From an optimization exercise on the open Yosys and OpenROAD flow, aimed at small area; shortcuts taken in it are not production practice. RTL that was checked went through simulation tests only; none was proved equivalent to the original. Some runs may be left out. An edit can pass the tests and still lose a function that they never use. No functional check of the RTL was part of runs 3, 4 and 7 to 9.

**Run 1: metal 4**

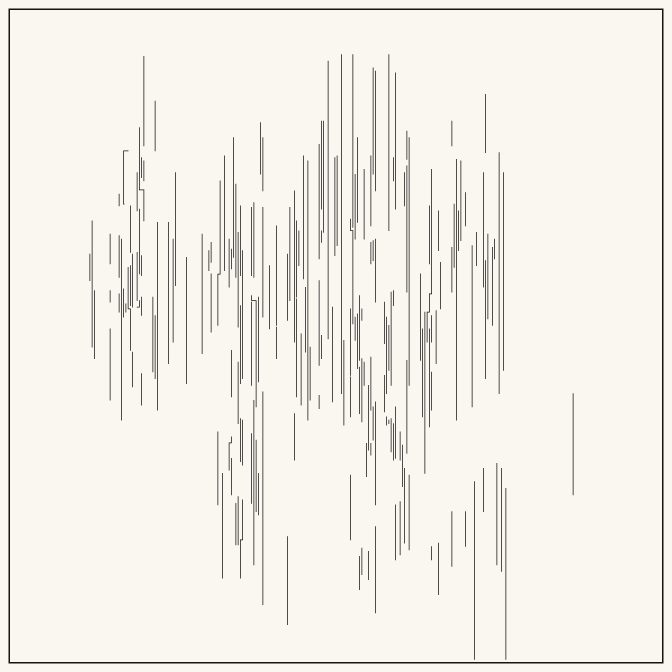
**Run 1: M1 wires**

Scale bar: 100 um.
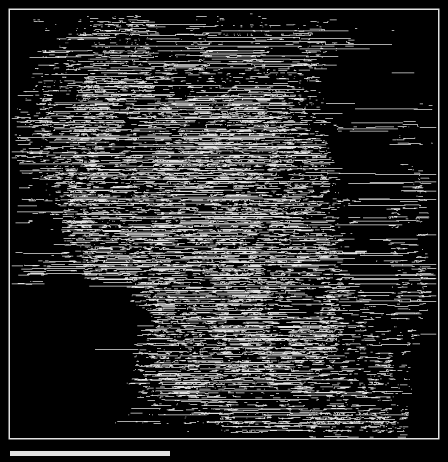
**Run 1: M2 wires**

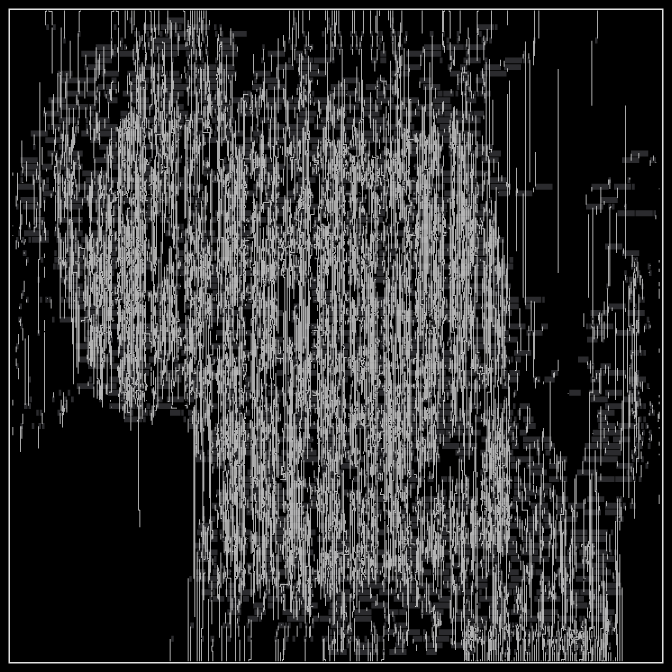
## flow/design.v in outline (module list and top-level ports)
// module multiplier: 4725 lines
// module fa_cell: 4 lines
// module ao22_cell: 3 lines
// module and2_cell: 3 lines
// module fa1_cell: 4 lines
// module ha_cell: 4 lines
// module mul_unit: 48 lines
module mul_unit (
    input wire clk,
    input wire A_flag,
    input wire U_flag,
    input wire LongMul,
    input wire [31:0] Rm_data,
    input wire [31:0] Rs_data,
    input wire [31:0] Rn_data,
    input wire [31:0] RdHi_data,
    input wire [31:0] RdLo_data,
    input wire [3:0] cpsr_flags,
    output wire [31:0] result_lo,
    output wire [31:0] result_hi,
    output wire [3:0] flags_out
);
  // ...
==> flow/flow/run.sh <==
#!/bin/bash
set -euo pipefail
bash standard.sh "BUFFER_PORTS_ARGS=-buffer_cell sky130_fd_sc_hd__buf_1" "CTS_ARGS=-sink_clustering_enable -repair_clock_nets -dont_use_dummy_load -buf_list sky130_fd_sc_hd__clkbuf_8" finish > standard_flow.log 2>&1
==> flow/standard.sh <==
#!/bin/bash
# synth_recipe.tcl (not shown) runs the flow's synth.tcl, then flattens the netlist and writes it again
# the make line also repeats each setting of config.mk as NAME=value (left out here)
make -C /OpenROAD-flow-scripts/flow DESIGN_CONFIG=/design/flow/config.mk WORK_HOME=/design/flow/orfs CLKGATE_MAP_FILE= SYNTH_SCRIPT=/design/flow/synth_recipe.tcl "${@:-finish}"
==> flow/config.mk <==
export PLATFORM = sky130hd
export DESIGN_NAME = mul_unit
export DESIGN_NICKNAME = mul_unit
export VERILOG_FILES = /design/flow/design.v
export SDC_FILE = /design/flow/constraint.sdc
export NUM_CORES = 4
export LEC_CHECK = 0
export ABC_AREA = 1
export CAP_MARGIN = 20
export CORE_MARGIN = 2
export CORE_UTILIZATION = 40
export SLEW_MARGIN = 20
export SYNTH_HIERARCHICAL = 1
export SYNTH_MINIMUM_KEEP_SIZE = 0
==> flow/constraint.sdc <==
create_clock -name core_clock -period 14.0 [get_ports {clk}]
set_input_delay 2.8000 -clock core_clock [delete_from_list [all_inputs] [get_ports {clk}]]
set_output_delay 2.8000 -clock core_clock [all_outputs]
set_load 0.01 [all_outputs]
==> metrics.md, run 1 <==
| Metric | Value |
|---|---|
| Max-cap violations | 0 |
| Setup slack, reg-to-reg | 13.56 ns |
| Cts bufs inserted | 17 |
| Worst-skew pair later-pin latency | 0.53 ns |
| Clock transition time at the flip-flop clock pins of the worst setup and hold paths | 0.09 ns |
| Dominant cell by count in the synthesized netlist | sky130_fd_sc_hd__fa_1 |
| CTS Hold Buffers Added | 0 |
| Worst-path fanout max | 21 |
| Register area share after synthesis | 9.711% |
| Layout Area Growth over Synthesis | 5.916% |
| CTS sink cnt | 134 |
| Deepest clock path buffer count | 2 |
| Global-route congestion overflow total | 0 |
| Flip-flop and latch count after synthesis | 134 |
| Tcrit/Tclk final | 89.68% |
| Rows | 96 |
| Final setup viols | 0 |
| Final TNS setup | 0 ns |
| Cell count after synthesis | 2802 |
| Overall global routing resource usage | 27.82% |
| Number of port buffers | 232 |
| Final number of max-transition violations | 0 |
| Most area-hungry cell type in the Yosys netlist | sky130_fd_sc_hd__fa_1 |
| Count of nets after finishing | 3689 |
| Number of top-level pins | 236 |
| Synth Cell Area | 0.02762 mm2 |
| Number of different library cells in the post-synthesis netlist | 33 |
| Post-detailed-route DRC marker count | 0 |
| First-pass detailed-route iteration total | 6 |
| DIE WIDTH | 266.8 um |
| Number of flops mapped to enable cells by yosys | 0 |
| Async set-reset flop share out of synthesis | 0% |
| Data required time at the worst endpoint | 14.46 ns |
| Syn Area/Cell | 9.858 um2 |
| Share of the synthesized area in the top cell type | 40.15% |
| Die height | 266.8 um |
| Number of buffers inserted by post-CTS setup repair | 0 |
| Number of global-route vias before repair | 24.56k |
| Arrival time of the worst setup path | 13.01 ns |
| Worst r2r path cells | 0 |
| Min-Delay Path Depth | 0 |
| Worst rel slew slack | 33.15% |
| Run status | complete, no violations |
| Kind of critical path | input port to flop |
| Detailed placer's ending HPWL | 70.53 mm |
| Number of H-tree branching levels | 4 |
| CTS tree | built |
| Wire length of the first global-routing pass | 147.5 mm |
| Core Footprint | 0.06847 mm2 |
| Ranking of synthesized cells by instance count | sky130_fd_sc_hd__fa_1, sky130_fd_sc_hd__xor2_1, sky130_fd_sc_hd__o22ai_1 |
| Yosys warning total | 7 |
| RSZ-0062 raised after global routing | false |
| Cell area after layout | 0.02926 mm2 |
| Final critical path time including I/O delays and setup | 12.56 ns |
| DIE AREA | 0.07117 mm2 |
| Number of nets with antenna violations after routing | 0 |
Back to the opening pictures, 'metal 4':
longest straight run: 139 um
nets with wire on the layer: 132
overall via count from detail_route: 22.63k
total length of routed wires: 98.19 mm

Back to the opening pictures, 'M1 wires':
wire length on this layer: 35.4 mm
share of all routed wire: 36%
longest straight run: 131 um
M1 GR Usage: 34.02%

Back to the opening pictures, 'M2 wires':
longest straight run: 108 um
main direction: vertical
share of all routed wire: 46%
met2 Use GR: 44.63%

run 1: cells in the final DEF (no fill, tap or decap), drive strengths merged, types with 2 or more instances in the layout:
cell type    n
nand2      193
nand4        6
buf        325
clkinv       2
nand3       22
dfxtp      134
clkbuf      33
a22oi        3
o21bai       2
ha         133
xnor2       24
a31o         2
nor2       108
diode        3
a31oi        2
xor2       552
and3         3
fa         554
a21oi       33
o22ai      511
inv        165
or2          8
mux2i       15
run 1: cell type report:
class                   count  area (um2)
well taps                 882        1104
flip-flops and latches    134        2683
multi-input cells        2173       22890
diodes                      3       7.507
fillers                  6673       39210
clock buffers              17       234.0
repair buffers            341        1709
inverters                 167       626.9
run 1: metrics by stage:
step | cells | util (%) | hold WS (ns) | worst slack, ns
6_report | 3717 | 42.73 | 0.2995 | 1.445
5_1_grt | 3717 | 42.73 | 0.3108 | 0.7367
4_1_cts | 3714 | 42.72 | 0.3041 | 1.350
3_5_place_dp | 3697 | 42.38 | 0.3121 | 0.8047
3_3_place_gp | 3697 | 42.38 | 0.3112 | 0.8259
2_1_floorplan | 2802 | - | 0.3096 | 1.619
run 1: worst max-delay path: cells and delay by family:
| family | cells | cell delay (ns) |
|---|---|---|
| AND/OR/NAND/NOR | 20 | 1.70 |
| AO/OA/AOI/OAI | 4 | 0.57 |
| buffers and inverters | 4 | 0.62 |
| adder cells (fa/ha/maj) | 17 | 6.77 |
| multiplexers | 1 | 0.25 |
| XOR/XNOR | 2 | 0.28 |
run 1: metal layers:
metal  global-route usage (%)  vias to the layer above  share of wire, %
li1                         -                     9260                 -
met1                    34.02                    11210                36
met2                    44.63                     1721                46
met3                    7.233                      437                11
met4                    15.78                        0               6.2
met5                        0                        -                 0
run 1: cells by family (layout without fill, tap and decap cells):
kind of cell / count (synthesis) / count (layout) / share of synthesized area, %
other: 0 / 3 / 0
and+or+nand+nor: 341 / 341 / 5.236
DFF: 134 / 134 / 9.711
muxes: 15 / 15 / 0.5435
adders and majority gates: 687 / 687 / 46.17
AOI/OAI and AO/OA: 554 / 554 / 12.45
buffers and inverters: 495 / 525 / 7.623
xor gates and xnor gates: 576 / 576 / 18.26
**Run 1: met3 routing**

Scale bar: 100 um.
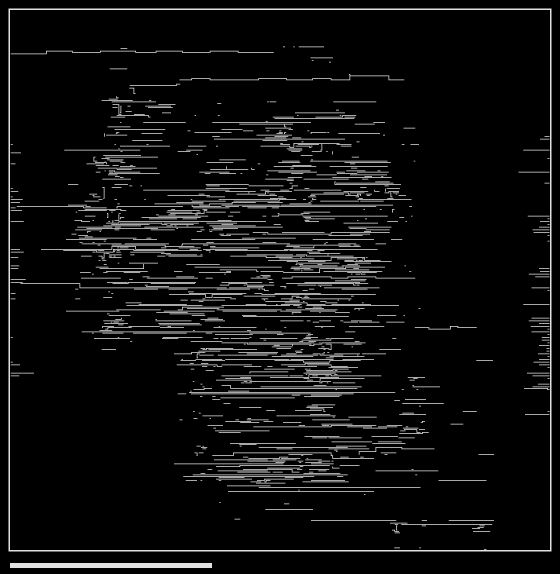

## Run 2: what changed since run 1
--- a/flow/config.mk
+++ b/flow/config.mk
@@ -10,4 +10,5 @@
 export CORE_MARGIN = 2
 export CORE_UTILIZATION = 40
+export PLACE_DENSITY = 0.8
 export SLEW_MARGIN = 20
 export SYNTH_HIERARCHICAL = 1
**Run 2: met3 routing**

Scale bar: 100 um.
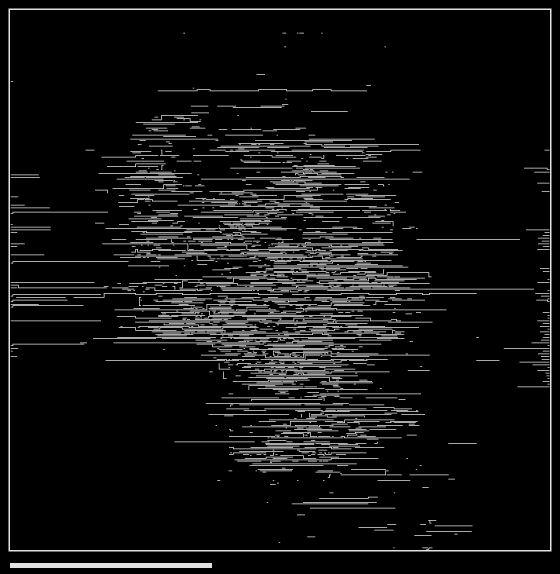
share of all routed wire: 15%
wire length on this layer: 13800 um
nets with wire on the layer: 588
overall via count from detail_route: 23.32k
GRT met3 Usage: 11.32%
total length of routed wires: 93.72 mm

**Run 2: M1 wires**

Scale bar: 100 um.
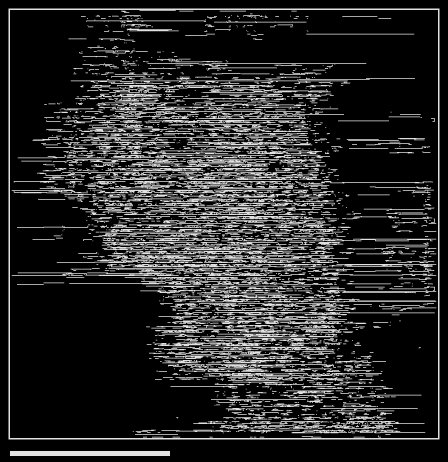
share of all routed wire: 33%
wire length on this layer: 30.8 mm
main direction: horizontal
M1 GR Usage: 30.38%

==> run 2 against run 1 <==
Effect of this change:
- global-route usage shrank 1.2 points
- non-clock buffer count decreased by 8
- sequential share of layout area hardly changed
- hold slack gained 0.0093 ns
- clock skew decreased by 0.0062 ns
- critical path depth rose by 1
- via count is 3.1% higher
- routed wire length fell by 4.6%
- die area unchanged
- critical path type unchanged
- critical endpoint is now res_q[53]$_DFF_P_
- highest routed layer is now met5
==> metrics.md, run 2 <==
| Metric | Value |
|---|---|
| Number of buffers inserted by post-CTS setup repair | 0 (unchanged) |
| Starting Density | 40.35% (unchanged) |
| Final critical path time including I/O delays and setup | 12.67 ns (was 12.56 ns) |
| CTS Hold Buffers Added | 0 (unchanged) |
| Detailed placer's ending HPWL | 68.11 mm (was 70.53 mm) |
| Commonest non-fill, non-tap cell in the layout | sky130_fd_sc_hd__fa_1 (unchanged) |
| Worst min-delay path category | flop to flop (unchanged) |
| Worst r2r path cells | 0 (unchanged) |
| Routability congestion estimate from global placement | 0.9726 (was 0.9567) |
| Clock transition time at the flip-flop clock pins of the worst setup and hold paths | 0.09 ns (about the same) |
| Wire length of the first global-routing pass | 142.7 mm (was 147.5 mm) |
| Average vias per placed instance | 6.288 (was 6.087) |
| Number of H-tree branching levels | 4 (unchanged) |
| Tcrit/Tclk final | 90.51% (was 89.68%) |
| CTS sink cnt | 134 (unchanged) |
| First-pass detailed-route iteration total | 9 (was 6) |
| Dominant cell by count in the synthesized netlist | sky130_fd_sc_hd__fa_1 (unchanged) |
| Minimum hold slack | 0.3089 ns (was 0.2995 ns) |
| Share of the synthesized area in the top cell type | 40.15% (unchanged) |
| Max stage delay on crit path | 0.64 ns (was 0.65 ns) |
| Rows | 96 (unchanged) |
| Number of flops mapped to enable cells by yosys | 0 (unchanged) |
| Most area-hungry cell type in the Yosys netlist | sky130_fd_sc_hd__fa_1 (unchanged) |
| CP max stage cell | sky130_fd_sc_hd__fa_1 (unchanged) |
| Flip-flop and latch count after synthesis | 134 (unchanged) |
| Arrival time of the worst setup path | 13.13 ns (was 13.01 ns) |
| Final TNS setup | 0 ns (unchanged) |
| Number of hold-slack violations in the final timing report | 0 (unchanged) |
| Initial DRC count | 3467 (was 2516) |
| Count of nets after finishing | 3681 (was 3689) |
| Number of global-route vias before repair | 24.50k (was 24.56k) |
| Worst setup EP type | flop (unchanged) |
| DIE WIDTH | 266.8 um (unchanged) |
| Kind of launch point of the worst setup path | input port (unchanged) |
| Deepest clock path buffer count | 2 (unchanged) |
| Global-route congestion overflow total | 0 (unchanged) |
| Overall global routing resource usage | 26.64% (was 27.82%) |
| Max-cap violations | 0 (unchanged) |
| Worst Max-Slew Pin Slew | 1.019 ns (was 1.002 ns) |
| Setup slack, reg-to-reg | 13.59 ns (was 13.56 ns) |
| Layout Area Growth over Synthesis | 5.698% (was 5.916%) |
| Worst-path fanout max | 16 (was 21) |
| Worst rel slew slack | 31.97% (was 33.15%) |
| Cell count after synthesis | 2802 (unchanged) |
| Synth Cell Area | 0.02762 mm2 (unchanged) |
| Leading cell types by total area after synthesis | sky130_fd_sc_hd__fa_1, sky130_fd_sc_hd__xor2_1, sky130_fd_sc_hd__o22ai_1 (unchanged) |
| Yosys warning total | 7 (unchanged) |
| Data required time at the worst endpoint | 14.46 ns (about the same) |
| Core Footprint | 0.06847 mm2 (unchanged) |
| Cts bufs inserted | 17 (unchanged) |
| Die height | 266.8 um (unchanged) |
| Average detailed-routed wire length per instance | 25.27 um (was 26.42 um) |
| Register area share after synthesis | 9.711% (unchanged) |
| Ranking of synthesized cells by instance count | sky130_fd_sc_hd__fa_1, sky130_fd_sc_hd__xor2_1, sky130_fd_sc_hd__o22ai_1 (unchanged) |
| Ratio of cells with drive above 1 in the final layout | 6.551% (was 6.815%) |
| Clock tree skew after final layout | 0.01883 ns (was 0.02499 ns) |
| Critical Path Most Common Cell | sky130_fd_sc_hd__fa_1 (unchanged) |
| Number of top-level pins | 236 (unchanged) |
| Run status | complete, no violations (unchanged) |
| Final number of max-transition violations | 0 (unchanged) |
| Highest Clock Rate | 78.92 MHz (was 79.65 MHz) |
| DIE AREA | 0.07117 mm2 (unchanged) |
| Number of different library cells in the post-synthesis netlist | 33 (unchanged) |
| Post-detailed-route DRC marker count | 0 (unchanged) |
| Syn Area/Cell | 9.858 um2 (unchanged) |
| Worst-skew pair later-pin latency | 0.54 ns (was 0.53 ns) |
| Filler Cell Count | 6436 (was 6673) |
| Most used DFF post-synth | sky130_fd_sc_hd__dfxtp_1 (unchanged) |
| Number of nets with antenna violations after routing | 0 (unchanged) |
| Number of port buffers | 232 (unchanged) |
| RSZ-0062 raised after global routing | false (unchanged) |
| Final setup viols | 0 (unchanged) |
| Kind of critical path | input port to flop (unchanged) |
| CTS tree | built (unchanged) |
| Min-Delay Path Depth | 0 (unchanged) |
| Quantity of gates resized following cts | 0 (unchanged) |
| Clk root buf | sky130_fd_sc_hd__clkbuf_8 (unchanged) |
| Async set-reset flop share out of synthesis | 0% (unchanged) |
| Number of antenna violations at the first check in global routing | 4 (was 3) |
| Pin count of the biggest net entering global routing | 36 (unchanged) |
| Leading cell types in the layout, fill and taps excluded | sky130_fd_sc_hd__fa_1, sky130_fd_sc_hd__xor2_1, sky130_fd_sc_hd__o22ai_1 (unchanged) |
-- run 2: cell counts after synthesis --
Identical to the previous run, type by type.
-- run 2: cell type report --
class | count | area [um2] | share of cell area, %
multi-input combinational | 2173 | 22890 | 78.41
sequential | 134 | 2683 | 9.188
timing repair buffer | 333 | 1649 | 5.648
tap | 882 | 1104 | 3.780
inverter | 167 | 626.9 | 2.147
clock buffer | 17 | 234.0 | 0.8014
antenna | 3 | 7.507 | 0.02571
-- run 2: metal layers --
metal | wire, um | up-vias | global-route usage [%]
li1 | - | 9251 | -
met1 | 30810 | 11180 | 30.38
met2 | 41680 | 2185 | 41.20
met3 | 13750 | 701 | 11.32
met4 | 7443 | 4 | 16.76
met5 | 32 | - | 0
-- run 2: worst max-delay path: cells and delay by family --
family	cells	cell delay (ns)
xor+xnor	2	0.31
fa+ha+maj	17	6.85
simple gates	20	1.69
compound gates	4	0.64
buf+inv	6	0.80
-- run 2: through the flow --
step           cells  instance area (um2)  setup slack [ns]  util, %
5_1_grt         3707                29190            0.7100    42.64
4_1_cts         3706                29190             1.313    42.63
2_1_floorplan   2802                27620             1.619        -
3_5_place_dp    3689                28960            0.7077    42.29
3_3_place_gp    3689                28960            0.8620    42.29
6_report        3709                29200             1.329    42.64
-- run 2: cell families (layout without fill, tap and decap cells) --
logic type                 count (synthesis)  in the layout  share of synthesized area, %
other                                      0              3                             0
and+or+nand+nor                          341            341                         5.236
xor gates and xnor gates                 576            576                         18.26
buffers and inverters                    495            517                         7.623
DFF                                      134            134                         9.711
muxes                                     15             15                        0.5435
AOI/OAI and AO/OA                        554            554                         12.45
adders and majority gates                687            687                         46.17
**Run 2: metal 4**

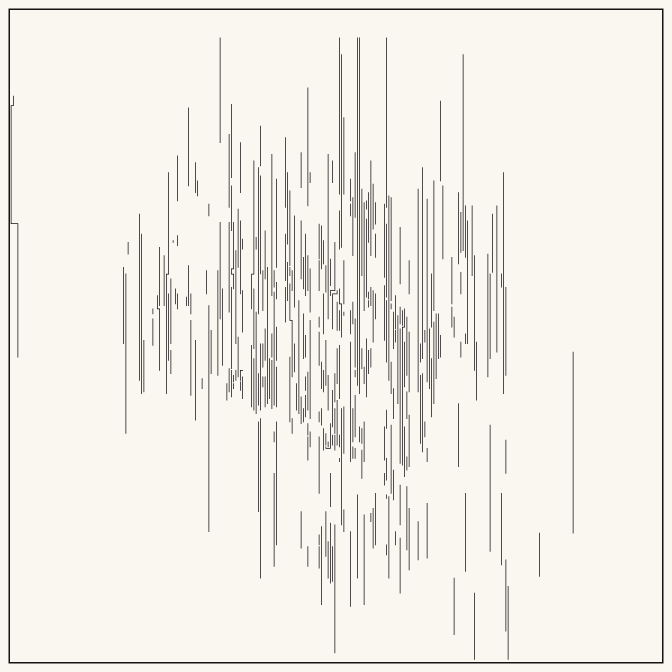

--- run 3: outline of the changes from run 2 ---
flow/design.v: 4791 -> 4799 lines; modules unchanged: 6
  multiplier: edited, 4725 -> 4733 lines
--- a/flow/config.mk
+++ b/flow/config.mk
@@ -10,5 +10,4 @@
 export CORE_MARGIN = 2
 export CORE_UTILIZATION = 40
-export PLACE_DENSITY = 0.8
 export SLEW_MARGIN = 20
 export SYNTH_HIERARCHICAL = 1
**Run 3: metal 4**

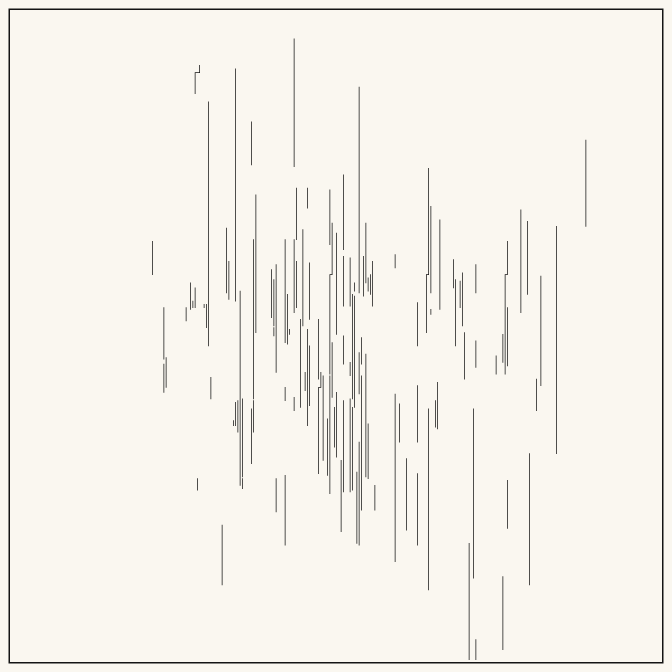
longest straight run: 100 um
share of all routed wire: 3.7%
nets with wire on the layer: 97
main direction: vertical
wire length on this layer: 3420 um
overall via count from detail_route: 22.06k
total length of routed wires: 93.64 mm

==> run 3 against run 2 <==
Effect of this change:
- via count fell by 5.4%
- still clean on timing, DRC and antenna
- critical path depth fell by 1
- cell count is 2.5% higher
==> metrics.md, run 3 <==
| Metric | Value |
|---|---|
| Most used DFF post-synth | sky130_fd_sc_hd__dfxtp_1 (unchanged) |
| Post-detailed-route DRC marker count | 0 (unchanged) |
| Setup slack, reg-to-reg | 13.58 ns (was 13.59 ns) |
| Yosys warning total | 7 (unchanged) |
| Arrival time of the worst setup path | 13.51 ns (was 13.13 ns) |
| Clock tree skew after final layout | 0.02386 ns (was 0.01883 ns) |
| Core Footprint | 0.06859 mm2 (was 0.06847 mm2) |
| Placed Area | 0.02927 mm2 (was 0.02896 mm2) |
| Run status | complete, no violations (unchanged) |
| Number of antenna violations at the first check in global routing | 2 (was 4) |
| Kind of critical path | input port to flop (unchanged) |
| Worst min-delay path category | flop to flop (unchanged) |
| Most area-hungry cell type in the Yosys netlist | sky130_fd_sc_hd__fa_1 (unchanged) |
| Highest Clock Rate | 76.38 MHz (was 78.92 MHz) |
| Detailed placer's ending HPWL | 69.66 mm (was 68.11 mm) |
| Share of the synthesized area in the top cell type | 39.89% (was 40.15%) |
| Pin count of the biggest net entering global routing | 43 (was 36) |
| CP max stage cell | sky130_fd_sc_hd__fa_1 (unchanged) |
| Clock transition time at the flip-flop clock pins of the worst setup and hold paths | 0.08 ns (was 0.09 ns) |
| Cts bufs inserted | 17 (unchanged) |
| Final number of max-transition violations | 0 (unchanged) |
| Number of nets with antenna violations after routing | 0 (unchanged) |
| Routability congestion estimate from global placement | 0.9719 (was 0.9726) |
| CTS Hold Buffers Added | 0 (unchanged) |
| Async set-reset flop share out of synthesis | 0% (unchanged) |
| Number of flops mapped to enable cells by yosys | 0 (unchanged) |
| Worst-path fanout max | 14 (was 16) |
| Starting Density | 40.39% (was 40.35%) |
| Synth Cell Area | 0.02770 mm2 (was 0.02762 mm2) |
| Number of top-level pins | 236 (unchanged) |
| Worst-skew pair later-pin latency | 0.55 ns (was 0.54 ns) |
| Data required time at the worst endpoint | 14.42 ns (was 14.46 ns) |
| Overall global routing resource usage | 26.65% (was 26.64%) |
| Flip-flop and latch count after synthesis | 134 (unchanged) |
| Final setup viols | 0 (unchanged) |
| Cell count after synthesis | 2826 (was 2802) |
| First-pass detailed-route iteration total | 6 (was 9) |
| Leading cell types in the layout, fill and taps excluded | sky130_fd_sc_hd__fa_1, sky130_fd_sc_hd__xor2_1, sky130_fd_sc_hd__o22ai_1 (unchanged) |
| Clk root buf | sky130_fd_sc_hd__clkbuf_8 (unchanged) |
| Layout Area Growth over Synthesis | 6.540% (was 5.698%) |
| Final TNS setup | 0 ns (unchanged) |
| Initial DRC count | 2095 (was 3467) |
| Dominant cell by count in the synthesized netlist | sky130_fd_sc_hd__fa_1 (unchanged) |
| Critical Path Most Common Cell | sky130_fd_sc_hd__fa_1 (unchanged) |
| Number of port buffers | 232 (unchanged) |
| DIE WIDTH | 267.2 um (was 266.8 um) |
| Number of buffers inserted by post-CTS setup repair | 0 (unchanged) |
| Wire length of the first global-routing pass | 141.8 mm (was 142.7 mm) |
| Average vias per placed instance | 5.800 (was 6.288) |
| Global-route congestion overflow total | 0 (unchanged) |
| Number of global-route vias before repair | 22.81k (was 24.50k) |
| Die height | 267.2 um (was 266.8 um) |
| Number of H-tree branching levels | 4 (unchanged) |
| Worst r2r path cells | 0 (unchanged) |
| Met2 Use GR | 42.79% (was 41.20%) |
| RSZ-0062 raised after global routing | false (unchanged) |
| Kind of launch point of the worst setup path | input port (unchanged) |
| Ratio of cells with drive above 1 in the final layout | 7.071% (was 6.551%) |
| Worst Max-Slew Pin Slew | 1.010 ns (was 1.019 ns) |
| DIE AREA | 0.07138 mm2 (was 0.07117 mm2) |
| Tcrit/Tclk final | 93.52% (was 90.51%) |
| Ranking of synthesized cells by instance count | sky130_fd_sc_hd__fa_1, sky130_fd_sc_hd__xor2_1, sky130_fd_sc_hd__o22ai_1 (unchanged) |
| Number of different library cells in the post-synthesis netlist | 37 (was 33) |
| Syn Area/Cell | 9.803 um2 (was 9.858 um2) |
| Quantity of gates resized following cts | 0 (unchanged) |
| Number of hold-slack violations in the final timing report | 0 (unchanged) |
| Average detailed-routed wire length per instance | 24.62 um (was 25.27 um) |
| Leading cell types by total area after synthesis | sky130_fd_sc_hd__fa_1, sky130_fd_sc_hd__xor2_1, sky130_fd_sc_hd__o22ai_1 (unchanged) |
| Final cell count without fillers | 3803 (was 3709) |
| Max stage delay on crit path | 0.53 ns (was 0.64 ns) |
| Final critical path time including I/O delays and setup | 13.09 ns (was 12.67 ns) |
| GRT met3 Usage | 6.712% (was 11.32%) |
| Worst setup EP type | flop (unchanged) |
| Register area share after synthesis | 9.683% (was 9.711%) |
| Deepest clock path buffer count | 2 (unchanged) |
| Layer with the highest usage | met2 (unchanged) |
| Count of nets after finishing | 3727 (was 3681) |
| Cell area after layout | 0.02952 mm2 (was 0.02920 mm2) |
| Rows | 96 (unchanged) |
| Placed Cells | 3785 (was 3689) |
| CTS tree | built (unchanged) |
| Worst rel slew slack | 32.56% (was 31.97%) |
| Min-Delay Path Depth | 0 (unchanged) |
**Run 3: M1 wires**

Scale bar: 100 um.
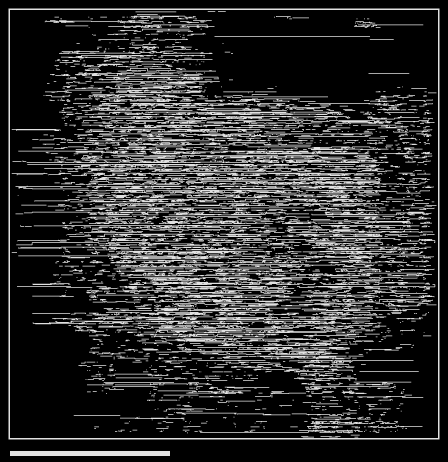
longest straight run: 110 um
nets with wire on the layer: 3282
wire length on this layer: 36.8 mm
share of all routed wire: 39%
main direction: horizontal
M1 GR Usage: 34.66%

[run 3: cell count changes in the layout (fill, tap and decap cells not counted), moves of 3 or more]
cell and change:
sky130_fd_sc_hd__buf_4 +23, sky130_fd_sc_hd__nand3_2 -6, sky130_fd_sc_hd__nand3_1 +6, sky130_fd_sc_hd__nor2_1 +8, sky130_fd_sc_hd__inv_1 +7, sky130_fd_sc_hd__xnor2_1 +3, sky130_fd_sc_hd__nand2_1 +11
[run 3: per-stage QoR]
step	hold slack [ns]	setup slack, ns	utilization, %
2_1_floorplan	0.3096	1.178	-
3_3_place_gp	0.3105	0.3336	42.68
3_5_place_dp	0.3121	0.2958	42.68
4_1_cts	0.3119	0.8756	43.02
5_1_grt	0.3182	0.06629	43.03
6_report	0.3059	0.9074	43.03
[run 3: logic make-up after synthesis]
group	after synthesis	share of synthesized area (%)
AO/OA/AOI/OAI	556	12.47
XOR/XNOR	578	18.27
adder cells (fa/ha/maj)	686	45.94
buffers and inverters	503	7.759
flip-flops	134	9.683
multiplexers	15	0.5419
AND/OR/NAND/NOR	354	5.329
[run 3: layout make-up]
class / instances / area [um2]
timing repair buffer: 356 / 1822
sequential: 134 / 2683
tap: 931 / 1165
fill: 6721 / 39070
multi-input combinational: 2189 / 22940
antenna: 1 / 2.502
inverter: 175 / 670.6
clock buffer: 17 / 234.0
[run 3: per-layer routing]
metal / wire [um] / part of all wire, % / vias to the layer above
li1: - / - / 9372
met1: 36800 / 39 / 10960
met2: 43360 / 46 / 1443
met3: 10050 / 11 / 274
met4: 3415 / 3.6 / 4
met5: 27 / 0.029 / -
[run 3: worst max-delay path, delay by kind of cell]
| kind | cells | cell delay, ns |
|---|---|---|
| AOI/OAI and AO/OA | 3 | 0.41 |
| xor gates and xnor gates | 3 | 0.44 |
| adders and majority gates | 19 | 6.72 |
| buffers and inverters | 7 | 0.97 |
| muxes | 1 | 0.44 |
| and+or+nand+nor | 15 | 1.69 |
**Run 3: M2 wires**

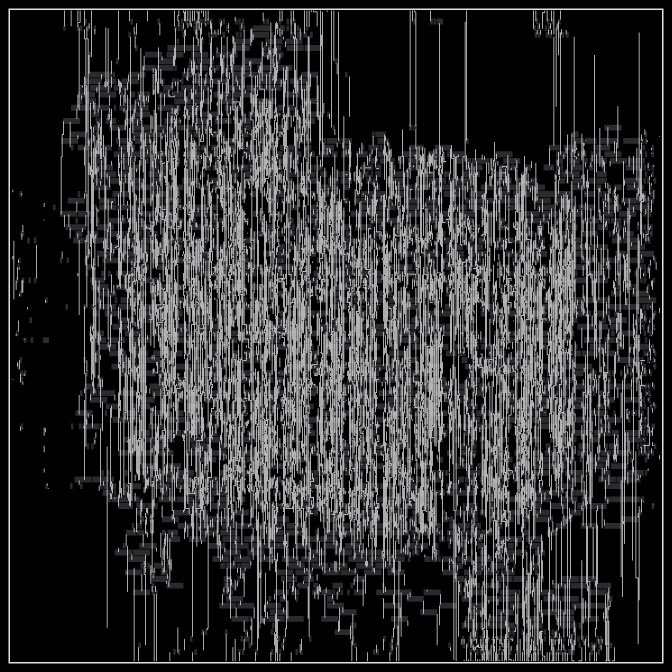

==> run 4: too many edits to list; what changed since run 3 <==
flow/design.v: 4799 -> 4858 lines; modules unchanged: 6
  multiplier: edited, 4733 -> 4792 lines
**Run 4: M2 wires**

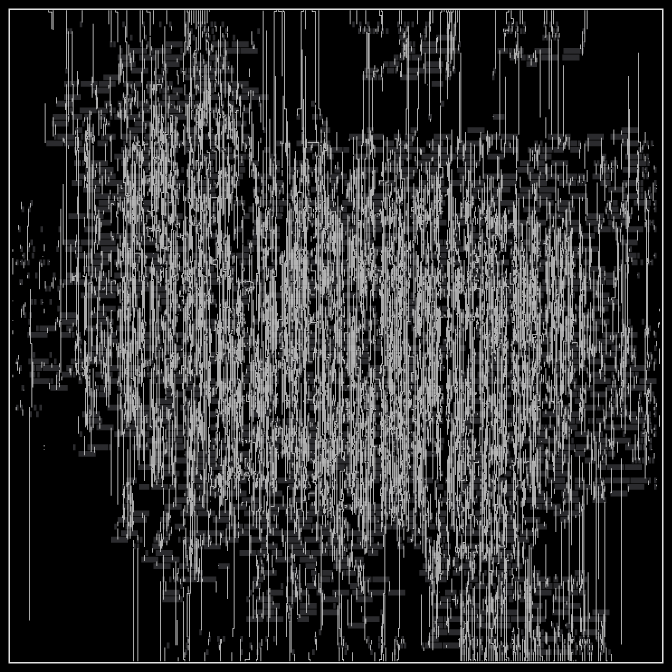
main direction: vertical
nets with wire on the layer: 3144
total length of routed wires: 95.80 mm
overall via count from detail_route: 22.32k
met2 Use GR: 42.92%

==> run 4 against run 3 <==
Effect of this change:
- still clean
- hold slack gained 0.0074 ns
- fmax up 6.9%
- sequential share of layout area decreased by 0.13 points
- largest cell class unchanged
- highest routed layer unchanged
==> metrics.md, run 4 <==
| Metric | Value |
|---|---|
| Setup slack, reg-to-reg | 13.58 ns (about the same) |
| Ratio of cells with drive above 1 in the final layout | 8.090% (was 7.071%) |
| Worst min-delay path category | flop to flop (unchanged) |
| Rows | 96 (unchanged) |
| Min-Delay Path Depth | 0 (unchanged) |
| Clk root buf | sky130_fd_sc_hd__clkbuf_8 (unchanged) |
| Final setup viols | 0 (unchanged) |
| Dominant cell by count in the synthesized netlist | sky130_fd_sc_hd__xor2_1 (was sky130_fd_sc_hd__fa_1) |
| First-pass detailed-route iteration total | 7 (was 6) |
| Worst rel slew slack | 41.45% (was 32.56%) |
| Overall global routing resource usage | 27.35% (was 26.65%) |
| Final critical path time including I/O delays and setup | 12.25 ns (was 13.09 ns) |
| Stages on the worst setup path | 38 (was 48) |
| Number of antenna violations at the first check in global routing | 5 (was 2) |
| Clock transition time at the flip-flop clock pins of the worst setup and hold paths | 0.10 ns (was 0.08 ns) |
| CP max stage cell | sky130_fd_sc_hd__inv_1 (was sky130_fd_sc_hd__fa_1) |
| Number of flops mapped to enable cells by yosys | 0 (unchanged) |
| Clock tree skew after final layout | 0.02047 ns (was 0.02386 ns) |
| Share of the synthesized area in the top cell type | 38.58% (was 39.89%) |
| Max stage delay on crit path | 0.56 ns (was 0.53 ns) |
| Run status | complete, no violations (unchanged) |
| Leading cell types by total area after synthesis | sky130_fd_sc_hd__fa_1, sky130_fd_sc_hd__xor2_1, sky130_fd_sc_hd__o22ai_1 (unchanged) |
| Data required time at the worst endpoint | 14.47 ns (was 14.42 ns) |
| Tcrit/Tclk final | 87.51% (was 93.52%) |
| Number of different library cells in the post-synthesis netlist | 34 (was 37) |
| Starting Density | 40.57% (was 40.39%) |
| Number of global-route vias before repair | 23.30k (was 22.81k) |
| Number of hold-slack violations in the final timing report | 0 (unchanged) |
| M1 GR Usage | 35.15% (was 34.66%) |
| Final number of max-transition violations | 0 (unchanged) |
| Number of nets with antenna violations after routing | 0 (unchanged) |
| Layout Area Growth over Synthesis | 7.015% (was 6.540%) |
| Placed Cells | 3856 (was 3785) |
| Buffers & Inverters on Critical Path | 5 (was 7) |
| Leading cell types in the layout, fill and taps excluded | sky130_fd_sc_hd__xor2_1, sky130_fd_sc_hd__fa_1, sky130_fd_sc_hd__o22ai_1 (was sky130_fd_sc_hd__fa_1, sky130_fd_sc_hd__xor2_1, sky130_fd_sc_hd__o22ai_1) |
| Worst setup EP type | flop (unchanged) |
| Wire length of the first global-routing pass | 146.3 mm (was 141.8 mm) |
| Commonest non-fill, non-tap cell in the layout | sky130_fd_sc_hd__xor2_1 (was sky130_fd_sc_hd__fa_1) |
| Highest Clock Rate | 81.62 MHz (was 76.38 MHz) |
| Async set-reset flop share out of synthesis | 0% (unchanged) |
| Cts bufs inserted | 17 (unchanged) |
| DIE AREA | 0.07205 mm2 (was 0.07138 mm2) |
| Family of cells with the greatest summed delay on the critical path | adder cells (unchanged) |
| Average vias per placed instance | 5.759 (was 5.800) |
| Final TNS setup | 0 ns (unchanged) |
| Synth Cell Area | 0.02797 mm2 (was 0.02770 mm2) |
| GRT met3 Usage | 8.475% (was 6.712%) |
| Worst-skew pair later-pin latency | 0.57 ns (was 0.55 ns) |
| Pin count of the biggest net entering global routing | 35 (was 43) |
| Setup slack at placement | 1.154 ns (was 0.2958 ns) |
| Number of buffers inserted by post-CTS setup repair | 0 (unchanged) |
| Core Footprint | 0.06895 mm2 (was 0.06859 mm2) |
| Most used DFF post-synth | sky130_fd_sc_hd__dfxtp_1 (unchanged) |
| Quantity of gates resized following cts | 0 (unchanged) |
| Layer with the highest usage | met2 (unchanged) |
| Most area-hungry cell type in the Yosys netlist | sky130_fd_sc_hd__fa_1 (unchanged) |
| Average detailed-routed wire length per instance | 24.72 um (was 24.62 um) |
| Kind of critical path | input port to flop (unchanged) |
| Worst-path fanout max | 17 (was 14) |
| Post-detailed-route DRC marker count | 0 (unchanged) |
| CTS tree | built (unchanged) |
| Worst Max-Slew Pin Slew | 0.8772 ns (was 1.010 ns) |
| Kind of launch point of the worst setup path | input port (unchanged) |
| Detailed placer's ending HPWL | 73.88 mm (was 69.66 mm) |
| Number of top-level pins | 236 (unchanged) |
| Worst r2r path cells | 0 (unchanged) |
| Syn Area/Cell | 9.711 um2 (was 9.803 um2) |
| DIE WIDTH | 268.4 um (was 267.2 um) |
| Number of port buffers | 232 (unchanged) |
| Max-cap violations | 0 (unchanged) |
| Register area share after synthesis | 9.592% (was 9.683%) |
| Deepest clock path buffer count | 2 (unchanged) |
| Yosys warning total | 7 (unchanged) |
| Final cell count without fillers | 3875 (was 3803) |
| Number of H-tree branching levels | 4 (unchanged) |
| CTS sink cnt | 134 (unchanged) |
| Cell count after synthesis | 2880 (was 2826) |
| Ranking of synthesized cells by instance count | sky130_fd_sc_hd__xor2_1, sky130_fd_sc_hd__fa_1, sky130_fd_sc_hd__o22ai_1 (was sky130_fd_sc_hd__fa_1, sky130_fd_sc_hd__xor2_1, sky130_fd_sc_hd__o22ai_1) |
| Global-route congestion overflow total | 0 (unchanged) |
| Flip-flop and latch count after synthesis | 134 (unchanged) |
| CTS Hold Buffers Added | 0 (unchanged) |
| RSZ-0062 raised after global routing | false (unchanged) |
| Initial DRC count | 2232 (was 2095) |
| Crit path setup slack, layout | 1.748 ns (was 0.9074 ns) |
| Count of nets after finishing | 3808 (was 3727) |
| Critical Path Most Common Cell | sky130_fd_sc_hd__fa_1 (unchanged) |
| Die height | 268.4 um (was 267.2 um) |
| Routability congestion estimate from global placement | 1.036 (was 0.9719) |
| Arrival time of the worst setup path | 12.72 ns (was 13.51 ns) |
**Run 4: metal 4**

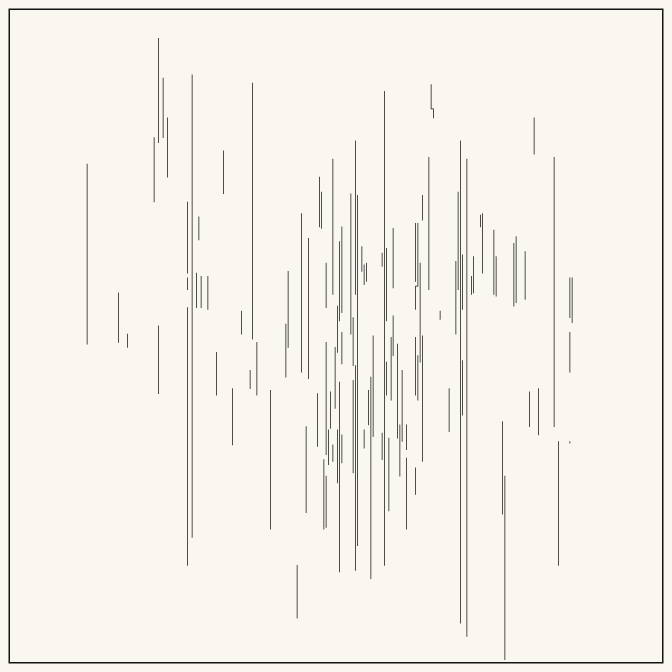
wire length on this layer: 4040 um
nets with wire on the layer: 88
main direction: vertical
longest straight run: 199 um
share of all routed wire: 4.2%

-- run 4: cell count changes after synthesis, sizes merged, moves of 13 or more --
cell | before | now
buf | 85 | 154
clkbuf | 243 | 175
nand2 | 202 | 227
ha | 134 | 157
a21oi | 34 | 52
fa | 552 | 539
-- run 4: metal layers --
layer | up-vias | wire, um
li1 | 9590 | -
met4 | 6 | 4037
met5 | - | 39
met3 | 245 | 10960
met1 | 11100 | 36740
met2 | 1373 | 44010
-- run 4: logic make-up (layout without fill, tap and decap cells) --
kind of cell               after synthesis  in the layout  share of synthesized area, %
AOI/OAI and AO/OA                      572            572                         12.76
xor gates and xnor gates               582            582                         18.23
adders and majority gates              696            696                         45.60
buffers and inverters                  513            575                         7.829
DFF                                    134            134                         9.592
muxes                                   15             15                        0.5368
other                                    0              2                             0
and+or+nand+nor                        368            368                         5.453
-- run 4: layout make-up --
type | count | area [um2]
timing repair buffer | 374 | 1982
multi-input combinational | 2233 | 23170
clock buffer | 17 | 234.0
inverter | 184 | 690.7
fill | 6832 | 39020
antenna | 2 | 5.005
tap | 931 | 1165
sequential | 134 | 2683
-- run 4: per-stage QoR --
stage | cell area [um2] | hold slack [ns] | util [%]
CTS | 29930 | 0.3155 | 43.40
detailed placement | 29690 | 0.3121 | 43.06
global placement | 29690 | 0.3103 | 43.06
floorplan | 27970 | 0.3096 | -
finish | 29930 | 0.3133 | 43.41
global route | 29930 | 0.3193 | 43.41
**Run 4: M1 wires**

Scale bar: 100 um.
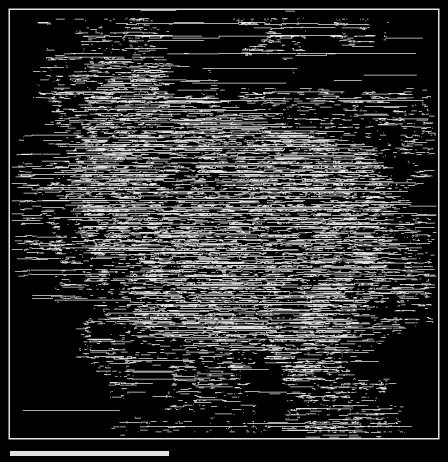

==> run 5: too many edits to list; what changed since run 4 <==
flow/design.v: 4858 -> 4781 lines; modules unchanged: 6
  multiplier: edited, 4792 -> 4715 lines
**Run 5: M1 wires**

Scale bar: 100 um.
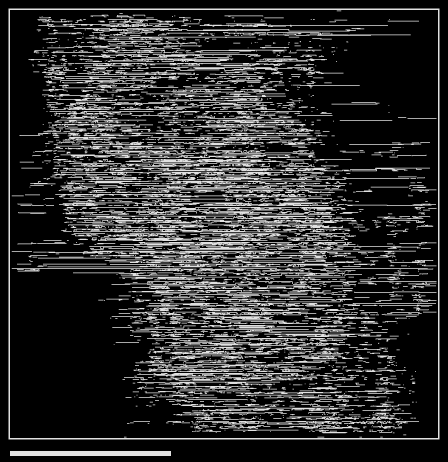
wire length on this layer: 36.6 mm
main direction: horizontal
longest straight run: 117 um
total length of routed wires: 100.2 mm
overall via count from detail_route: 22.63k
M1 GR Usage: 34.72%

==> run 5 against run 4 <==
Effect of this change:
- still clean
- clock skew down 0.00063 ns
- hold slack worse by 0.0028 ns
- first-iteration DRC count is 28% higher
- cell area down 2.4%
- non-clock buffer count is 33 lower
- sequential share of layout area rose by 0.22 points
- global-route usage up 1.1 points
- sequential cell count unchanged
- via count grew 1.4%
- cell count down 4.3%
- critical endpoint is now res_q[53]$_DFF_P_
==> metrics.md, run 5 <==
| Metric | Value |
|---|---|
| Run status | complete, no violations (unchanged) |
| Starting Density | 40.28% (was 40.57%) |
| Uppermost layer routed | met5 (unchanged) |
| Worst-skew pair later-pin latency | 0.53 ns (was 0.57 ns) |
| Wire length of the first global-routing pass | 150.5 mm (was 146.3 mm) |
| Quantity of gates resized following cts | 0 (unchanged) |
| Ranking of synthesized cells by instance count | sky130_fd_sc_hd__fa_1, sky130_fd_sc_hd__xor2_1, sky130_fd_sc_hd__o22ai_1 (was sky130_fd_sc_hd__xor2_1, sky130_fd_sc_hd__fa_1, sky130_fd_sc_hd__o22ai_1) |
| Kind of critical path | input port to flop (unchanged) |
| Number of nets with antenna violations after routing | 0 (unchanged) |
| Share of the synthesized area in the top cell type | 40.36% (was 38.58%) |
| Number of different library cells in the post-synthesis netlist | 32 (was 34) |
| Arrival time of the worst setup path | 13.49 ns (was 12.72 ns) |
| Average vias per placed instance | 6.103 (was 5.759) |
| Kind of launch point of the worst setup path | input port (unchanged) |
| Number of port buffers | 232 (unchanged) |
| Synth Cell Area | 0.02758 mm2 (was 0.02797 mm2) |
| Core Footprint | 0.06847 mm2 (was 0.06895 mm2) |
| Critical Path Most Common Cell | sky130_fd_sc_hd__fa_1 (unchanged) |
| Placed Cells | 3688 (was 3856) |
| Filler Cell Count | 6609 (was 6832) |
| Leading cell types in the layout, fill and taps excluded | sky130_fd_sc_hd__fa_1, sky130_fd_sc_hd__xor2_1, sky130_fd_sc_hd__o22ai_1 (was sky130_fd_sc_hd__xor2_1, sky130_fd_sc_hd__fa_1, sky130_fd_sc_hd__o22ai_1) |
| Ratio of cells with drive above 1 in the final layout | 6.730% (was 8.090%) |
| Clock transition time at the flip-flop clock pins of the worst setup and hold paths | 0.08 ns (was 0.10 ns) |
| CTS Hold Buffers Added | 0 (unchanged) |
| Worst setup EP type | flop (unchanged) |
| Number of antenna violations at the first check in global routing | 4 (was 5) |
| Cell area after layout | 0.02922 mm2 (was 0.02993 mm2) |
| Rows | 96 (unchanged) |
| Number of buffers inserted by post-CTS setup repair | 0 (unchanged) |
| Commonest non-fill, non-tap cell in the layout | sky130_fd_sc_hd__fa_1 (was sky130_fd_sc_hd__xor2_1) |
| Worst-path fanout max | 5 (was 17) |
| Cell count after synthesis | 2793 (was 2880) |
| DIE WIDTH | 266.6 um (was 268.4 um) |
| Dominant cell by count in the synthesized netlist | sky130_fd_sc_hd__fa_1 (was sky130_fd_sc_hd__xor2_1) |
| Most used DFF post-synth | sky130_fd_sc_hd__dfxtp_1 (unchanged) |
| Average detailed-routed wire length per instance | 27.03 um (was 24.72 um) |
| Routability congestion estimate from global placement | 0.9460 (was 1.036) |
| Overall global routing resource usage | 28.47% (was 27.35%) |
| CP max stage cell | sky130_fd_sc_hd__fa_1 (was sky130_fd_sc_hd__inv_1) |
| Final TNS setup | 0 ns (unchanged) |
| Layout Area Growth over Synthesis | 5.934% (was 7.015%) |
| Clock tree skew after final layout | 0.01984 ns (was 0.02047 ns) |
| Async set-reset flop share out of synthesis | 0% (unchanged) |
| CTS sink cnt | 134 (unchanged) |
| Placed Area | 0.02897 mm2 (was 0.02969 mm2) |
| Global-route congestion overflow total | 0 (unchanged) |
| Highest Clock Rate | 76.69 MHz (was 81.62 MHz) |
| DIE AREA | 0.07106 mm2 (was 0.07205 mm2) |
| Syn Area/Cell | 9.874 um2 (was 9.711 um2) |
| Flip-flop and latch count after synthesis | 134 (unchanged) |
| Met2 routed wirelength | 45.63 mm (was 44.01 mm) |
| Max stage delay on crit path | 0.60 ns (was 0.56 ns) |
| Number of H-tree branching levels | 4 (unchanged) |
| Length of routed met3 wiring | 12.18 mm (was 10.96 mm) |
| First-pass detailed-route iteration total | 6 (was 7) |
| Number of top-level pins | 236 (unchanged) |
| Number of hold-slack violations in the final timing report | 0 (unchanged) |
| Deepest clock path buffer count | 2 (unchanged) |
| Number of global-route vias before repair | 24.64k (was 23.30k) |
| Most area-hungry cell type in the Yosys netlist | sky130_fd_sc_hd__fa_1 (unchanged) |
| Max-cap violations | 0 (unchanged) |
| Final cell count without fillers | 3708 (was 3875) |
| Worst Max-Slew Pin Slew | 1.071 ns (was 0.8772 ns) |
**Run 5: M2 wires**

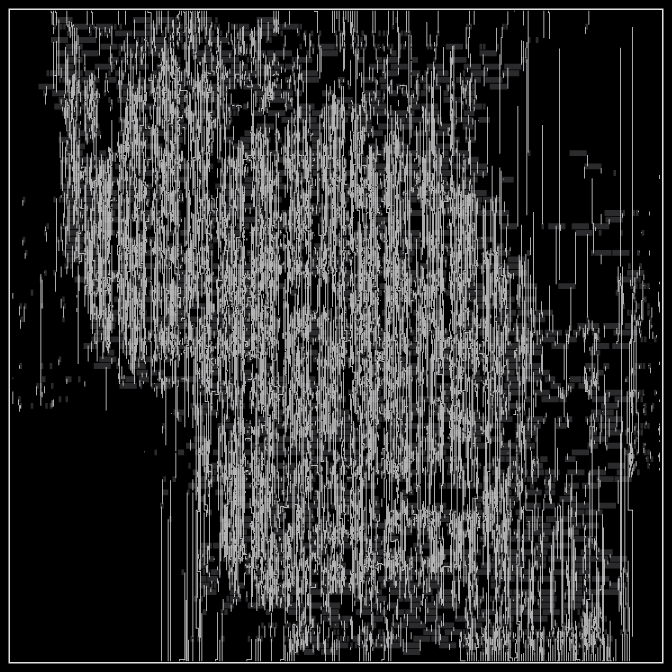
wire length on this layer: 45.6 mm
share of all routed wire: 46%
nets with wire on the layer: 3115
met2 Use GR: 44.60%

==> run 5: changes by cell type in the layout (fill, tap and decap cells not counted), moves of 13 or more <==
cell / before / now
sky130_fd_sc_hd__nand2_1: 197 / 184
sky130_fd_sc_hd__inv_1: 180 / 157
sky130_fd_sc_hd__ha_1: 157 / 131
sky130_fd_sc_hd__nand2_2: 29 / 4
sky130_fd_sc_hd__fa_1: 539 / 556
sky130_fd_sc_hd__buf_4: 140 / 109
==> run 5: cell type report <==
class / instances / area [um2] / area share, %
Sequential cell: 134 / 2683 / 9.182
Multi-Input combinational cell: 2163 / 22850 / 78.21
Inverter: 168 / 630.6 / 2.158
Tap cell: 882 / 1104 / 3.777
Antenna cell: 3 / 7.507 / 0.02570
Timing Repair Buffer: 341 / 1709 / 5.850
Clock buffer: 17 / 234.0 / 0.8009
==> run 5: cells by family (layout without fill, tap and decap cells) <==
group | count (synthesis) | count (layout) | share of synthesized area [%]
DFF | 134 | 134 | 9.727
and+or+nand+nor | 333 | 333 | 5.068
buffers and inverters | 496 | 526 | 7.649
other | 0 | 3 | 0
xor gates and xnor gates | 574 | 574 | 18.23
AOI/OAI and AO/OA | 554 | 554 | 12.48
adders and majority gates | 687 | 687 | 46.30
muxes | 15 | 15 | 0.5444
==> run 5: metal layers <==
metal	track usage, %	vias up
li1	-	9228
met1	34.72	11190
met2	44.60	1775
met3	9.493	432
met4	15.26	2
met5	0	-
==> run 5: critical path, delay by kind of cell <==
kind,cells,cell delay [ns]
compound gates,5,0.78
simple gates,17,1.47
buf+inv,4,0.33
fa+ha+maj,20,7.82
xor+xnor,2,0.29
==> run 5: metrics by stage <==
stage          setup slack (ns)  hold slack, ns  util [%]
2_1_floorplan            0.8799          0.3096         -
3_3_place_gp             0.3340          0.3110     42.32
3_5_place_dp             0.3471          0.3121     42.32
4_1_cts                  0.8865          0.3111     42.66
5_1_grt                  0.3649          0.3196     42.66
6_report                 0.9604          0.3104     42.67
**Run 5: metal 4**

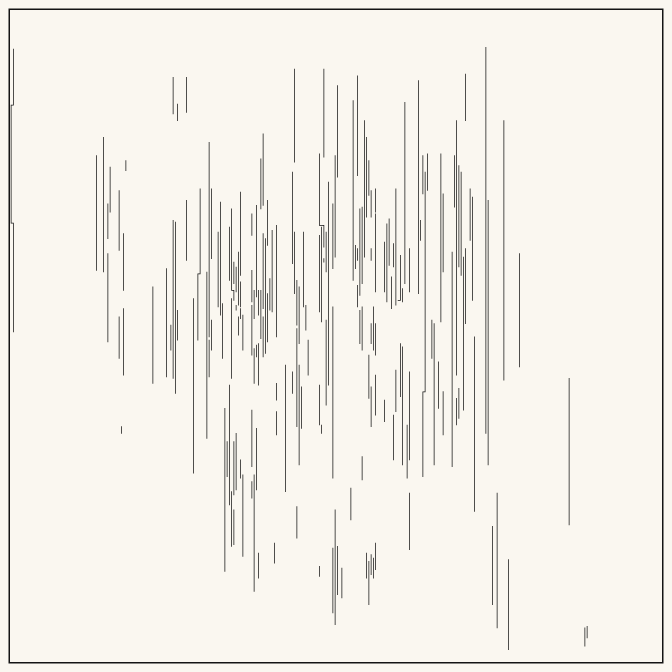

## Run 6: what changed since run 5
--- a/flow/config.mk
+++ b/flow/config.mk
@@ -10,4 +10,5 @@
 export CORE_MARGIN = 2
 export CORE_UTILIZATION = 40
+export PLACE_DENSITY = 0.8
 export SLEW_MARGIN = 20
 export SYNTH_HIERARCHICAL = 1
**Run 6: metal 4**

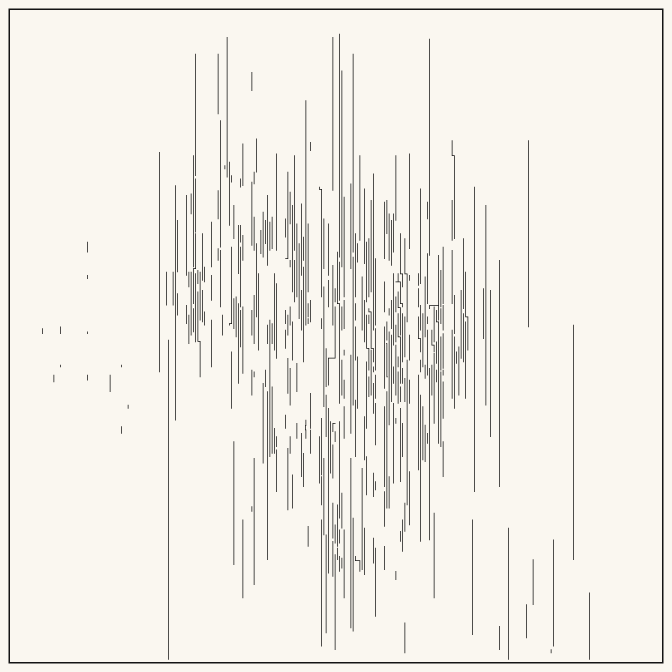
wire length on this layer: 7650 um
share of all routed wire: 8.1%
main direction: vertical
overall via count from detail_route: 23.48k
total length of routed wires: 95.02 mm

==> run 6 against run 5 <==
Effect of this change:
- fmax decreased by 0.92%
- highest routed layer unchanged
- critical endpoint is now res_q[51]$_DFF_P_
==> metrics.md, run 6 <==
| Metric | Value |
|---|---|
| Run status | complete, no violations (unchanged) |
| Worst-skew pair later-pin latency | 0.50 ns (was 0.53 ns) |
| Adder-Cell Fraction of Synth Area | 46.30% (unchanged) |
| Crit path setup slack, layout | 0.8394 ns (was 0.9604 ns) |
| Max stage delay on crit path | 0.62 ns (was 0.60 ns) |
| Rows | 96 (unchanged) |
| Worst setup EP type | flop (unchanged) |
| Final TNS setup | 0 ns (unchanged) |
| Post-Synth Simple-Gate Area | 5.068% (unchanged) |
| Worst r2r path cells | 0 (unchanged) |
| Commonest non-fill, non-tap cell in the layout | sky130_fd_sc_hd__fa_1 (unchanged) |
| Count of nets after finishing | 3672 (was 3680) |
| Ratio of cells with drive above 1 in the final layout | 6.465% (was 6.730%) |
| Placed Cells | 3680 (was 3688) |
| Most area-hungry cell type in the Yosys netlist | sky130_fd_sc_hd__fa_1 (unchanged) |
| Post-detailed-route DRC marker count | 0 (unchanged) |
| Average detailed-routed wire length per instance | 25.67 um (was 27.03 um) |
| Average vias per placed instance | 6.342 (was 6.103) |
| Leading cell types by total area after synthesis | sky130_fd_sc_hd__fa_1, sky130_fd_sc_hd__xor2_1, sky130_fd_sc_hd__o22ai_1 (unchanged) |
| Kind of critical path | input port to flop (unchanged) |
| Cell count after synthesis | 2793 (unchanged) |
| Final setup viols | 0 (unchanged) |
| Number of flops mapped to enable cells by yosys | 0 (unchanged) |
| Clock tree skew after final layout | 0.02017 ns (was 0.01984 ns) |
| Post-synthesis compound-gate area fraction | 12.48% (unchanged) |
| Layout Area Growth over Synthesis | 5.735% (was 5.934%) |
| Deepest clock path buffer count | 2 (unchanged) |
| Number of different library cells in the post-synthesis netlist | 32 (unchanged) |
| Die height | 266.6 um (unchanged) |
| Number of H-tree branching levels | 4 (unchanged) |
| Number of nets with antenna violations after routing | 0 (unchanged) |
| Filler Cell Count | 6380 (was 6609) |
| Final critical path time including I/O delays and setup | 13.16 ns (was 13.04 ns) |
| DIE AREA | 0.07106 mm2 (unchanged) |
| Setup slack at placement | 0.2871 ns (was 0.3471 ns) |
| Post-Synth XOR/XNOR Area | 18.23% (unchanged) |
| Async set-reset flop share out of synthesis | 0% (unchanged) |
| Clock transition time at the flip-flop clock pins of the worst setup and hold paths | 0.09 ns (was 0.08 ns) |
| CTS tree | built (unchanged) |
| Number of antenna violations at the first check in global routing | 18 (was 4) |
| Overall global routing resource usage | 27.01% (was 28.47%) |
| Initial DRC count | 3466 (was 2857) |
| CTS sink cnt | 134 (unchanged) |
| Most used DFF post-synth | sky130_fd_sc_hd__dfxtp_1 (unchanged) |
| Min-Delay Path Depth | 0 (unchanged) |
| Synth Cell Area | 0.02758 mm2 (unchanged) |
| Core Footprint | 0.06847 mm2 (unchanged) |
| Tcrit/Tclk final | 94.00% (was 93.14%) |
| Final cell count without fillers | 3702 (was 3708) |
| Number of global-route vias before repair | 24.46k (was 24.64k) |
| Kind of launch point of the worst setup path | input port (unchanged) |
| CTS Hold Buffers Added | 0 (unchanged) |
| Number of top-level pins | 236 (unchanged) |
| Number of port buffers | 232 (unchanged) |
| Pin count of the biggest net entering global routing | 36 (was 38) |
| Register area share after synthesis | 9.727% (unchanged) |
| Syn Area/Cell | 9.874 um2 (unchanged) |
| Wire length of the first global-routing pass | 143.3 mm (was 150.5 mm) |
| Starting Density | 40.28% (unchanged) |
| Data required time at the worst endpoint | 14.45 ns (about the same) |
| Worst Max-Slew Pin Slew | 1.241 ns (was 1.071 ns) |
| Max-cap violations | 0 (unchanged) |
| Clk root buf | sky130_fd_sc_hd__clkbuf_8 (unchanged) |
| Highest Clock Rate | 75.98 MHz (was 76.69 MHz) |
| Detailed placer's ending HPWL | 67.19 mm (was 71.38 mm) |
| Global-route congestion overflow total | 0 (unchanged) |
| Worst-path fanout max | 8 (was 5) |
| CP max stage cell | sky130_fd_sc_hd__fa_1 (unchanged) |
| RSZ-0062 raised after global routing | false (unchanged) |
| First-pass detailed-route iteration total | 10 (was 6) |
| Yosys warning total | 7 (unchanged) |
| Number of buffers inserted by post-CTS setup repair | 0 (unchanged) |
| DIE WIDTH | 266.6 um (unchanged) |
| Worst rel slew slack | 15.63% (was 28.54%) |
| Leading cell types in the layout, fill and taps excluded | sky130_fd_sc_hd__fa_1, sky130_fd_sc_hd__xor2_1, sky130_fd_sc_hd__o22ai_1 (unchanged) |
| Worst min-delay path category | flop to flop (unchanged) |
| Utilization after layout | 42.59% (was 42.67%) |
**Run 6: M2 wires**

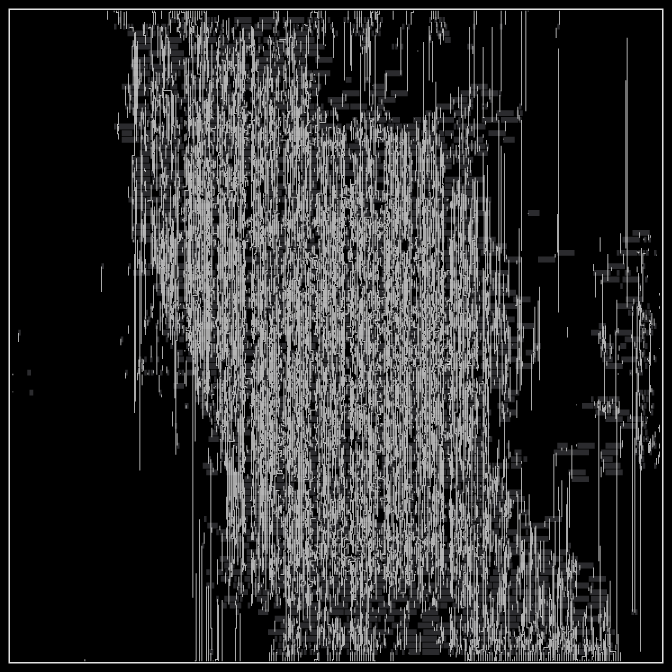
main direction: vertical
nets with wire on the layer: 3169
longest straight run: 122 um
share of all routed wire: 43%
met2 Use GR: 41.16%

-- run 6: cell counts after synthesis --
Identical to the previous run, type by type.
-- run 6: kinds of logic after synthesis --
group / count (synthesis)
flops: 134
buf+inv: 496
mux: 15
xor+xnor: 574
fa+ha+maj: 687
compound gates: 554
simple gates: 333
-- run 6: worst max-delay path: cells and delay by family --
family | cells | cell delay, ns
AOI/OAI and AO/OA | 6 | 0.89
muxes | 1 | 0.36
adders and majority gates | 19 | 7.47
and+or+nand+nor | 16 | 1.39
xor gates and xnor gates | 2 | 0.32
buffers and inverters | 4 | 0.36
-- run 6: area by class of cell --
type / instances / area [um2] / area share [%]
tap: 882 / 1104 / 3.784
multi-input combinational: 2163 / 22850 / 78.35
inverter: 168 / 630.6 / 2.163
antenna: 5 / 12.51 / 0.04291
sequential: 134 / 2683 / 9.199
timing repair buffer: 333 / 1649 / 5.655
clock buffer: 17 / 234.0 / 0.8024
-- run 6: layer usage --
| metal | up-vias | wire, um | GRT usage [%] |
|---|---|---|---|
| li1 | 9239 | - | - |
| met1 | 11160 | 30930 | 30.91 |
| met2 | 2299 | 41300 | 41.16 |
| met3 | 749 | 14950 | 12.47 |
| met4 | 28 | 7650 | 16.43 |
| met5 | - | 185 | 0 |
-- run 6: per-stage QoR --
stage	instance area (um2)
detailed placement	28910
global route	29160
CTS	29150
global placement	28910
finish	29160
floorplan	27580
**Run 6: M1 wires**

Scale bar: 100 um.
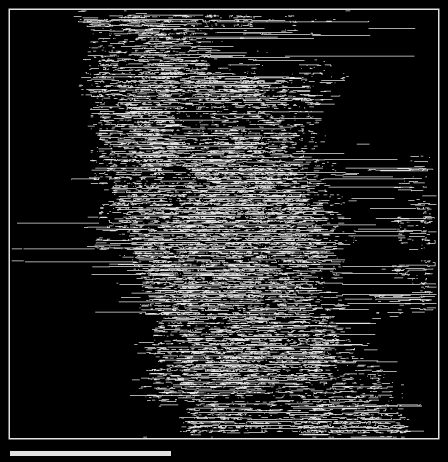

==> run 7: too many edits to list; what changed since run 6 <==
flow/design.v: 4781 -> 4812 lines; modules unchanged: 6
  multiplier: edited, 4715 -> 4746 lines
--- a/flow/config.mk
+++ b/flow/config.mk
@@ -10,5 +10,4 @@
 export CORE_MARGIN = 2
 export CORE_UTILIZATION = 40
-export PLACE_DENSITY = 0.8
 export SLEW_MARGIN = 20
 export SYNTH_HIERARCHICAL = 1
**Run 7: M1 wires**

Scale bar: 100 um.
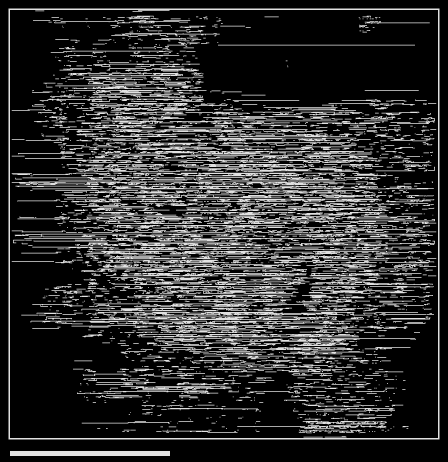
share of all routed wire: 40%
main direction: horizontal
longest straight run: 123 um
wire length on this layer: 37.3 mm
nets with wire on the layer: 3290
overall via count from detail_route: 22.05k
M1 GR Usage: 35.36%
total length of routed wires: 94.17 mm

==> run 7 against run 6 <==
Effect of this change:
- hold slack improved by 0.00094 ns
- area after synthesis increased by 0.50%
- die area increased by 0.49%
- cell count increased by 2.0%
- first-iteration DRC count decreased by 34%
- synthesized cell count increased by 0.79%
- via count decreased by 6.1%
- register-to-register slack improved by 0.02 ns
- clock skew about the same
- clock-buffer cell count unchanged
- highest routed layer unchanged
==> metrics.md, run 7 <==
| Metric | Value |
|---|---|
| Syn Area/Cell | 9.846 um2 (was 9.874 um2) |
| Tcrit/Tclk final | 91.83% (was 94.00%) |
| DIE WIDTH | 267.2 um (was 266.6 um) |
| Number of H-tree branching levels | 4 (unchanged) |
| Minimum hold slack | 0.3043 ns (was 0.3034 ns) |
| Register area share after synthesis | 9.679% (was 9.727%) |
| Number of buffers inserted by post-CTS setup repair | 0 (unchanged) |
| Core Footprint | 0.06859 mm2 (was 0.06847 mm2) |
| DIE AREA | 0.07141 mm2 (was 0.07106 mm2) |
| Flip-flop and latch count after synthesis | 134 (unchanged) |
| CTS sink cnt | 134 (unchanged) |
| Number of top-level pins | 236 (unchanged) |
| Worst r2r path cells | 0 (unchanged) |
| Highest Clock Rate | 77.78 MHz (was 75.98 MHz) |
| Final TNS setup | 0 ns (unchanged) |
| Commonest non-fill, non-tap cell in the layout | sky130_fd_sc_hd__fa_1 (unchanged) |
| Most used DFF post-synth | sky130_fd_sc_hd__dfxtp_1 (unchanged) |
| Min-Delay Path Depth | 0 (unchanged) |
| Rows | 96 (unchanged) |
| Max stage delay on crit path | 0.51 ns (was 0.62 ns) |
| Number of antenna violations at the first check in global routing | 5 (was 18) |
| RSZ-0062 raised after global routing | false (unchanged) |
| Arrival time of the worst setup path | 13.34 ns (was 13.61 ns) |
| Kind of critical path | input port to flop (unchanged) |
| Detailed placer's ending HPWL | 68.54 mm (was 67.19 mm) |
| Cts bufs inserted | 17 (unchanged) |
| Run status | complete, no violations (unchanged) |
| First-pass detailed-route iteration total | 5 (was 10) |
| Final critical path time including I/O delays and setup | 12.86 ns (was 13.16 ns) |
| Max-cap violations | 0 (unchanged) |
| Starting Density | 40.41% (was 40.28%) |
| Most area-hungry cell type in the Yosys netlist | sky130_fd_sc_hd__fa_1 (unchanged) |
| CTS tree | built (unchanged) |
| Worst setup EP type | flop (unchanged) |
| Worst-path fanout max | 31 (was 8) |
| Yosys warning total | 7 (unchanged) |
| Worst-skew pair later-pin latency | 0.56 ns (was 0.50 ns) |
| Leading cell types in the layout, fill and taps excluded | sky130_fd_sc_hd__fa_1, sky130_fd_sc_hd__xor2_1, sky130_fd_sc_hd__o22ai_1 (unchanged) |
| Synth Cell Area | 0.02772 mm2 (was 0.02758 mm2) |
| Number of global-route vias before repair | 22.63k (was 24.46k) |
| Clock transition time at the flip-flop clock pins of the worst setup and hold paths | 0.08 ns (was 0.09 ns) |
| Final cell count without fillers | 3775 (was 3702) |
| Deepest clock path buffer count | 2 (unchanged) |
| Family of cells with the greatest summed delay on the critical path | adder cells (unchanged) |
| Number of different library cells in the post-synthesis netlist | 37 (was 32) |
| Wire length of the first global-routing pass | 142.5 mm (was 143.3 mm) |
| Global-route congestion overflow total | 0 (unchanged) |
| Number of port buffers | 232 (unchanged) |
| Pin count of the biggest net entering global routing | 36 (unchanged) |
| Kind of launch point of the worst setup path | input port (unchanged) |
| Final setup viols | 0 (unchanged) |
| Dominant cell by count in the synthesized netlist | sky130_fd_sc_hd__fa_1 (unchanged) |
| Worst Max-Slew Pin Slew | 1.108 ns (was 1.241 ns) |
| Count of nets after finishing | 3703 (was 3672) |
| Share of the synthesized area in the top cell type | 39.80% (was 40.36%) |
| Clock tree skew after final layout | 0.01988 ns (was 0.02017 ns) |
| Buffers & Inverters on Critical Path | 2 (was 4) |
| Final number of max-transition violations | 0 (unchanged) |
| Data required time at the worst endpoint | 14.48 ns (was 14.45 ns) |
| Layout Area Growth over Synthesis | 6.008% (was 5.735%) |
| Die height | 267.2 um (was 266.6 um) |
| Number of flops mapped to enable cells by yosys | 0 (unchanged) |
| CTS Hold Buffers Added | 0 (unchanged) |
| Leading cell types by total area after synthesis | sky130_fd_sc_hd__fa_1, sky130_fd_sc_hd__xor2_1, sky130_fd_sc_hd__o22ai_1 (unchanged) |
| Number of nets with antenna violations after routing | 0 (unchanged) |
| Average vias per placed instance | 5.841 (was 6.342) |
| Stages on the worst setup path | 50 (was 48) |
| Placed Cells | 3755 (was 3680) |
| Utilization after layout | 42.84% (was 42.59%) |
| CP max stage cell | sky130_fd_sc_hd__fa_1 (unchanged) |
| Quantity of gates resized following cts | 0 (unchanged) |
| Async set-reset flop share out of synthesis | 0% (unchanged) |
| Cell count after synthesis | 2815 (was 2793) |
| Number of hold-slack violations in the final timing report | 0 (unchanged) |
| Ranking of synthesized cells by instance count | sky130_fd_sc_hd__fa_1, sky130_fd_sc_hd__xor2_1, sky130_fd_sc_hd__o22ai_1 (unchanged) |
| Overall global routing resource usage | 26.93% (was 27.01%) |
| Setup slack, reg-to-reg | 13.57 ns (was 13.55 ns) |
| Critical Path Most Common Cell | sky130_fd_sc_hd__fa_1 (unchanged) |
| Filler Cell Count | 6754 (was 6380) |
| Ratio of cells with drive above 1 in the final layout | 6.793% (was 6.465%) |
| Worst min-delay path category | flop to flop (unchanged) |
| Worst rel slew slack | 24.65% (was 15.63%) |
| Routability congestion estimate from global placement | 0.9533 (was 0.9711) |
| Clk root buf | sky130_fd_sc_hd__clkbuf_8 (unchanged) |
| Average detailed-routed wire length per instance | 24.95 um (was 25.67 um) |
| Initial DRC count | 2272 (was 3466) |
| Post-detailed-route DRC marker count | 0 (unchanged) |
**Run 7: M2 wires**

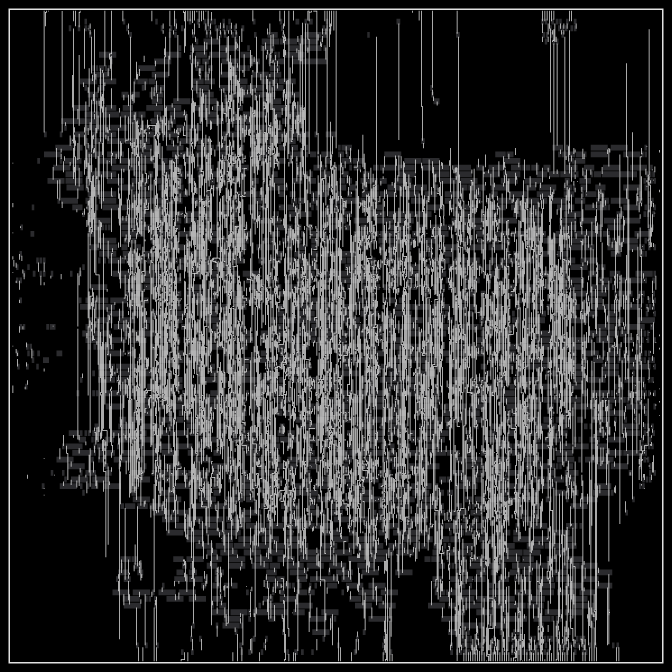
main direction: vertical
share of all routed wire: 45%
nets with wire on the layer: 3054
wire length on this layer: 42.7 mm
met2 Use GR: 42.01%

## run 7: cell families (layout without fill, tap and decap cells)
kind of cell,count (synthesis),count (layout),synth area share (%)
muxes,15,15,0.5417
buffers and inverters,497,523,7.625
xor gates and xnor gates,576,576,18.20
and+or+nand+nor,347,347,5.331
adders and majority gates,692,692,46.16
AOI/OAI and AO/OA,553,553,12.45
DFF,134,134,9.679
other,1,4,0.01353
## run 7: cell type report
cell class	instances	area (um2)	area share, %
sequential	134	2683	9.130
timing repair buffer	337	1679	5.715
inverter	169	634.4	2.159
multi-input combinational	2184	22980	78.21
antenna	3	7.507	0.02555
tap	931	1165	3.965
clock buffer	17	234.0	0.7963
## run 7: stage by stage
| step | worst slack [ns] | area (um2) |
|---|---|---|
| final | 1.144 | 29380 |
| after global routing | 0.4113 | 29380 |
| after CTS | 1.024 | 29370 |
| after detailed placement | 0.4468 | 29140 |
| after global placement | 0.5468 | 29140 |
| after floorplan | 1.381 | 27720 |
## run 7: per-layer routing
| metal | GRT usage, % | part of all wire (%) |
|---|---|---|
| met5 | 0 | 0.024 |
| met4 | 11.10 | 4.2 |
| met3 | 7.227 | 11 |
| met2 | 42.01 | 45 |
| met1 | 35.36 | 40 |
**Run 7: metal 4**

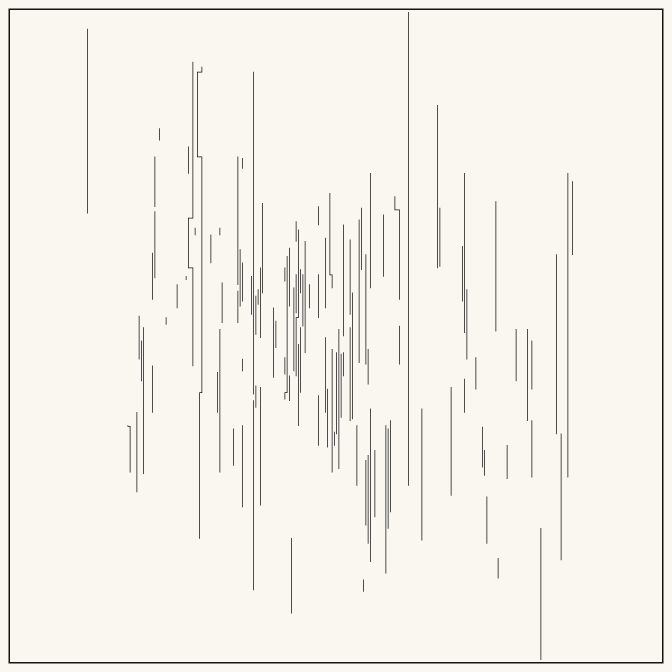

## Run 8: what changed since run 7
--- a/flow/design.v
+++ b/flow/design.v
@@ -4466,217 +4466,175 @@
 wire n3787 = n3781 | n3786;
 wire n3788 = n3780 & n3779;
-wire n3789 = n3788 & n3775;
+wire n3789 = n3788 & n3778;
 wire n3790 = n3787 | n3789;
-wire n3791 = n3788 & n3776;
-wire n3792 = n3791 & n3765;
-wire n3793 = n3790 | n3792;
-wire n3794 = ~n3490;
-wire n3795;
-wire n3796;
-ha_cell u666 (.a(n3491), .b(n3492), .s(n3795), .co(n3796));
-wire n3797 = n3794 ^ n3793;
-wire n3798 = n3794 & n3793;
-wire n3799 = n3490 | n3798;
-wire n3800 = n3795 ^ n3799;
-wire n3801 = n3795 & n3490;
-wire n3802 = n3796 | n3801;
-wire n3803 = n3795 & n3794;
-wire n3804 = n3803 & n3790;
-wire n3805 = n3802 | n3804;
-wire n3806 = n3803 & n3791;
-wire n3807 = n3806 & n3765;
-wire n3808 = n3805 | n3807;
-wire n3809 = ~n3494;
-wire n3810;
-wire n3811;
-ha_cell u667 (.a(n3173), .b(n3495), .s(n3810), .co(n3811));
-wire n3812 = n3809 ^ n3808;
-wire n3813 = n3809 & n3808;
-wire n3814 = n3494 | n3813;
-wire n3815 = n3810 ^ n3814;
-wire n3816 = n3810 & n3494;
-wire n3817 = n3811 | n3816;
-wire n3818 = n3810 & n3809;
-wire n3819 = n3818 & n3805;
-wire n3820 = n3817 | n3819;
-wire n3821 = n3818 & n3806;
-wire n3822 = n3821 & n3765;
-wire n3823 = n3820 | n3822;
-wire n3824 = ~n3496;
-wire n3825;
-wire n3826;
-ha_cell u668 (.a(n3221), .b(n3497), .s(n3825), .co(n3826));
-wire n3827 = n3824 ^ n3823;
-wire n3828 = n3824 & n3823;
-wire n3829 = n3496 | n3828;
-wire n3830 = n3825 ^ n3829;
-wire n3831 = n3825 & n3496;
-wire n3832 = n3826 | n3831;
-wire n3833 = n3825 & n3824;
-wire n3834 = n3833 & n3820;
-wire n3835 = n3832 | n3834;
-wire n3836 = n3833 & n3821;
-wire n3837 = n3836 & n3765;
+wire n3791 = ~n3490;
+wire n3792;
+wire n3793;
+ha_cell u666 (.a(n3491), .b(n3492), .s(n3792), .co(n3793));
+wire n3794 = n3791 ^ n3790;
+wire n3795 = n3791 & n3790;
+wire n3796 = n3490 | n3795;
+wire n3797 = n3792 ^ n3796;
+wire n3798 = n3792 & n3490;
+wire n3799 = n3793 | n3798;
+wire n3800 = n3792 & n3791;
+wire n3801 = n3800 & n3790;
+wire n3802 = n3799 | n3801;
+wire n3803 = ~n3494;
+wire n3804;
+wire n3805;
+ha_cell u667 (.a(n3173), .b(n3495), .s(n3804), .co(n3805));
+wire n3806 = n3803 ^ n3802;
+wire n3807 = n3803 & n3802;
+wire n3808 = n3494 | n3807;
+wire n3809 = n3804 ^ n3808;
+wire n3810 = n3804 & n3494;
+wire n3811 = n3805 | n3810;
+wire n3812 = n3804 & n3803;
+wire n3813 = n3812 & n3802;
+wire n3814 = n3811 | n3813;
+wire n3815 = ~n3496;
+wire n3816;
+wire n3817;
+ha_cell u668 (.a(n3221), .b(n3497), .s(n3816), .co(n3817));
+wire n3818 = n3815 ^ n3814;
+wire n3819 = n3815 & n3814;
+wire n3820 = n3496 | n3819;
+wire n3821 = n3816 ^ n3820;
+wire n3822 = n3816 & n3496;
+wire n3823 = n3817 | n3822;
+wire n3824 = n3816 & n3815;
+wire n3825 = n3824 & n3814;
+wire n3826 = n3823 | n3825;
+wire n3827 = ~n3498;
+wire n3828;
+wire n3829;
+ha_cell u669 (.a(n3265), .b(n3499), .s(n3828), .co(n3829));
+wire n3830 = n3827 ^ n3826;
+wire n3831 = n3827 & n3826;
+wire n3832 = n3498 | n3831;
+wire n3833 = n3828 ^ n3832;
+wire n3834 = n3828 & n3498;
+wire n3835 = n3829 | n3834;
+wire n3836 = n3828 & n3827;
+wire n3837 = n3836 & n3826;
 wire n3838 = n3835 | n3837;
-wire n3839 = ~n3498;
+wire n3839 = ~n3500;
 wire n3840;
 wire n3841;
-ha_cell u669 (.a(n3265), .b(n3499), .s(n3840), .co(n3841));
+ha_cell u670 (.a(n3305), .b(n3501), .s(n3840), .co(n3841));
 wire n3842 = n3839 ^ n3838;
 wire n3843 = n3839 & n3838;
-wire n3844 = n3498 | n3843;
+wire n3844 = n3500 | n3843;
 wire n3845 = n3840 ^ n3844;
-wire n3846 = n3840 & n3498;
+wire n3846 = n3840 & n3500;
 wire n3847 = n3841 | n3846;
 wire n3848 = n3840 & n3839;
-wire n3849 = n3848 & n3835;
+wire n3849 = n3848 & n3838;
 wire n3850 = n3847 | n3849;
-wire n3851 = n3848 & n3836;
-wire n3852 = n3851 & n3765;
-wire n3853 = n3850 | n3852;
-wire n3854 = ~n3500;
-wire n3855;
-wire n3856;
-ha_cell u670 (.a(n3305), .b(n3501), .s(n3855), .co(n3856));
-wire n3857 = n3854 ^ n3853;
-wire n3858 = n3854 & n3853;
-wire n3859 = n3500 | n3858;
-wire n3860 = n3855 ^ n3859;
-wire n3861 = n3855 & n3500;
-wire n3862 = n3856 | n3861;
-wire n3863 = n3855 & n3854;
-wire n3864 = n3863 & n3850;
-wire n3865 = n3862 | n3864;
-wire n3866 = n3863 & n3851;
-wire n3867 = n3866 & n3765;
-wire n3868 = n3865 | n3867;
-wire n3869 = ~n3502;
-wire n3870;
-wire n3871;
-ha_cell u671 (.a(n3341), .b(n3503), .s(n3870), .co(n3871));
-wire n3872 = n3869 ^ n3868;
-wire n3873 = n3869 & n3868;
-wire n3874 = n3502 | n3873;
-wire n3875 = n3870 ^ n3874;
-wire n3876 = n3870 & n3502;
-wire n3877 = n3871 | n3876;
-wire n3878 = n3870 & n3869;
-wire n3879 = n3878 & n3865;
-wire n3880 = n3877 | n3879;
-wire n3881 = n3878 & n3866;
-wire n3882 = n3881 & n3765;
-wire n3883 = n3880 | n3882;
-wire n3884 = ~n3504;
-wire n3885;
-wire n3886;
-ha_cell u672 (.a(n3373), .b(n3505), .s(n3885), .co(n3886));
-wire n3887 = n3884 ^ n3883;
-wire n3888 = n3884 & n3883;
-wire n3889 = n3504 | n3888;
-wire n3890 = n3885 ^ n3889;
-wire n3891 = n3885 & n3504;
-wire n3892 = n3886 | n3891;
-wire n3893 = n3885 & n3884;
-wire n3894 = n3893 & n3880;
-wire n3895 = n3892 | n3894;
-wire n3896 = n3893 & n3881;
-wire n3897 = n3896 & n3765;
+wire n3851 = ~n3502;
+wire n3852;
+wire n3853;
+ha_cell u671 (.a(n3341), .b(n3503), .s(n3852), .co(n3853));
+wire n3854 = n3851 ^ n3850;
+wire n3855 = n3851 & n3850;
+wire n3856 = n3502 | n3855;
+wire n3857 = n3852 ^ n3856;
+wire n3858 = n3852 & n3502;
+wire n3859 = n3853 | n3858;
+wire n3860 = n3852 & n3851;
+wire n3861 = n3860 & n3850;
+wire n3862 = n3859 | n3861;
+wire n3863 = ~n3504;
+wire n3864;
+wire n3865;
+ha_cell u672 (.a(n3373), .b(n3505), .s(n3864), .co(n3865));
+wire n3866 = n3863 ^ n3862;
+wire n3867 = n3863 & n3862;
+wire n3868 = n3504 | n3867;
+wire n3869 = n3864 ^ n3868;
+wire n3870 = n3864 & n3504;
+wire n3871 = n3865 | n3870;
+wire n3872 = n3864 & n3863;
+wire n3873 = n3872 & n3862;
+wire n3874 = n3871 | n3873;
+wire n3875 = ~n3506;
+wire n3876;
+wire n3877;
+ha_cell u673 (.a(n3401), .b(n3507), .s(n3876), .co(n3877));
+wire n3878 = n3875 ^ n3874;
+wire n3879 = n3875 & n3874;
+wire n3880 = n3506 | n3879;
+wire n3881 = n3876 ^ n3880;
+wire n3882 = n3876 & n3506;
+wire n3883 = n3877 | n3882;
+wire n3884 = n3876 & n3875;
+wire n3885 = n3884 & n3874;
+wire n3886 = n3883 | n3885;
+wire n3887 = ~n3508;
+wire n3888;
+wire n3889;
+ha_cell u674 (.a(n3425), .b(n3509), .s(n3888), .co(n3889));
+wire n3890 = n3887 ^ n3886;
+wire n3891 = n3887 & n3886;
+wire n3892 = n3508 | n3891;
+wire n3893 = n3888 ^ n3892;
+wire n3894 = n3888 & n3508;
+wire n3895 = n3889 | n3894;
+wire n3896 = n3888 & n3887;
+wire n3897 = n3896 & n3886;
 wire n3898 = n3895 | n3897;
-wire n3899 = ~n3506;
+wire n3899 = ~n3510;
 wire n3900;
 wire n3901;
-ha_cell u673 (.a(n3401), .b(n3507), .s(n3900), .co(n3901));
+ha_cell u675 (.a(n3445), .b(n3511), .s(n3900), .co(n3901));
 wire n3902 = n3899 ^ n3898;
 wire n3903 = n3899 & n3898;
-wire n3904 = n3506 | n3903;
+wire n3904 = n3510 | n3903;
 wire n3905 = n3900 ^ n3904;
-wire n3906 = n3900 & n3506;
+wire n3906 = n3900 & n3510;
 wire n3907 = n3901 | n3906;
 wire n3908 = n3900 & n3899;
-wire n3909 = n3908 & n3895;
+wire n3909 = n3908 & n3898;
 wire n3910 = n3907 | n3909;
-wire n3911 = n3908 & n3896;
-wire n3912 = n3911 & n3765;
-wire n3913 = n3910 | n3912;
-wire n3914 = ~n3508;
-wire n3915;
-wire n3916;
-ha_cell u674 (.a(n3425), .b(n3509), .s(n3915), .co(n3916));
-wire n3917 = n3914 ^ n3913;
-wire n3918 = n3914 & n3913;
-wire n3919 = n3508 | n3918;
-wire n3920 = n3915 ^ n3919;
-wire n3921 = n3915 & n3508;
-wire n3922 = n3916 | n3921;
-wire n3923 = n3915 & n3914;
-wire n3924 = n3923 & n3910;
-wire n3925 = n3922 | n3924;
-wire n3926 = n3923 & n3911;
-wire n3927 = n3926 & n3765;
-wire n3928 = n3925 | n3927;
-wire n3929 = ~n3510;
-wire n3930;
-wire n3931;
-ha_cell u675 (.a(n3445), .b(n3511), .s(n3930), .co(n3931));
-wire n3932 = n3929 ^ n3928;
-wire n3933 = n3929 & n3928;
-wire n3934 = n3510 | n3933;
-wire n3935 = n3930 ^ n3934;
-wire n3936 = n3930 & n3510;
-wire n3937 = n3931 | n3936;
-wire n3938 = n3930 & n3929;
-wire n3939 = n3938 & n3925;
-wire n3940 = n3937 | n3939;
-wire n3941 = n3938 & n3926;
-wire n3942 = n3941 & n3765;
-wire n3943 = n3940 | n3942;
-wire n3944 = ~n3512;
-wire n3945;
-wire n3946;
-ha_cell u676 (.a(n3461), .b(n3513), .s(n3945), .co(n3946));
-wire n3947 = n3944 ^ n3943;
-wire n3948 = n3944 & n3943;
-wire n3949 = n3512 | n3948;
-wire n3950 = n3945 ^ n3949;
-wire n3951 = n3945 & n3512;
-wire n3952 = n3946 | n3951;
-wire n3953 = n3945 & n3944;
-wire n3954 = n3953 & n3940;
-wire n3955 = n3952 | n3954;
-wire n3956 = n3953 & n3941;
-wire n3957 = n3956 & n3765;
-wire n3958 = n3955 | n3957;
-wire n3959 = ~n3514;
-wire n3960;
-wire n3961;
-ha_cell u677 (.a(n3473), .b(n3515), .s(n3960), .co(n3961));
-wire n3962 = n3959 ^ n3958;
-wire n3963 = n3959 & n3958;
-wire n3964 = n3514 | n3963;
-wire n3965 = n3960 ^ n3964;
-wire n3966 = n3960 & n3514;
-wire n3967 = n3961 | n3966;
-wire n3968 = n3960 & n3959;
-wire n3969 = n3968 & n3955;
-wire n3970 = n3967 | n3969;
-wire n3971 = n3968 & n3956;
-wire n3972 = n3971 & n3765;
-wire n3973 = n3970 | n3972;
-wire n3974 = ~n3516;
-wire n3975;
-wire n3976;
-ha_cell u678 (.a(n3481), .b(n3517), .s(n3975), .co(n3976));
-wire n3977 = n3974 ^ n3973;
-wire n3978 = n3974 & n3973;
-wire n3979 = n3516 | n3978;
-wire n3980 = n3975 ^ n3979;
-wire n3981 = n3975 & n3516;
-wire n3982 = n3976 | n3981;
-wire n3983 = n3975 & n3974;
-wire n3984 = n3983 & n3970;
-wire n3985 = n3982 | n3984;
-wire n3986 = n3983 & n3971;
-wire n3987 = n3986 & n3765;
-wire n3988 = n3985 | n3987;
+wire n3911 = ~n3512;
+wire n3912;
+wire n3913;
+ha_cell u676 (.a(n3461), .b(n3513), .s(n3912), .co(n3913));
+wire n3914 = n3911 ^ n3910;
+wire n3915 = n3911 & n3910;
+wire n3916 = n3512 | n3915;
+wire n3917 = n3912 ^ n3916;
+wire n3918 = n3912 & n3512;
+wire n3919 = n3913 | n3918;
+wire n3920 = n3912 & n3911;
+wire n3921 = n3920 & n3910;
+wire n3922 = n3919 | n3921;
+wire n3923 = ~n3514;
+wire n3924;
+wire n3925;
+ha_cell u677 (.a(n3473), .b(n3515), .s(n3924), .co(n3925));
+wire n3926 = n3923 ^ n3922;
+wire n3927 = n3923 & n3922;
+wire n3928 = n3514 | n3927;
+wire n3929 = n3924 ^ n3928;
+wire n3930 = n3924 & n3514;
+wire n3931 = n3925 | n3930;
+wire n3932 = n3924 & n3923;
+wire n3933 = n3932 & n3922;
+wire n3934 = n3931 | n3933;
+wire n3935 = ~n3516;
+wire n3936;
+wire n3937;
+ha_cell u678 (.a(n3481), .b(n3517), .s(n3936), .co(n3937));
+wire n3938 = n3935 ^ n3934;
+wire n3939 = n3935 & n3934;
+wire n3940 = n3516 | n3939;
+wire n3941 = n3936 ^ n3940;
+wire n3942 = n3936 & n3516;
+wire n3943 = n3937 | n3942;
+wire n3944 = n3936 & n3935;
+wire n3945 = n3944 & n3934;
+wire n3946 = n3943 | n3945;
 assign res[0] = n3617;
 assign res[1] = n3619;
@@ -4717,30 +4675,30 @@
 assign res[36] = n3782;
 assign res[37] = n3785;
-assign res[38] = n3797;
-assign res[39] = n3800;
-assign res[40] = n3812;
-assign res[41] = n3815;
-assign res[42] = n3827;
-assign res[43] = n3830;
-assign res[44] = n3842;
-assign res[45] = n3845;
-assign res[46] = n3857;
-assign res[47] = n3860;
-assign res[48] = n3872;
-assign res[49] = n3875;
-assign res[50] = n3887;
-assign res[51] = n3890;
-assign res[52] = n3902;
-assign res[53] = n3905;
-assign res[54] = n3917;
-assign res[55] = n3920;
-assign res[56] = n3932;
-assign res[57] = n3935;
-assign res[58] = n3947;
-assign res[59] = n3950;
-assign res[60] = n3962;
-assign res[61] = n3965;
-assign res[62] = n3977;
-assign res[63] = n3980;
+assign res[38] = n3794;
+assign res[39] = n3797;
+assign res[40] = n3806;
+assign res[41] = n3809;
+assign res[42] = n3818;
+assign res[43] = n3821;
+assign res[44] = n3830;
+assign res[45] = n3833;
+assign res[46] = n3842;
+assign res[47] = n3845;
+assign res[48] = n3854;
+assign res[49] = n3857;
+assign res[50] = n3866;
+assign res[51] = n3869;
+assign res[52] = n3878;
+assign res[53] = n3881;
+assign res[54] = n3890;
+assign res[55] = n3893;
+assign res[56] = n3902;
+assign res[57] = n3905;
+assign res[58] = n3914;
+assign res[59] = n3917;
+assign res[60] = n3926;
+assign res[61] = n3929;
+assign res[62] = n3938;
+assign res[63] = n3941;
 assign prod32 = n3615;
 endmodule
**Run 8: metal 4**

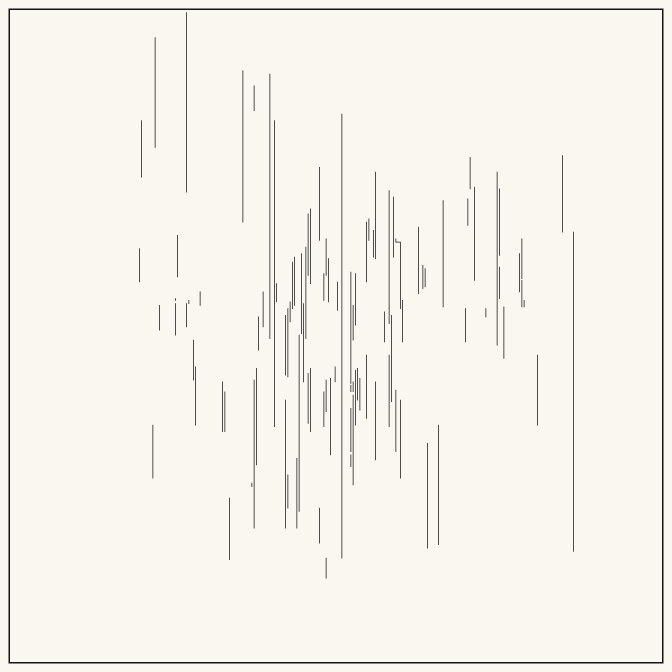
main direction: vertical
wire length on this layer: 2820 um
longest straight run: 182 um
share of all routed wire: 3.1%
total length of routed wires: 91.98 mm
overall via count from detail_route: 21.75k

==> run 8 against run 7 <==
Effect of this change:
- register-to-register slack barely moved
- largest cell class unchanged
- clock-buffer cell count did not move
- sequential share of layout area barely moved
==> metrics.md, run 8 <==
| Metric | Value |
|---|---|
| Critical Path Most Common Cell | sky130_fd_sc_hd__fa_1 (unchanged) |
| Overall global routing resource usage | 26.43% (was 26.93%) |
| First-pass detailed-route iteration total | 6 (was 5) |
| Number of H-tree branching levels | 4 (unchanged) |
| Adder-Cell Fraction of Synth Area | 46.39% (was 46.16%) |
| Placed Cells | 3713 (was 3755) |
| Worst min-delay path category | flop to flop (unchanged) |
| Arrival time of the worst setup path | 13.70 ns (was 13.34 ns) |
| Worst rel slew slack | 44.12% (was 24.65%) |
| Post-synthesis compound-gate area fraction | 12.39% (was 12.45%) |
| Setup slack at placement | -0.3297 ns (was 0.4468 ns) |
| Dominant combinational cell family by area after synthesis | adder cells (unchanged) |
| Syn Area/Cell | 9.851 um2 (was 9.846 um2) |
| Post-Synth Simple-Gate Area | 4.990% (was 5.331%) |
| Worst Max-Slew Pin Slew | 0.8220 ns (was 1.108 ns) |
| Number of flops mapped to enable cells by yosys | 0 (unchanged) |
| Min-Delay Path Depth | 0 (unchanged) |
| Worst r2r path cells | 0 (unchanged) |
| Number of different library cells in the post-synthesis netlist | 31 (was 37) |
| Kind of launch point of the worst setup path | input port (unchanged) |
| Ranking of synthesized cells by instance count | sky130_fd_sc_hd__fa_1, sky130_fd_sc_hd__xor2_1, sky130_fd_sc_hd__o22ai_1 (unchanged) |
| Number of hold-slack violations in the final timing report | 0 (unchanged) |
| Clock tree skew after final layout | 0.01621 ns (was 0.01988 ns) |
| Kind of critical path | input port to flop (unchanged) |
| Layout Area Growth over Synthesis | 6.645% (was 6.008%) |
| Setup slack, reg-to-reg | 13.58 ns (was 13.57 ns) |
| Stages on the worst setup path | 56 (was 50) |
| Number of antenna violations at the first check in global routing | 3 (was 5) |
| Number of global-route vias before repair | 22.28k (was 22.63k) |
| Crit path setup slack, layout | 0.7626 ns (was 1.144 ns) |
| Minimum hold slack | 0.3119 ns (was 0.3043 ns) |
| Max stage delay on crit path | 0.45 ns (was 0.51 ns) |
| Number of nets with antenna violations after routing | 0 (unchanged) |
| RSZ-0062 raised after global routing | false (unchanged) |
| Ratio of cells with drive above 1 in the final layout | 7.303% (was 6.793%) |
| Number of port buffers | 232 (unchanged) |
| Buffers & Inverters on Critical Path | 2 (unchanged) |
| Most area-hungry cell type in the Yosys netlist | sky130_fd_sc_hd__fa_1 (unchanged) |
| Register area share after synthesis | 9.726% (was 9.679%) |
| Count of nets after finishing | 3710 (was 3703) |
| Synth Cell Area | 0.02758 mm2 (was 0.02772 mm2) |
| Max-cap violations | 0 (unchanged) |
| Cts bufs inserted | 17 (unchanged) |
| Post-Synth XOR/XNOR Area | 18.29% (was 18.20%) |
| Core Footprint | 0.06847 mm2 (was 0.06859 mm2) |
| Utilization after layout | 42.96% (was 42.84%) |
| Number of top-level pins | 236 (unchanged) |
| Flip-flop and latch count after synthesis | 134 (unchanged) |
| Family of cells with the greatest summed delay on the critical path | adder cells (unchanged) |
| CTS tree | built (unchanged) |
| Final setup viols | 0 (unchanged) |
| Die height | 266.6 um (was 267.2 um) |
| Commonest non-fill, non-tap cell in the layout | sky130_fd_sc_hd__fa_1 (unchanged) |
| Deepest clock path buffer count | 2 (unchanged) |
| Post-detailed-route DRC marker count | 0 (unchanged) |
| Detailed placer's ending HPWL | 68.11 mm (was 68.54 mm) |
| Clk root buf | sky130_fd_sc_hd__clkbuf_8 (unchanged) |
| Portion of netlist area occupied by mux cells | 0.5443% (was 0.5417%) |
| Cell count after synthesis | 2800 (was 2815) |
| Placed Area | 0.02914 mm2 (about the same) |
| Final number of max-transition violations | 0 (unchanged) |
| CP max stage cell | sky130_fd_sc_hd__fa_1 (unchanged) |
| DIE AREA | 0.07107 mm2 (was 0.07141 mm2) |
| Yosys warning total | 7 (unchanged) |
| Worst setup EP type | flop (unchanged) |
| Wire length of the first global-routing pass | 140.1 mm (was 142.5 mm) |
| Leading cell types by total area after synthesis | sky130_fd_sc_hd__fa_1, sky130_fd_sc_hd__xor2_1, sky130_fd_sc_hd__o22ai_1 (unchanged) |
| Routability congestion estimate from global placement | 0.9711 (was 0.9533) |
| Run status | complete, no violations (unchanged) |
| Initial DRC count | 2497 (was 2272) |
| Pin count of the biggest net entering global routing | 42 (was 36) |
| Share of the synthesized area in the top cell type | 39.99% (was 39.80%) |
| DIE WIDTH | 266.6 um (was 267.2 um) |
| Dominant cell by count in the synthesized netlist | sky130_fd_sc_hd__fa_1 (unchanged) |
| Starting Density | 40.29% (was 40.41%) |
| Leading cell types in the layout, fill and taps excluded | sky130_fd_sc_hd__fa_1, sky130_fd_sc_hd__xor2_1, sky130_fd_sc_hd__o22ai_1 (unchanged) |
| Final cell count without fillers | 3732 (was 3775) |
| Async set-reset flop share out of synthesis | 0% (unchanged) |
| Cell area after layout | 0.02942 mm2 (was 0.02938 mm2) |
| Highest Clock Rate | 75.54 MHz (was 77.78 MHz) |
| Clock transition time at the flip-flop clock pins of the worst setup and hold paths | 0.06 ns (was 0.08 ns) |
| Rows | 96 (unchanged) |
| Final critical path time including I/O delays and setup | 13.24 ns (was 12.86 ns) |
| CTS sink cnt | 134 (unchanged) |
| Global-route congestion overflow total | 0 (unchanged) |
| Average detailed-routed wire length per instance | 24.65 um (was 24.95 um) |
| Average vias per placed instance | 5.827 (was 5.841) |
| Most used DFF post-synth | sky130_fd_sc_hd__dfxtp_1 (unchanged) |
| Tcrit/Tclk final | 94.55% (was 91.83%) |
| Worst-path fanout max | 2 (was 31) |
| Data required time at the worst endpoint | 14.46 ns (was 14.48 ns) |
| Number of buffers inserted by post-CTS setup repair | 0 (unchanged) |
| Final TNS setup | 0 ns (unchanged) |
| Worst-skew pair later-pin latency | 0.54 ns (was 0.56 ns) |
**Run 8: M2 wires**

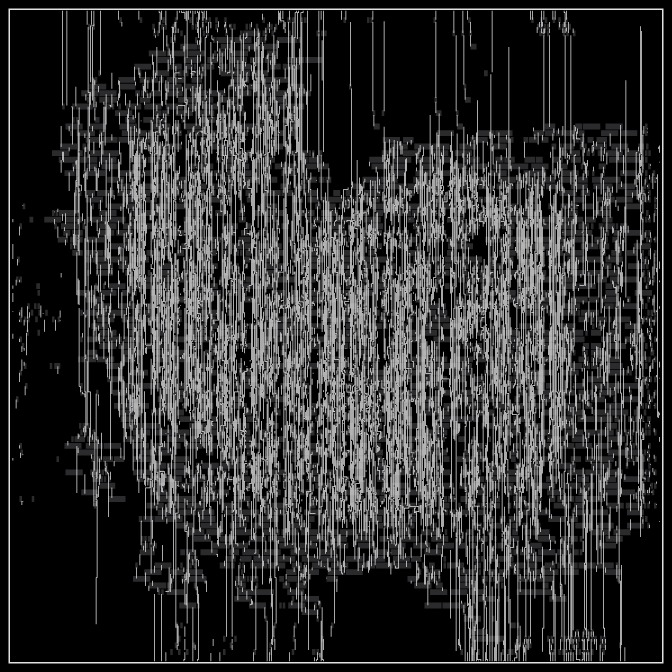
main direction: vertical
wire length on this layer: 42.6 mm
longest straight run: 99.3 um
nets with wire on the layer: 3042
met2 Use GR: 41.84%

## run 8: logic make-up (layout without fill, tap and decap cells)
group                    after synthesis  in the layout
AO/OA/AOI/OAI                        548            548
XOR/XNOR                             576            576
adder cells (fa/ha/maj)              692            692
buffers and inverters                497            545
flip-flops                           134            134
multiplexers                          15             15
other                                  1              3
AND/OR/NAND/NOR                      337            337
## run 8: metal layers
layer  track usage [%]  vias to the layer above  wire, um
li1                  -                     9279         -
met1             35.12                    10830     36190
met2             41.84                     1411     42590
met3             6.707                      222     10370
met4             9.247                        2      2820
met5                 0                        -         8
## run 8: area by class of cell
| class | count | area (um2) |
|---|---|---|
| antenna | 2 | 5.005 |
| clock buffer | 17 | 234.0 |
| fill | 6725 | 39050 |
| inverter | 169 | 634.4 |
| multi-input combinational | 2169 | 22880 |
| sequential | 134 | 2683 |
| tap | 882 | 1104 |
| timing repair buffer | 359 | 1874 |
## run 8: timing repair
item                                    4_1_cts  5_1_grt
endpoints found under the setup margin        0        8
gates resized for setup                       0        9
hold buffers                                  0        0
**Run 8: met3 routing**

Scale bar: 100 um.
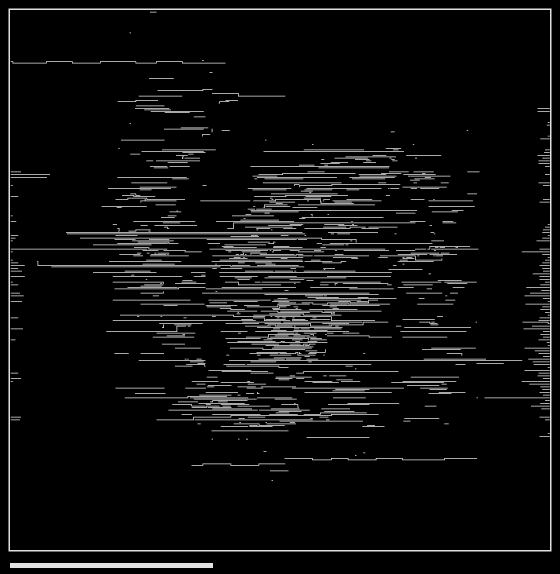

==> run 9: too many edits to list; what changed since run 8 <==
flow/design.v: 4770 -> 4745 lines; modules unchanged: 6
  multiplier: edited, 4704 -> 4679 lines
**Run 9: met3 routing**

Scale bar: 100 um.
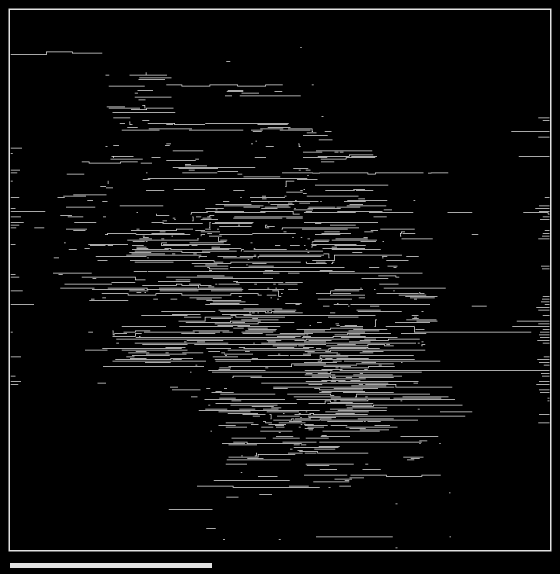
longest straight run: 104 um
wire length on this layer: 10700 um
GRT met3 Usage: 7.650%
total length of routed wires: 96.95 mm

==> run 9 against run 8 <==
Effect of this change:
- critical path depth down 8
- die area increased by 0.47%
- critical path type unchanged
- critical endpoint is now res_q[47]$_DFF_P_
==> metrics.md, run 9 <==
| Metric | Value |
|---|---|
| Run status | complete, no violations (unchanged) |
| Global-route congestion overflow total | 0 (unchanged) |
| Register area share after synthesis | 9.679% (was 9.726%) |
| Dominant cell by count in the synthesized netlist | sky130_fd_sc_hd__xor2_1 (was sky130_fd_sc_hd__fa_1) |
| Share of the synthesized area in the top cell type | 40.88% (was 39.99%) |
| Commonest non-fill, non-tap cell in the layout | sky130_fd_sc_hd__xor2_1 (was sky130_fd_sc_hd__fa_1) |
| Worst-skew pair later-pin latency | 0.56 ns (was 0.54 ns) |
| Cell count after synthesis | 2807 (was 2800) |
| Quantity of gates resized following cts | 0 (unchanged) |
| Multi-input gate area | 0.02307 mm2 (was 0.02288 mm2) |
| Final cell count without fillers | 3780 (was 3732) |
| Cts bufs inserted | 17 (unchanged) |
| Overall global routing resource usage | 27.63% (was 26.43%) |
| Min-Delay Path Depth | 0 (unchanged) |
| Post-Synth XOR/XNOR Area | 18.27% (was 18.29%) |
| DIE WIDTH | 267.2 um (was 266.6 um) |
| Worst setup EP type | flop (unchanged) |
| Detailed placer's ending HPWL | 69.50 mm (was 68.11 mm) |
| Highest Clock Rate | 80.48 MHz (was 75.54 MHz) |
| Count of nets after finishing | 3705 (was 3710) |
| Arrival time of the worst setup path | 12.88 ns (was 13.70 ns) |
| Post-synthesis compound-gate area fraction | 12.34% (was 12.39%) |
| Number of flops mapped to enable cells by yosys | 0 (unchanged) |
| CTS tree | built (unchanged) |
| Most area-hungry cell type in the Yosys netlist | sky130_fd_sc_hd__fa_1 (unchanged) |
| Number of H-tree branching levels | 4 (unchanged) |
| Synth Cell Area | 0.02771 mm2 (was 0.02758 mm2) |
| Die height | 267.2 um (was 266.6 um) |
| Kind of launch point of the worst setup path | input port (unchanged) |
| Pin count of the biggest net entering global routing | 36 (was 42) |
| Routability congestion estimate from global placement | 0.9520 (was 0.9711) |
| Utilization after layout | 42.90% (was 42.96%) |
| Family of cells with the greatest summed delay on the critical path | adder cells (unchanged) |
| Leading cell types in the layout, fill and taps excluded | sky130_fd_sc_hd__xor2_1, sky130_fd_sc_hd__fa_1, sky130_fd_sc_hd__o22ai_1 (was sky130_fd_sc_hd__fa_1, sky130_fd_sc_hd__xor2_1, sky130_fd_sc_hd__o22ai_1) |
| Syn Area/Cell | 9.873 um2 (was 9.851 um2) |
| CTS sink cnt | 134 (unchanged) |
| Post-Synth Simple-Gate Area | 5.287% (was 4.990%) |
| Worst-path fanout max | 16 (was 2) |
| Clock tree skew after final layout | 0.04092 ns (was 0.01621 ns) |
| Number of global-route vias before repair | 23.41k (was 22.28k) |
| Max-cap violations | 0 (unchanged) |
| Clock transition time at the flip-flop clock pins of the worst setup and hold paths | 0.12 ns (was 0.06 ns) |
| Starting Density | 40.41% (was 40.29%) |
| Dominant combinational cell family by area after synthesis | adder cells (unchanged) |
| Worst r2r path cells | 0 (unchanged) |
| Filler Cell Count | 6704 (was 6725) |
| Final setup viols | 0 (unchanged) |
| First-pass detailed-route iteration total | 5 (was 6) |
| Final critical path time including I/O delays and setup | 12.43 ns (was 13.24 ns) |
| CP max stage cell | sky130_fd_sc_hd__fa_1 (unchanged) |
| Ratio of cells with drive above 1 in the final layout | 6.603% (was 7.303%) |
| Worst rel slew slack | 25.80% (was 44.12%) |
| Adder-Cell Fraction of Synth Area | 46.39% (about the same) |
| RSZ-0062 raised after global routing | false (unchanged) |
| Post-detailed-route DRC marker count | 0 (unchanged) |
| Crit path setup slack, layout | 1.574 ns (was 0.7626 ns) |
| Placed Cells | 3761 (was 3713) |
| Number of port buffers | 232 (unchanged) |
| Leading cell types by total area after synthesis | sky130_fd_sc_hd__fa_1, sky130_fd_sc_hd__xor2_1, sky130_fd_sc_hd__o22ai_1 (unchanged) |
| Kind of critical path | input port to flop (unchanged) |
| Number of antenna violations at the first check in global routing | 1 (was 3) |
| Rows | 96 (unchanged) |
| Most used DFF post-synth | sky130_fd_sc_hd__dfxtp_1 (unchanged) |
| Number of buffers inserted by post-CTS setup repair | 0 (unchanged) |
| Average vias per placed instance | 5.858 (was 5.827) |
| Number of top-level pins | 236 (unchanged) |
| Ranking of synthesized cells by instance count | sky130_fd_sc_hd__xor2_1, sky130_fd_sc_hd__fa_1, sky130_fd_sc_hd__o22ai_1 (was sky130_fd_sc_hd__fa_1, sky130_fd_sc_hd__xor2_1, sky130_fd_sc_hd__o22ai_1) |
| CTS Hold Buffers Added | 0 (unchanged) |
| Area occupied by registers | 0.002683 mm2 (unchanged) |
| Stages on the worst setup path | 48 (was 56) |
| Tcrit/Tclk final | 88.75% (was 94.55%) |
| Yosys warning total | 7 (unchanged) |
| Worst min-delay path category | flop to flop (unchanged) |
| DIE AREA | 0.07141 mm2 (was 0.07107 mm2) |
| Number of different library cells in the post-synthesis netlist | 34 (was 31) |
| Buffers & Inverters on Critical Path | 4 (was 2) |
| Core Footprint | 0.06859 mm2 (was 0.06847 mm2) |
**Run 9: M1 wires**

Scale bar: 100 um.
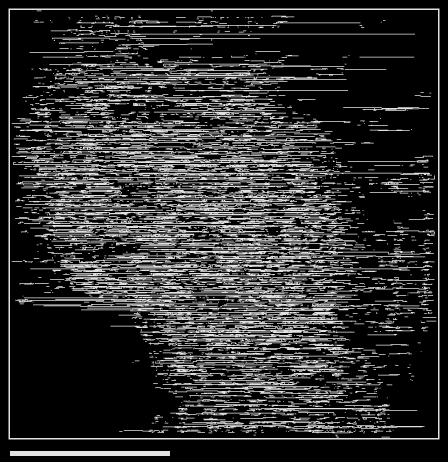
main direction: horizontal
share of all routed wire: 38%
nets with wire on the layer: 3306
longest straight run: 179 um
wire length on this layer: 36.5 mm
overall via count from detail_route: 22.14k
M1 GR Usage: 34.61%

[run 9: area by class of cell]
type                            instances  share of cell area (%)
Clock buffer                           17                  0.7951
Multi-Input combinational cell       2202                   78.42
Timing Repair Buffer                  336                   5.681
Sequential cell                       134                   9.116
Inverter                              158                   2.015
Antenna cell                            2                 0.01701
Tap cell                              931                   3.959
[run 9: kinds of logic after synthesis]
kind of cell / count (synthesis)
XOR/XNOR: 578
AND/OR/NAND/NOR: 356
multiplexers: 15
buffers and inverters: 486
flip-flops: 134
other: 1
adder cells (fa/ha/maj): 688
AO/OA/AOI/OAI: 549
[run 9: routing by layer]
metal | up-vias | share of wire, % | track usage (%) | wire (um)
met5 | - | 0 | 0 | 0
li1 | 9258 | - | - | -
met3 | 305 | 11 | 7.650 | 10650
met2 | 1450 | 46 | 43.82 | 44860
met1 | 11130 | 38 | 34.61 | 36530
met4 | 0 | 5.1 | 13.79 | 4901
[run 9: through the flow]
step	hold WS (ns)	area, um2
floorplan	0.3096	27770
global placement	0.3100	29190
detailed placement	0.3121	29190
CTS	0.2866	29420
global route	0.3002	29420
finish	0.2878	29430

-- port drivers added, routing unchanged --
The flow's constraints put no driver on any port. The routed layouts listed below were extracted and timed again, unchanged, in two steps. Step 1 sets driving cells, clkbuf_16 on the clock port and buf_2 on the other inputs (assumed; they add their load-dependent delay and slew). Step 2 also shifts input and output timing later by t, the mid clock arrival at the registers, as if the neighbouring blocks saw the same clock. Three values: ideal ports, drivers, drivers and shift; two values: the first two.
| run | t (ns) | setup WS [ns] | worst setup path at the end |
|---|---|---|---|
| run 1 | 0.589 | 1.445 / 1.449 / 0.860 | input to register |
| run 2 | 0.582 | 1.329 / 1.331 / 0.749 | input to register |
| run 3 | 0.603 | 0.907 / 0.919 / 0.316 | input to register |
| run 4 | 0.606 | 1.748 / 1.768 / 1.162 | input to register |
| run 5 | 0.568 | 0.960 / 0.945 / 0.377 | input to register |
| run 6 | 0.555 | 0.839 / 0.827 / 0.272 | input to register |
| run 7 | 0.617 | 1.144 / 1.175 / 0.558 | input to register |
| run 8 | 0.593 | 0.763 / 0.794 / 0.201 | input to register |
| run 9 | 0.597 | 1.574 / 1.610 / 1.013 | input to register |
After both steps setup and hold are still met in every run listed. For run 3, which loses most, drivers alone change the setup slack by +0.012 ns; drivers and shift together by -0.591 ns.
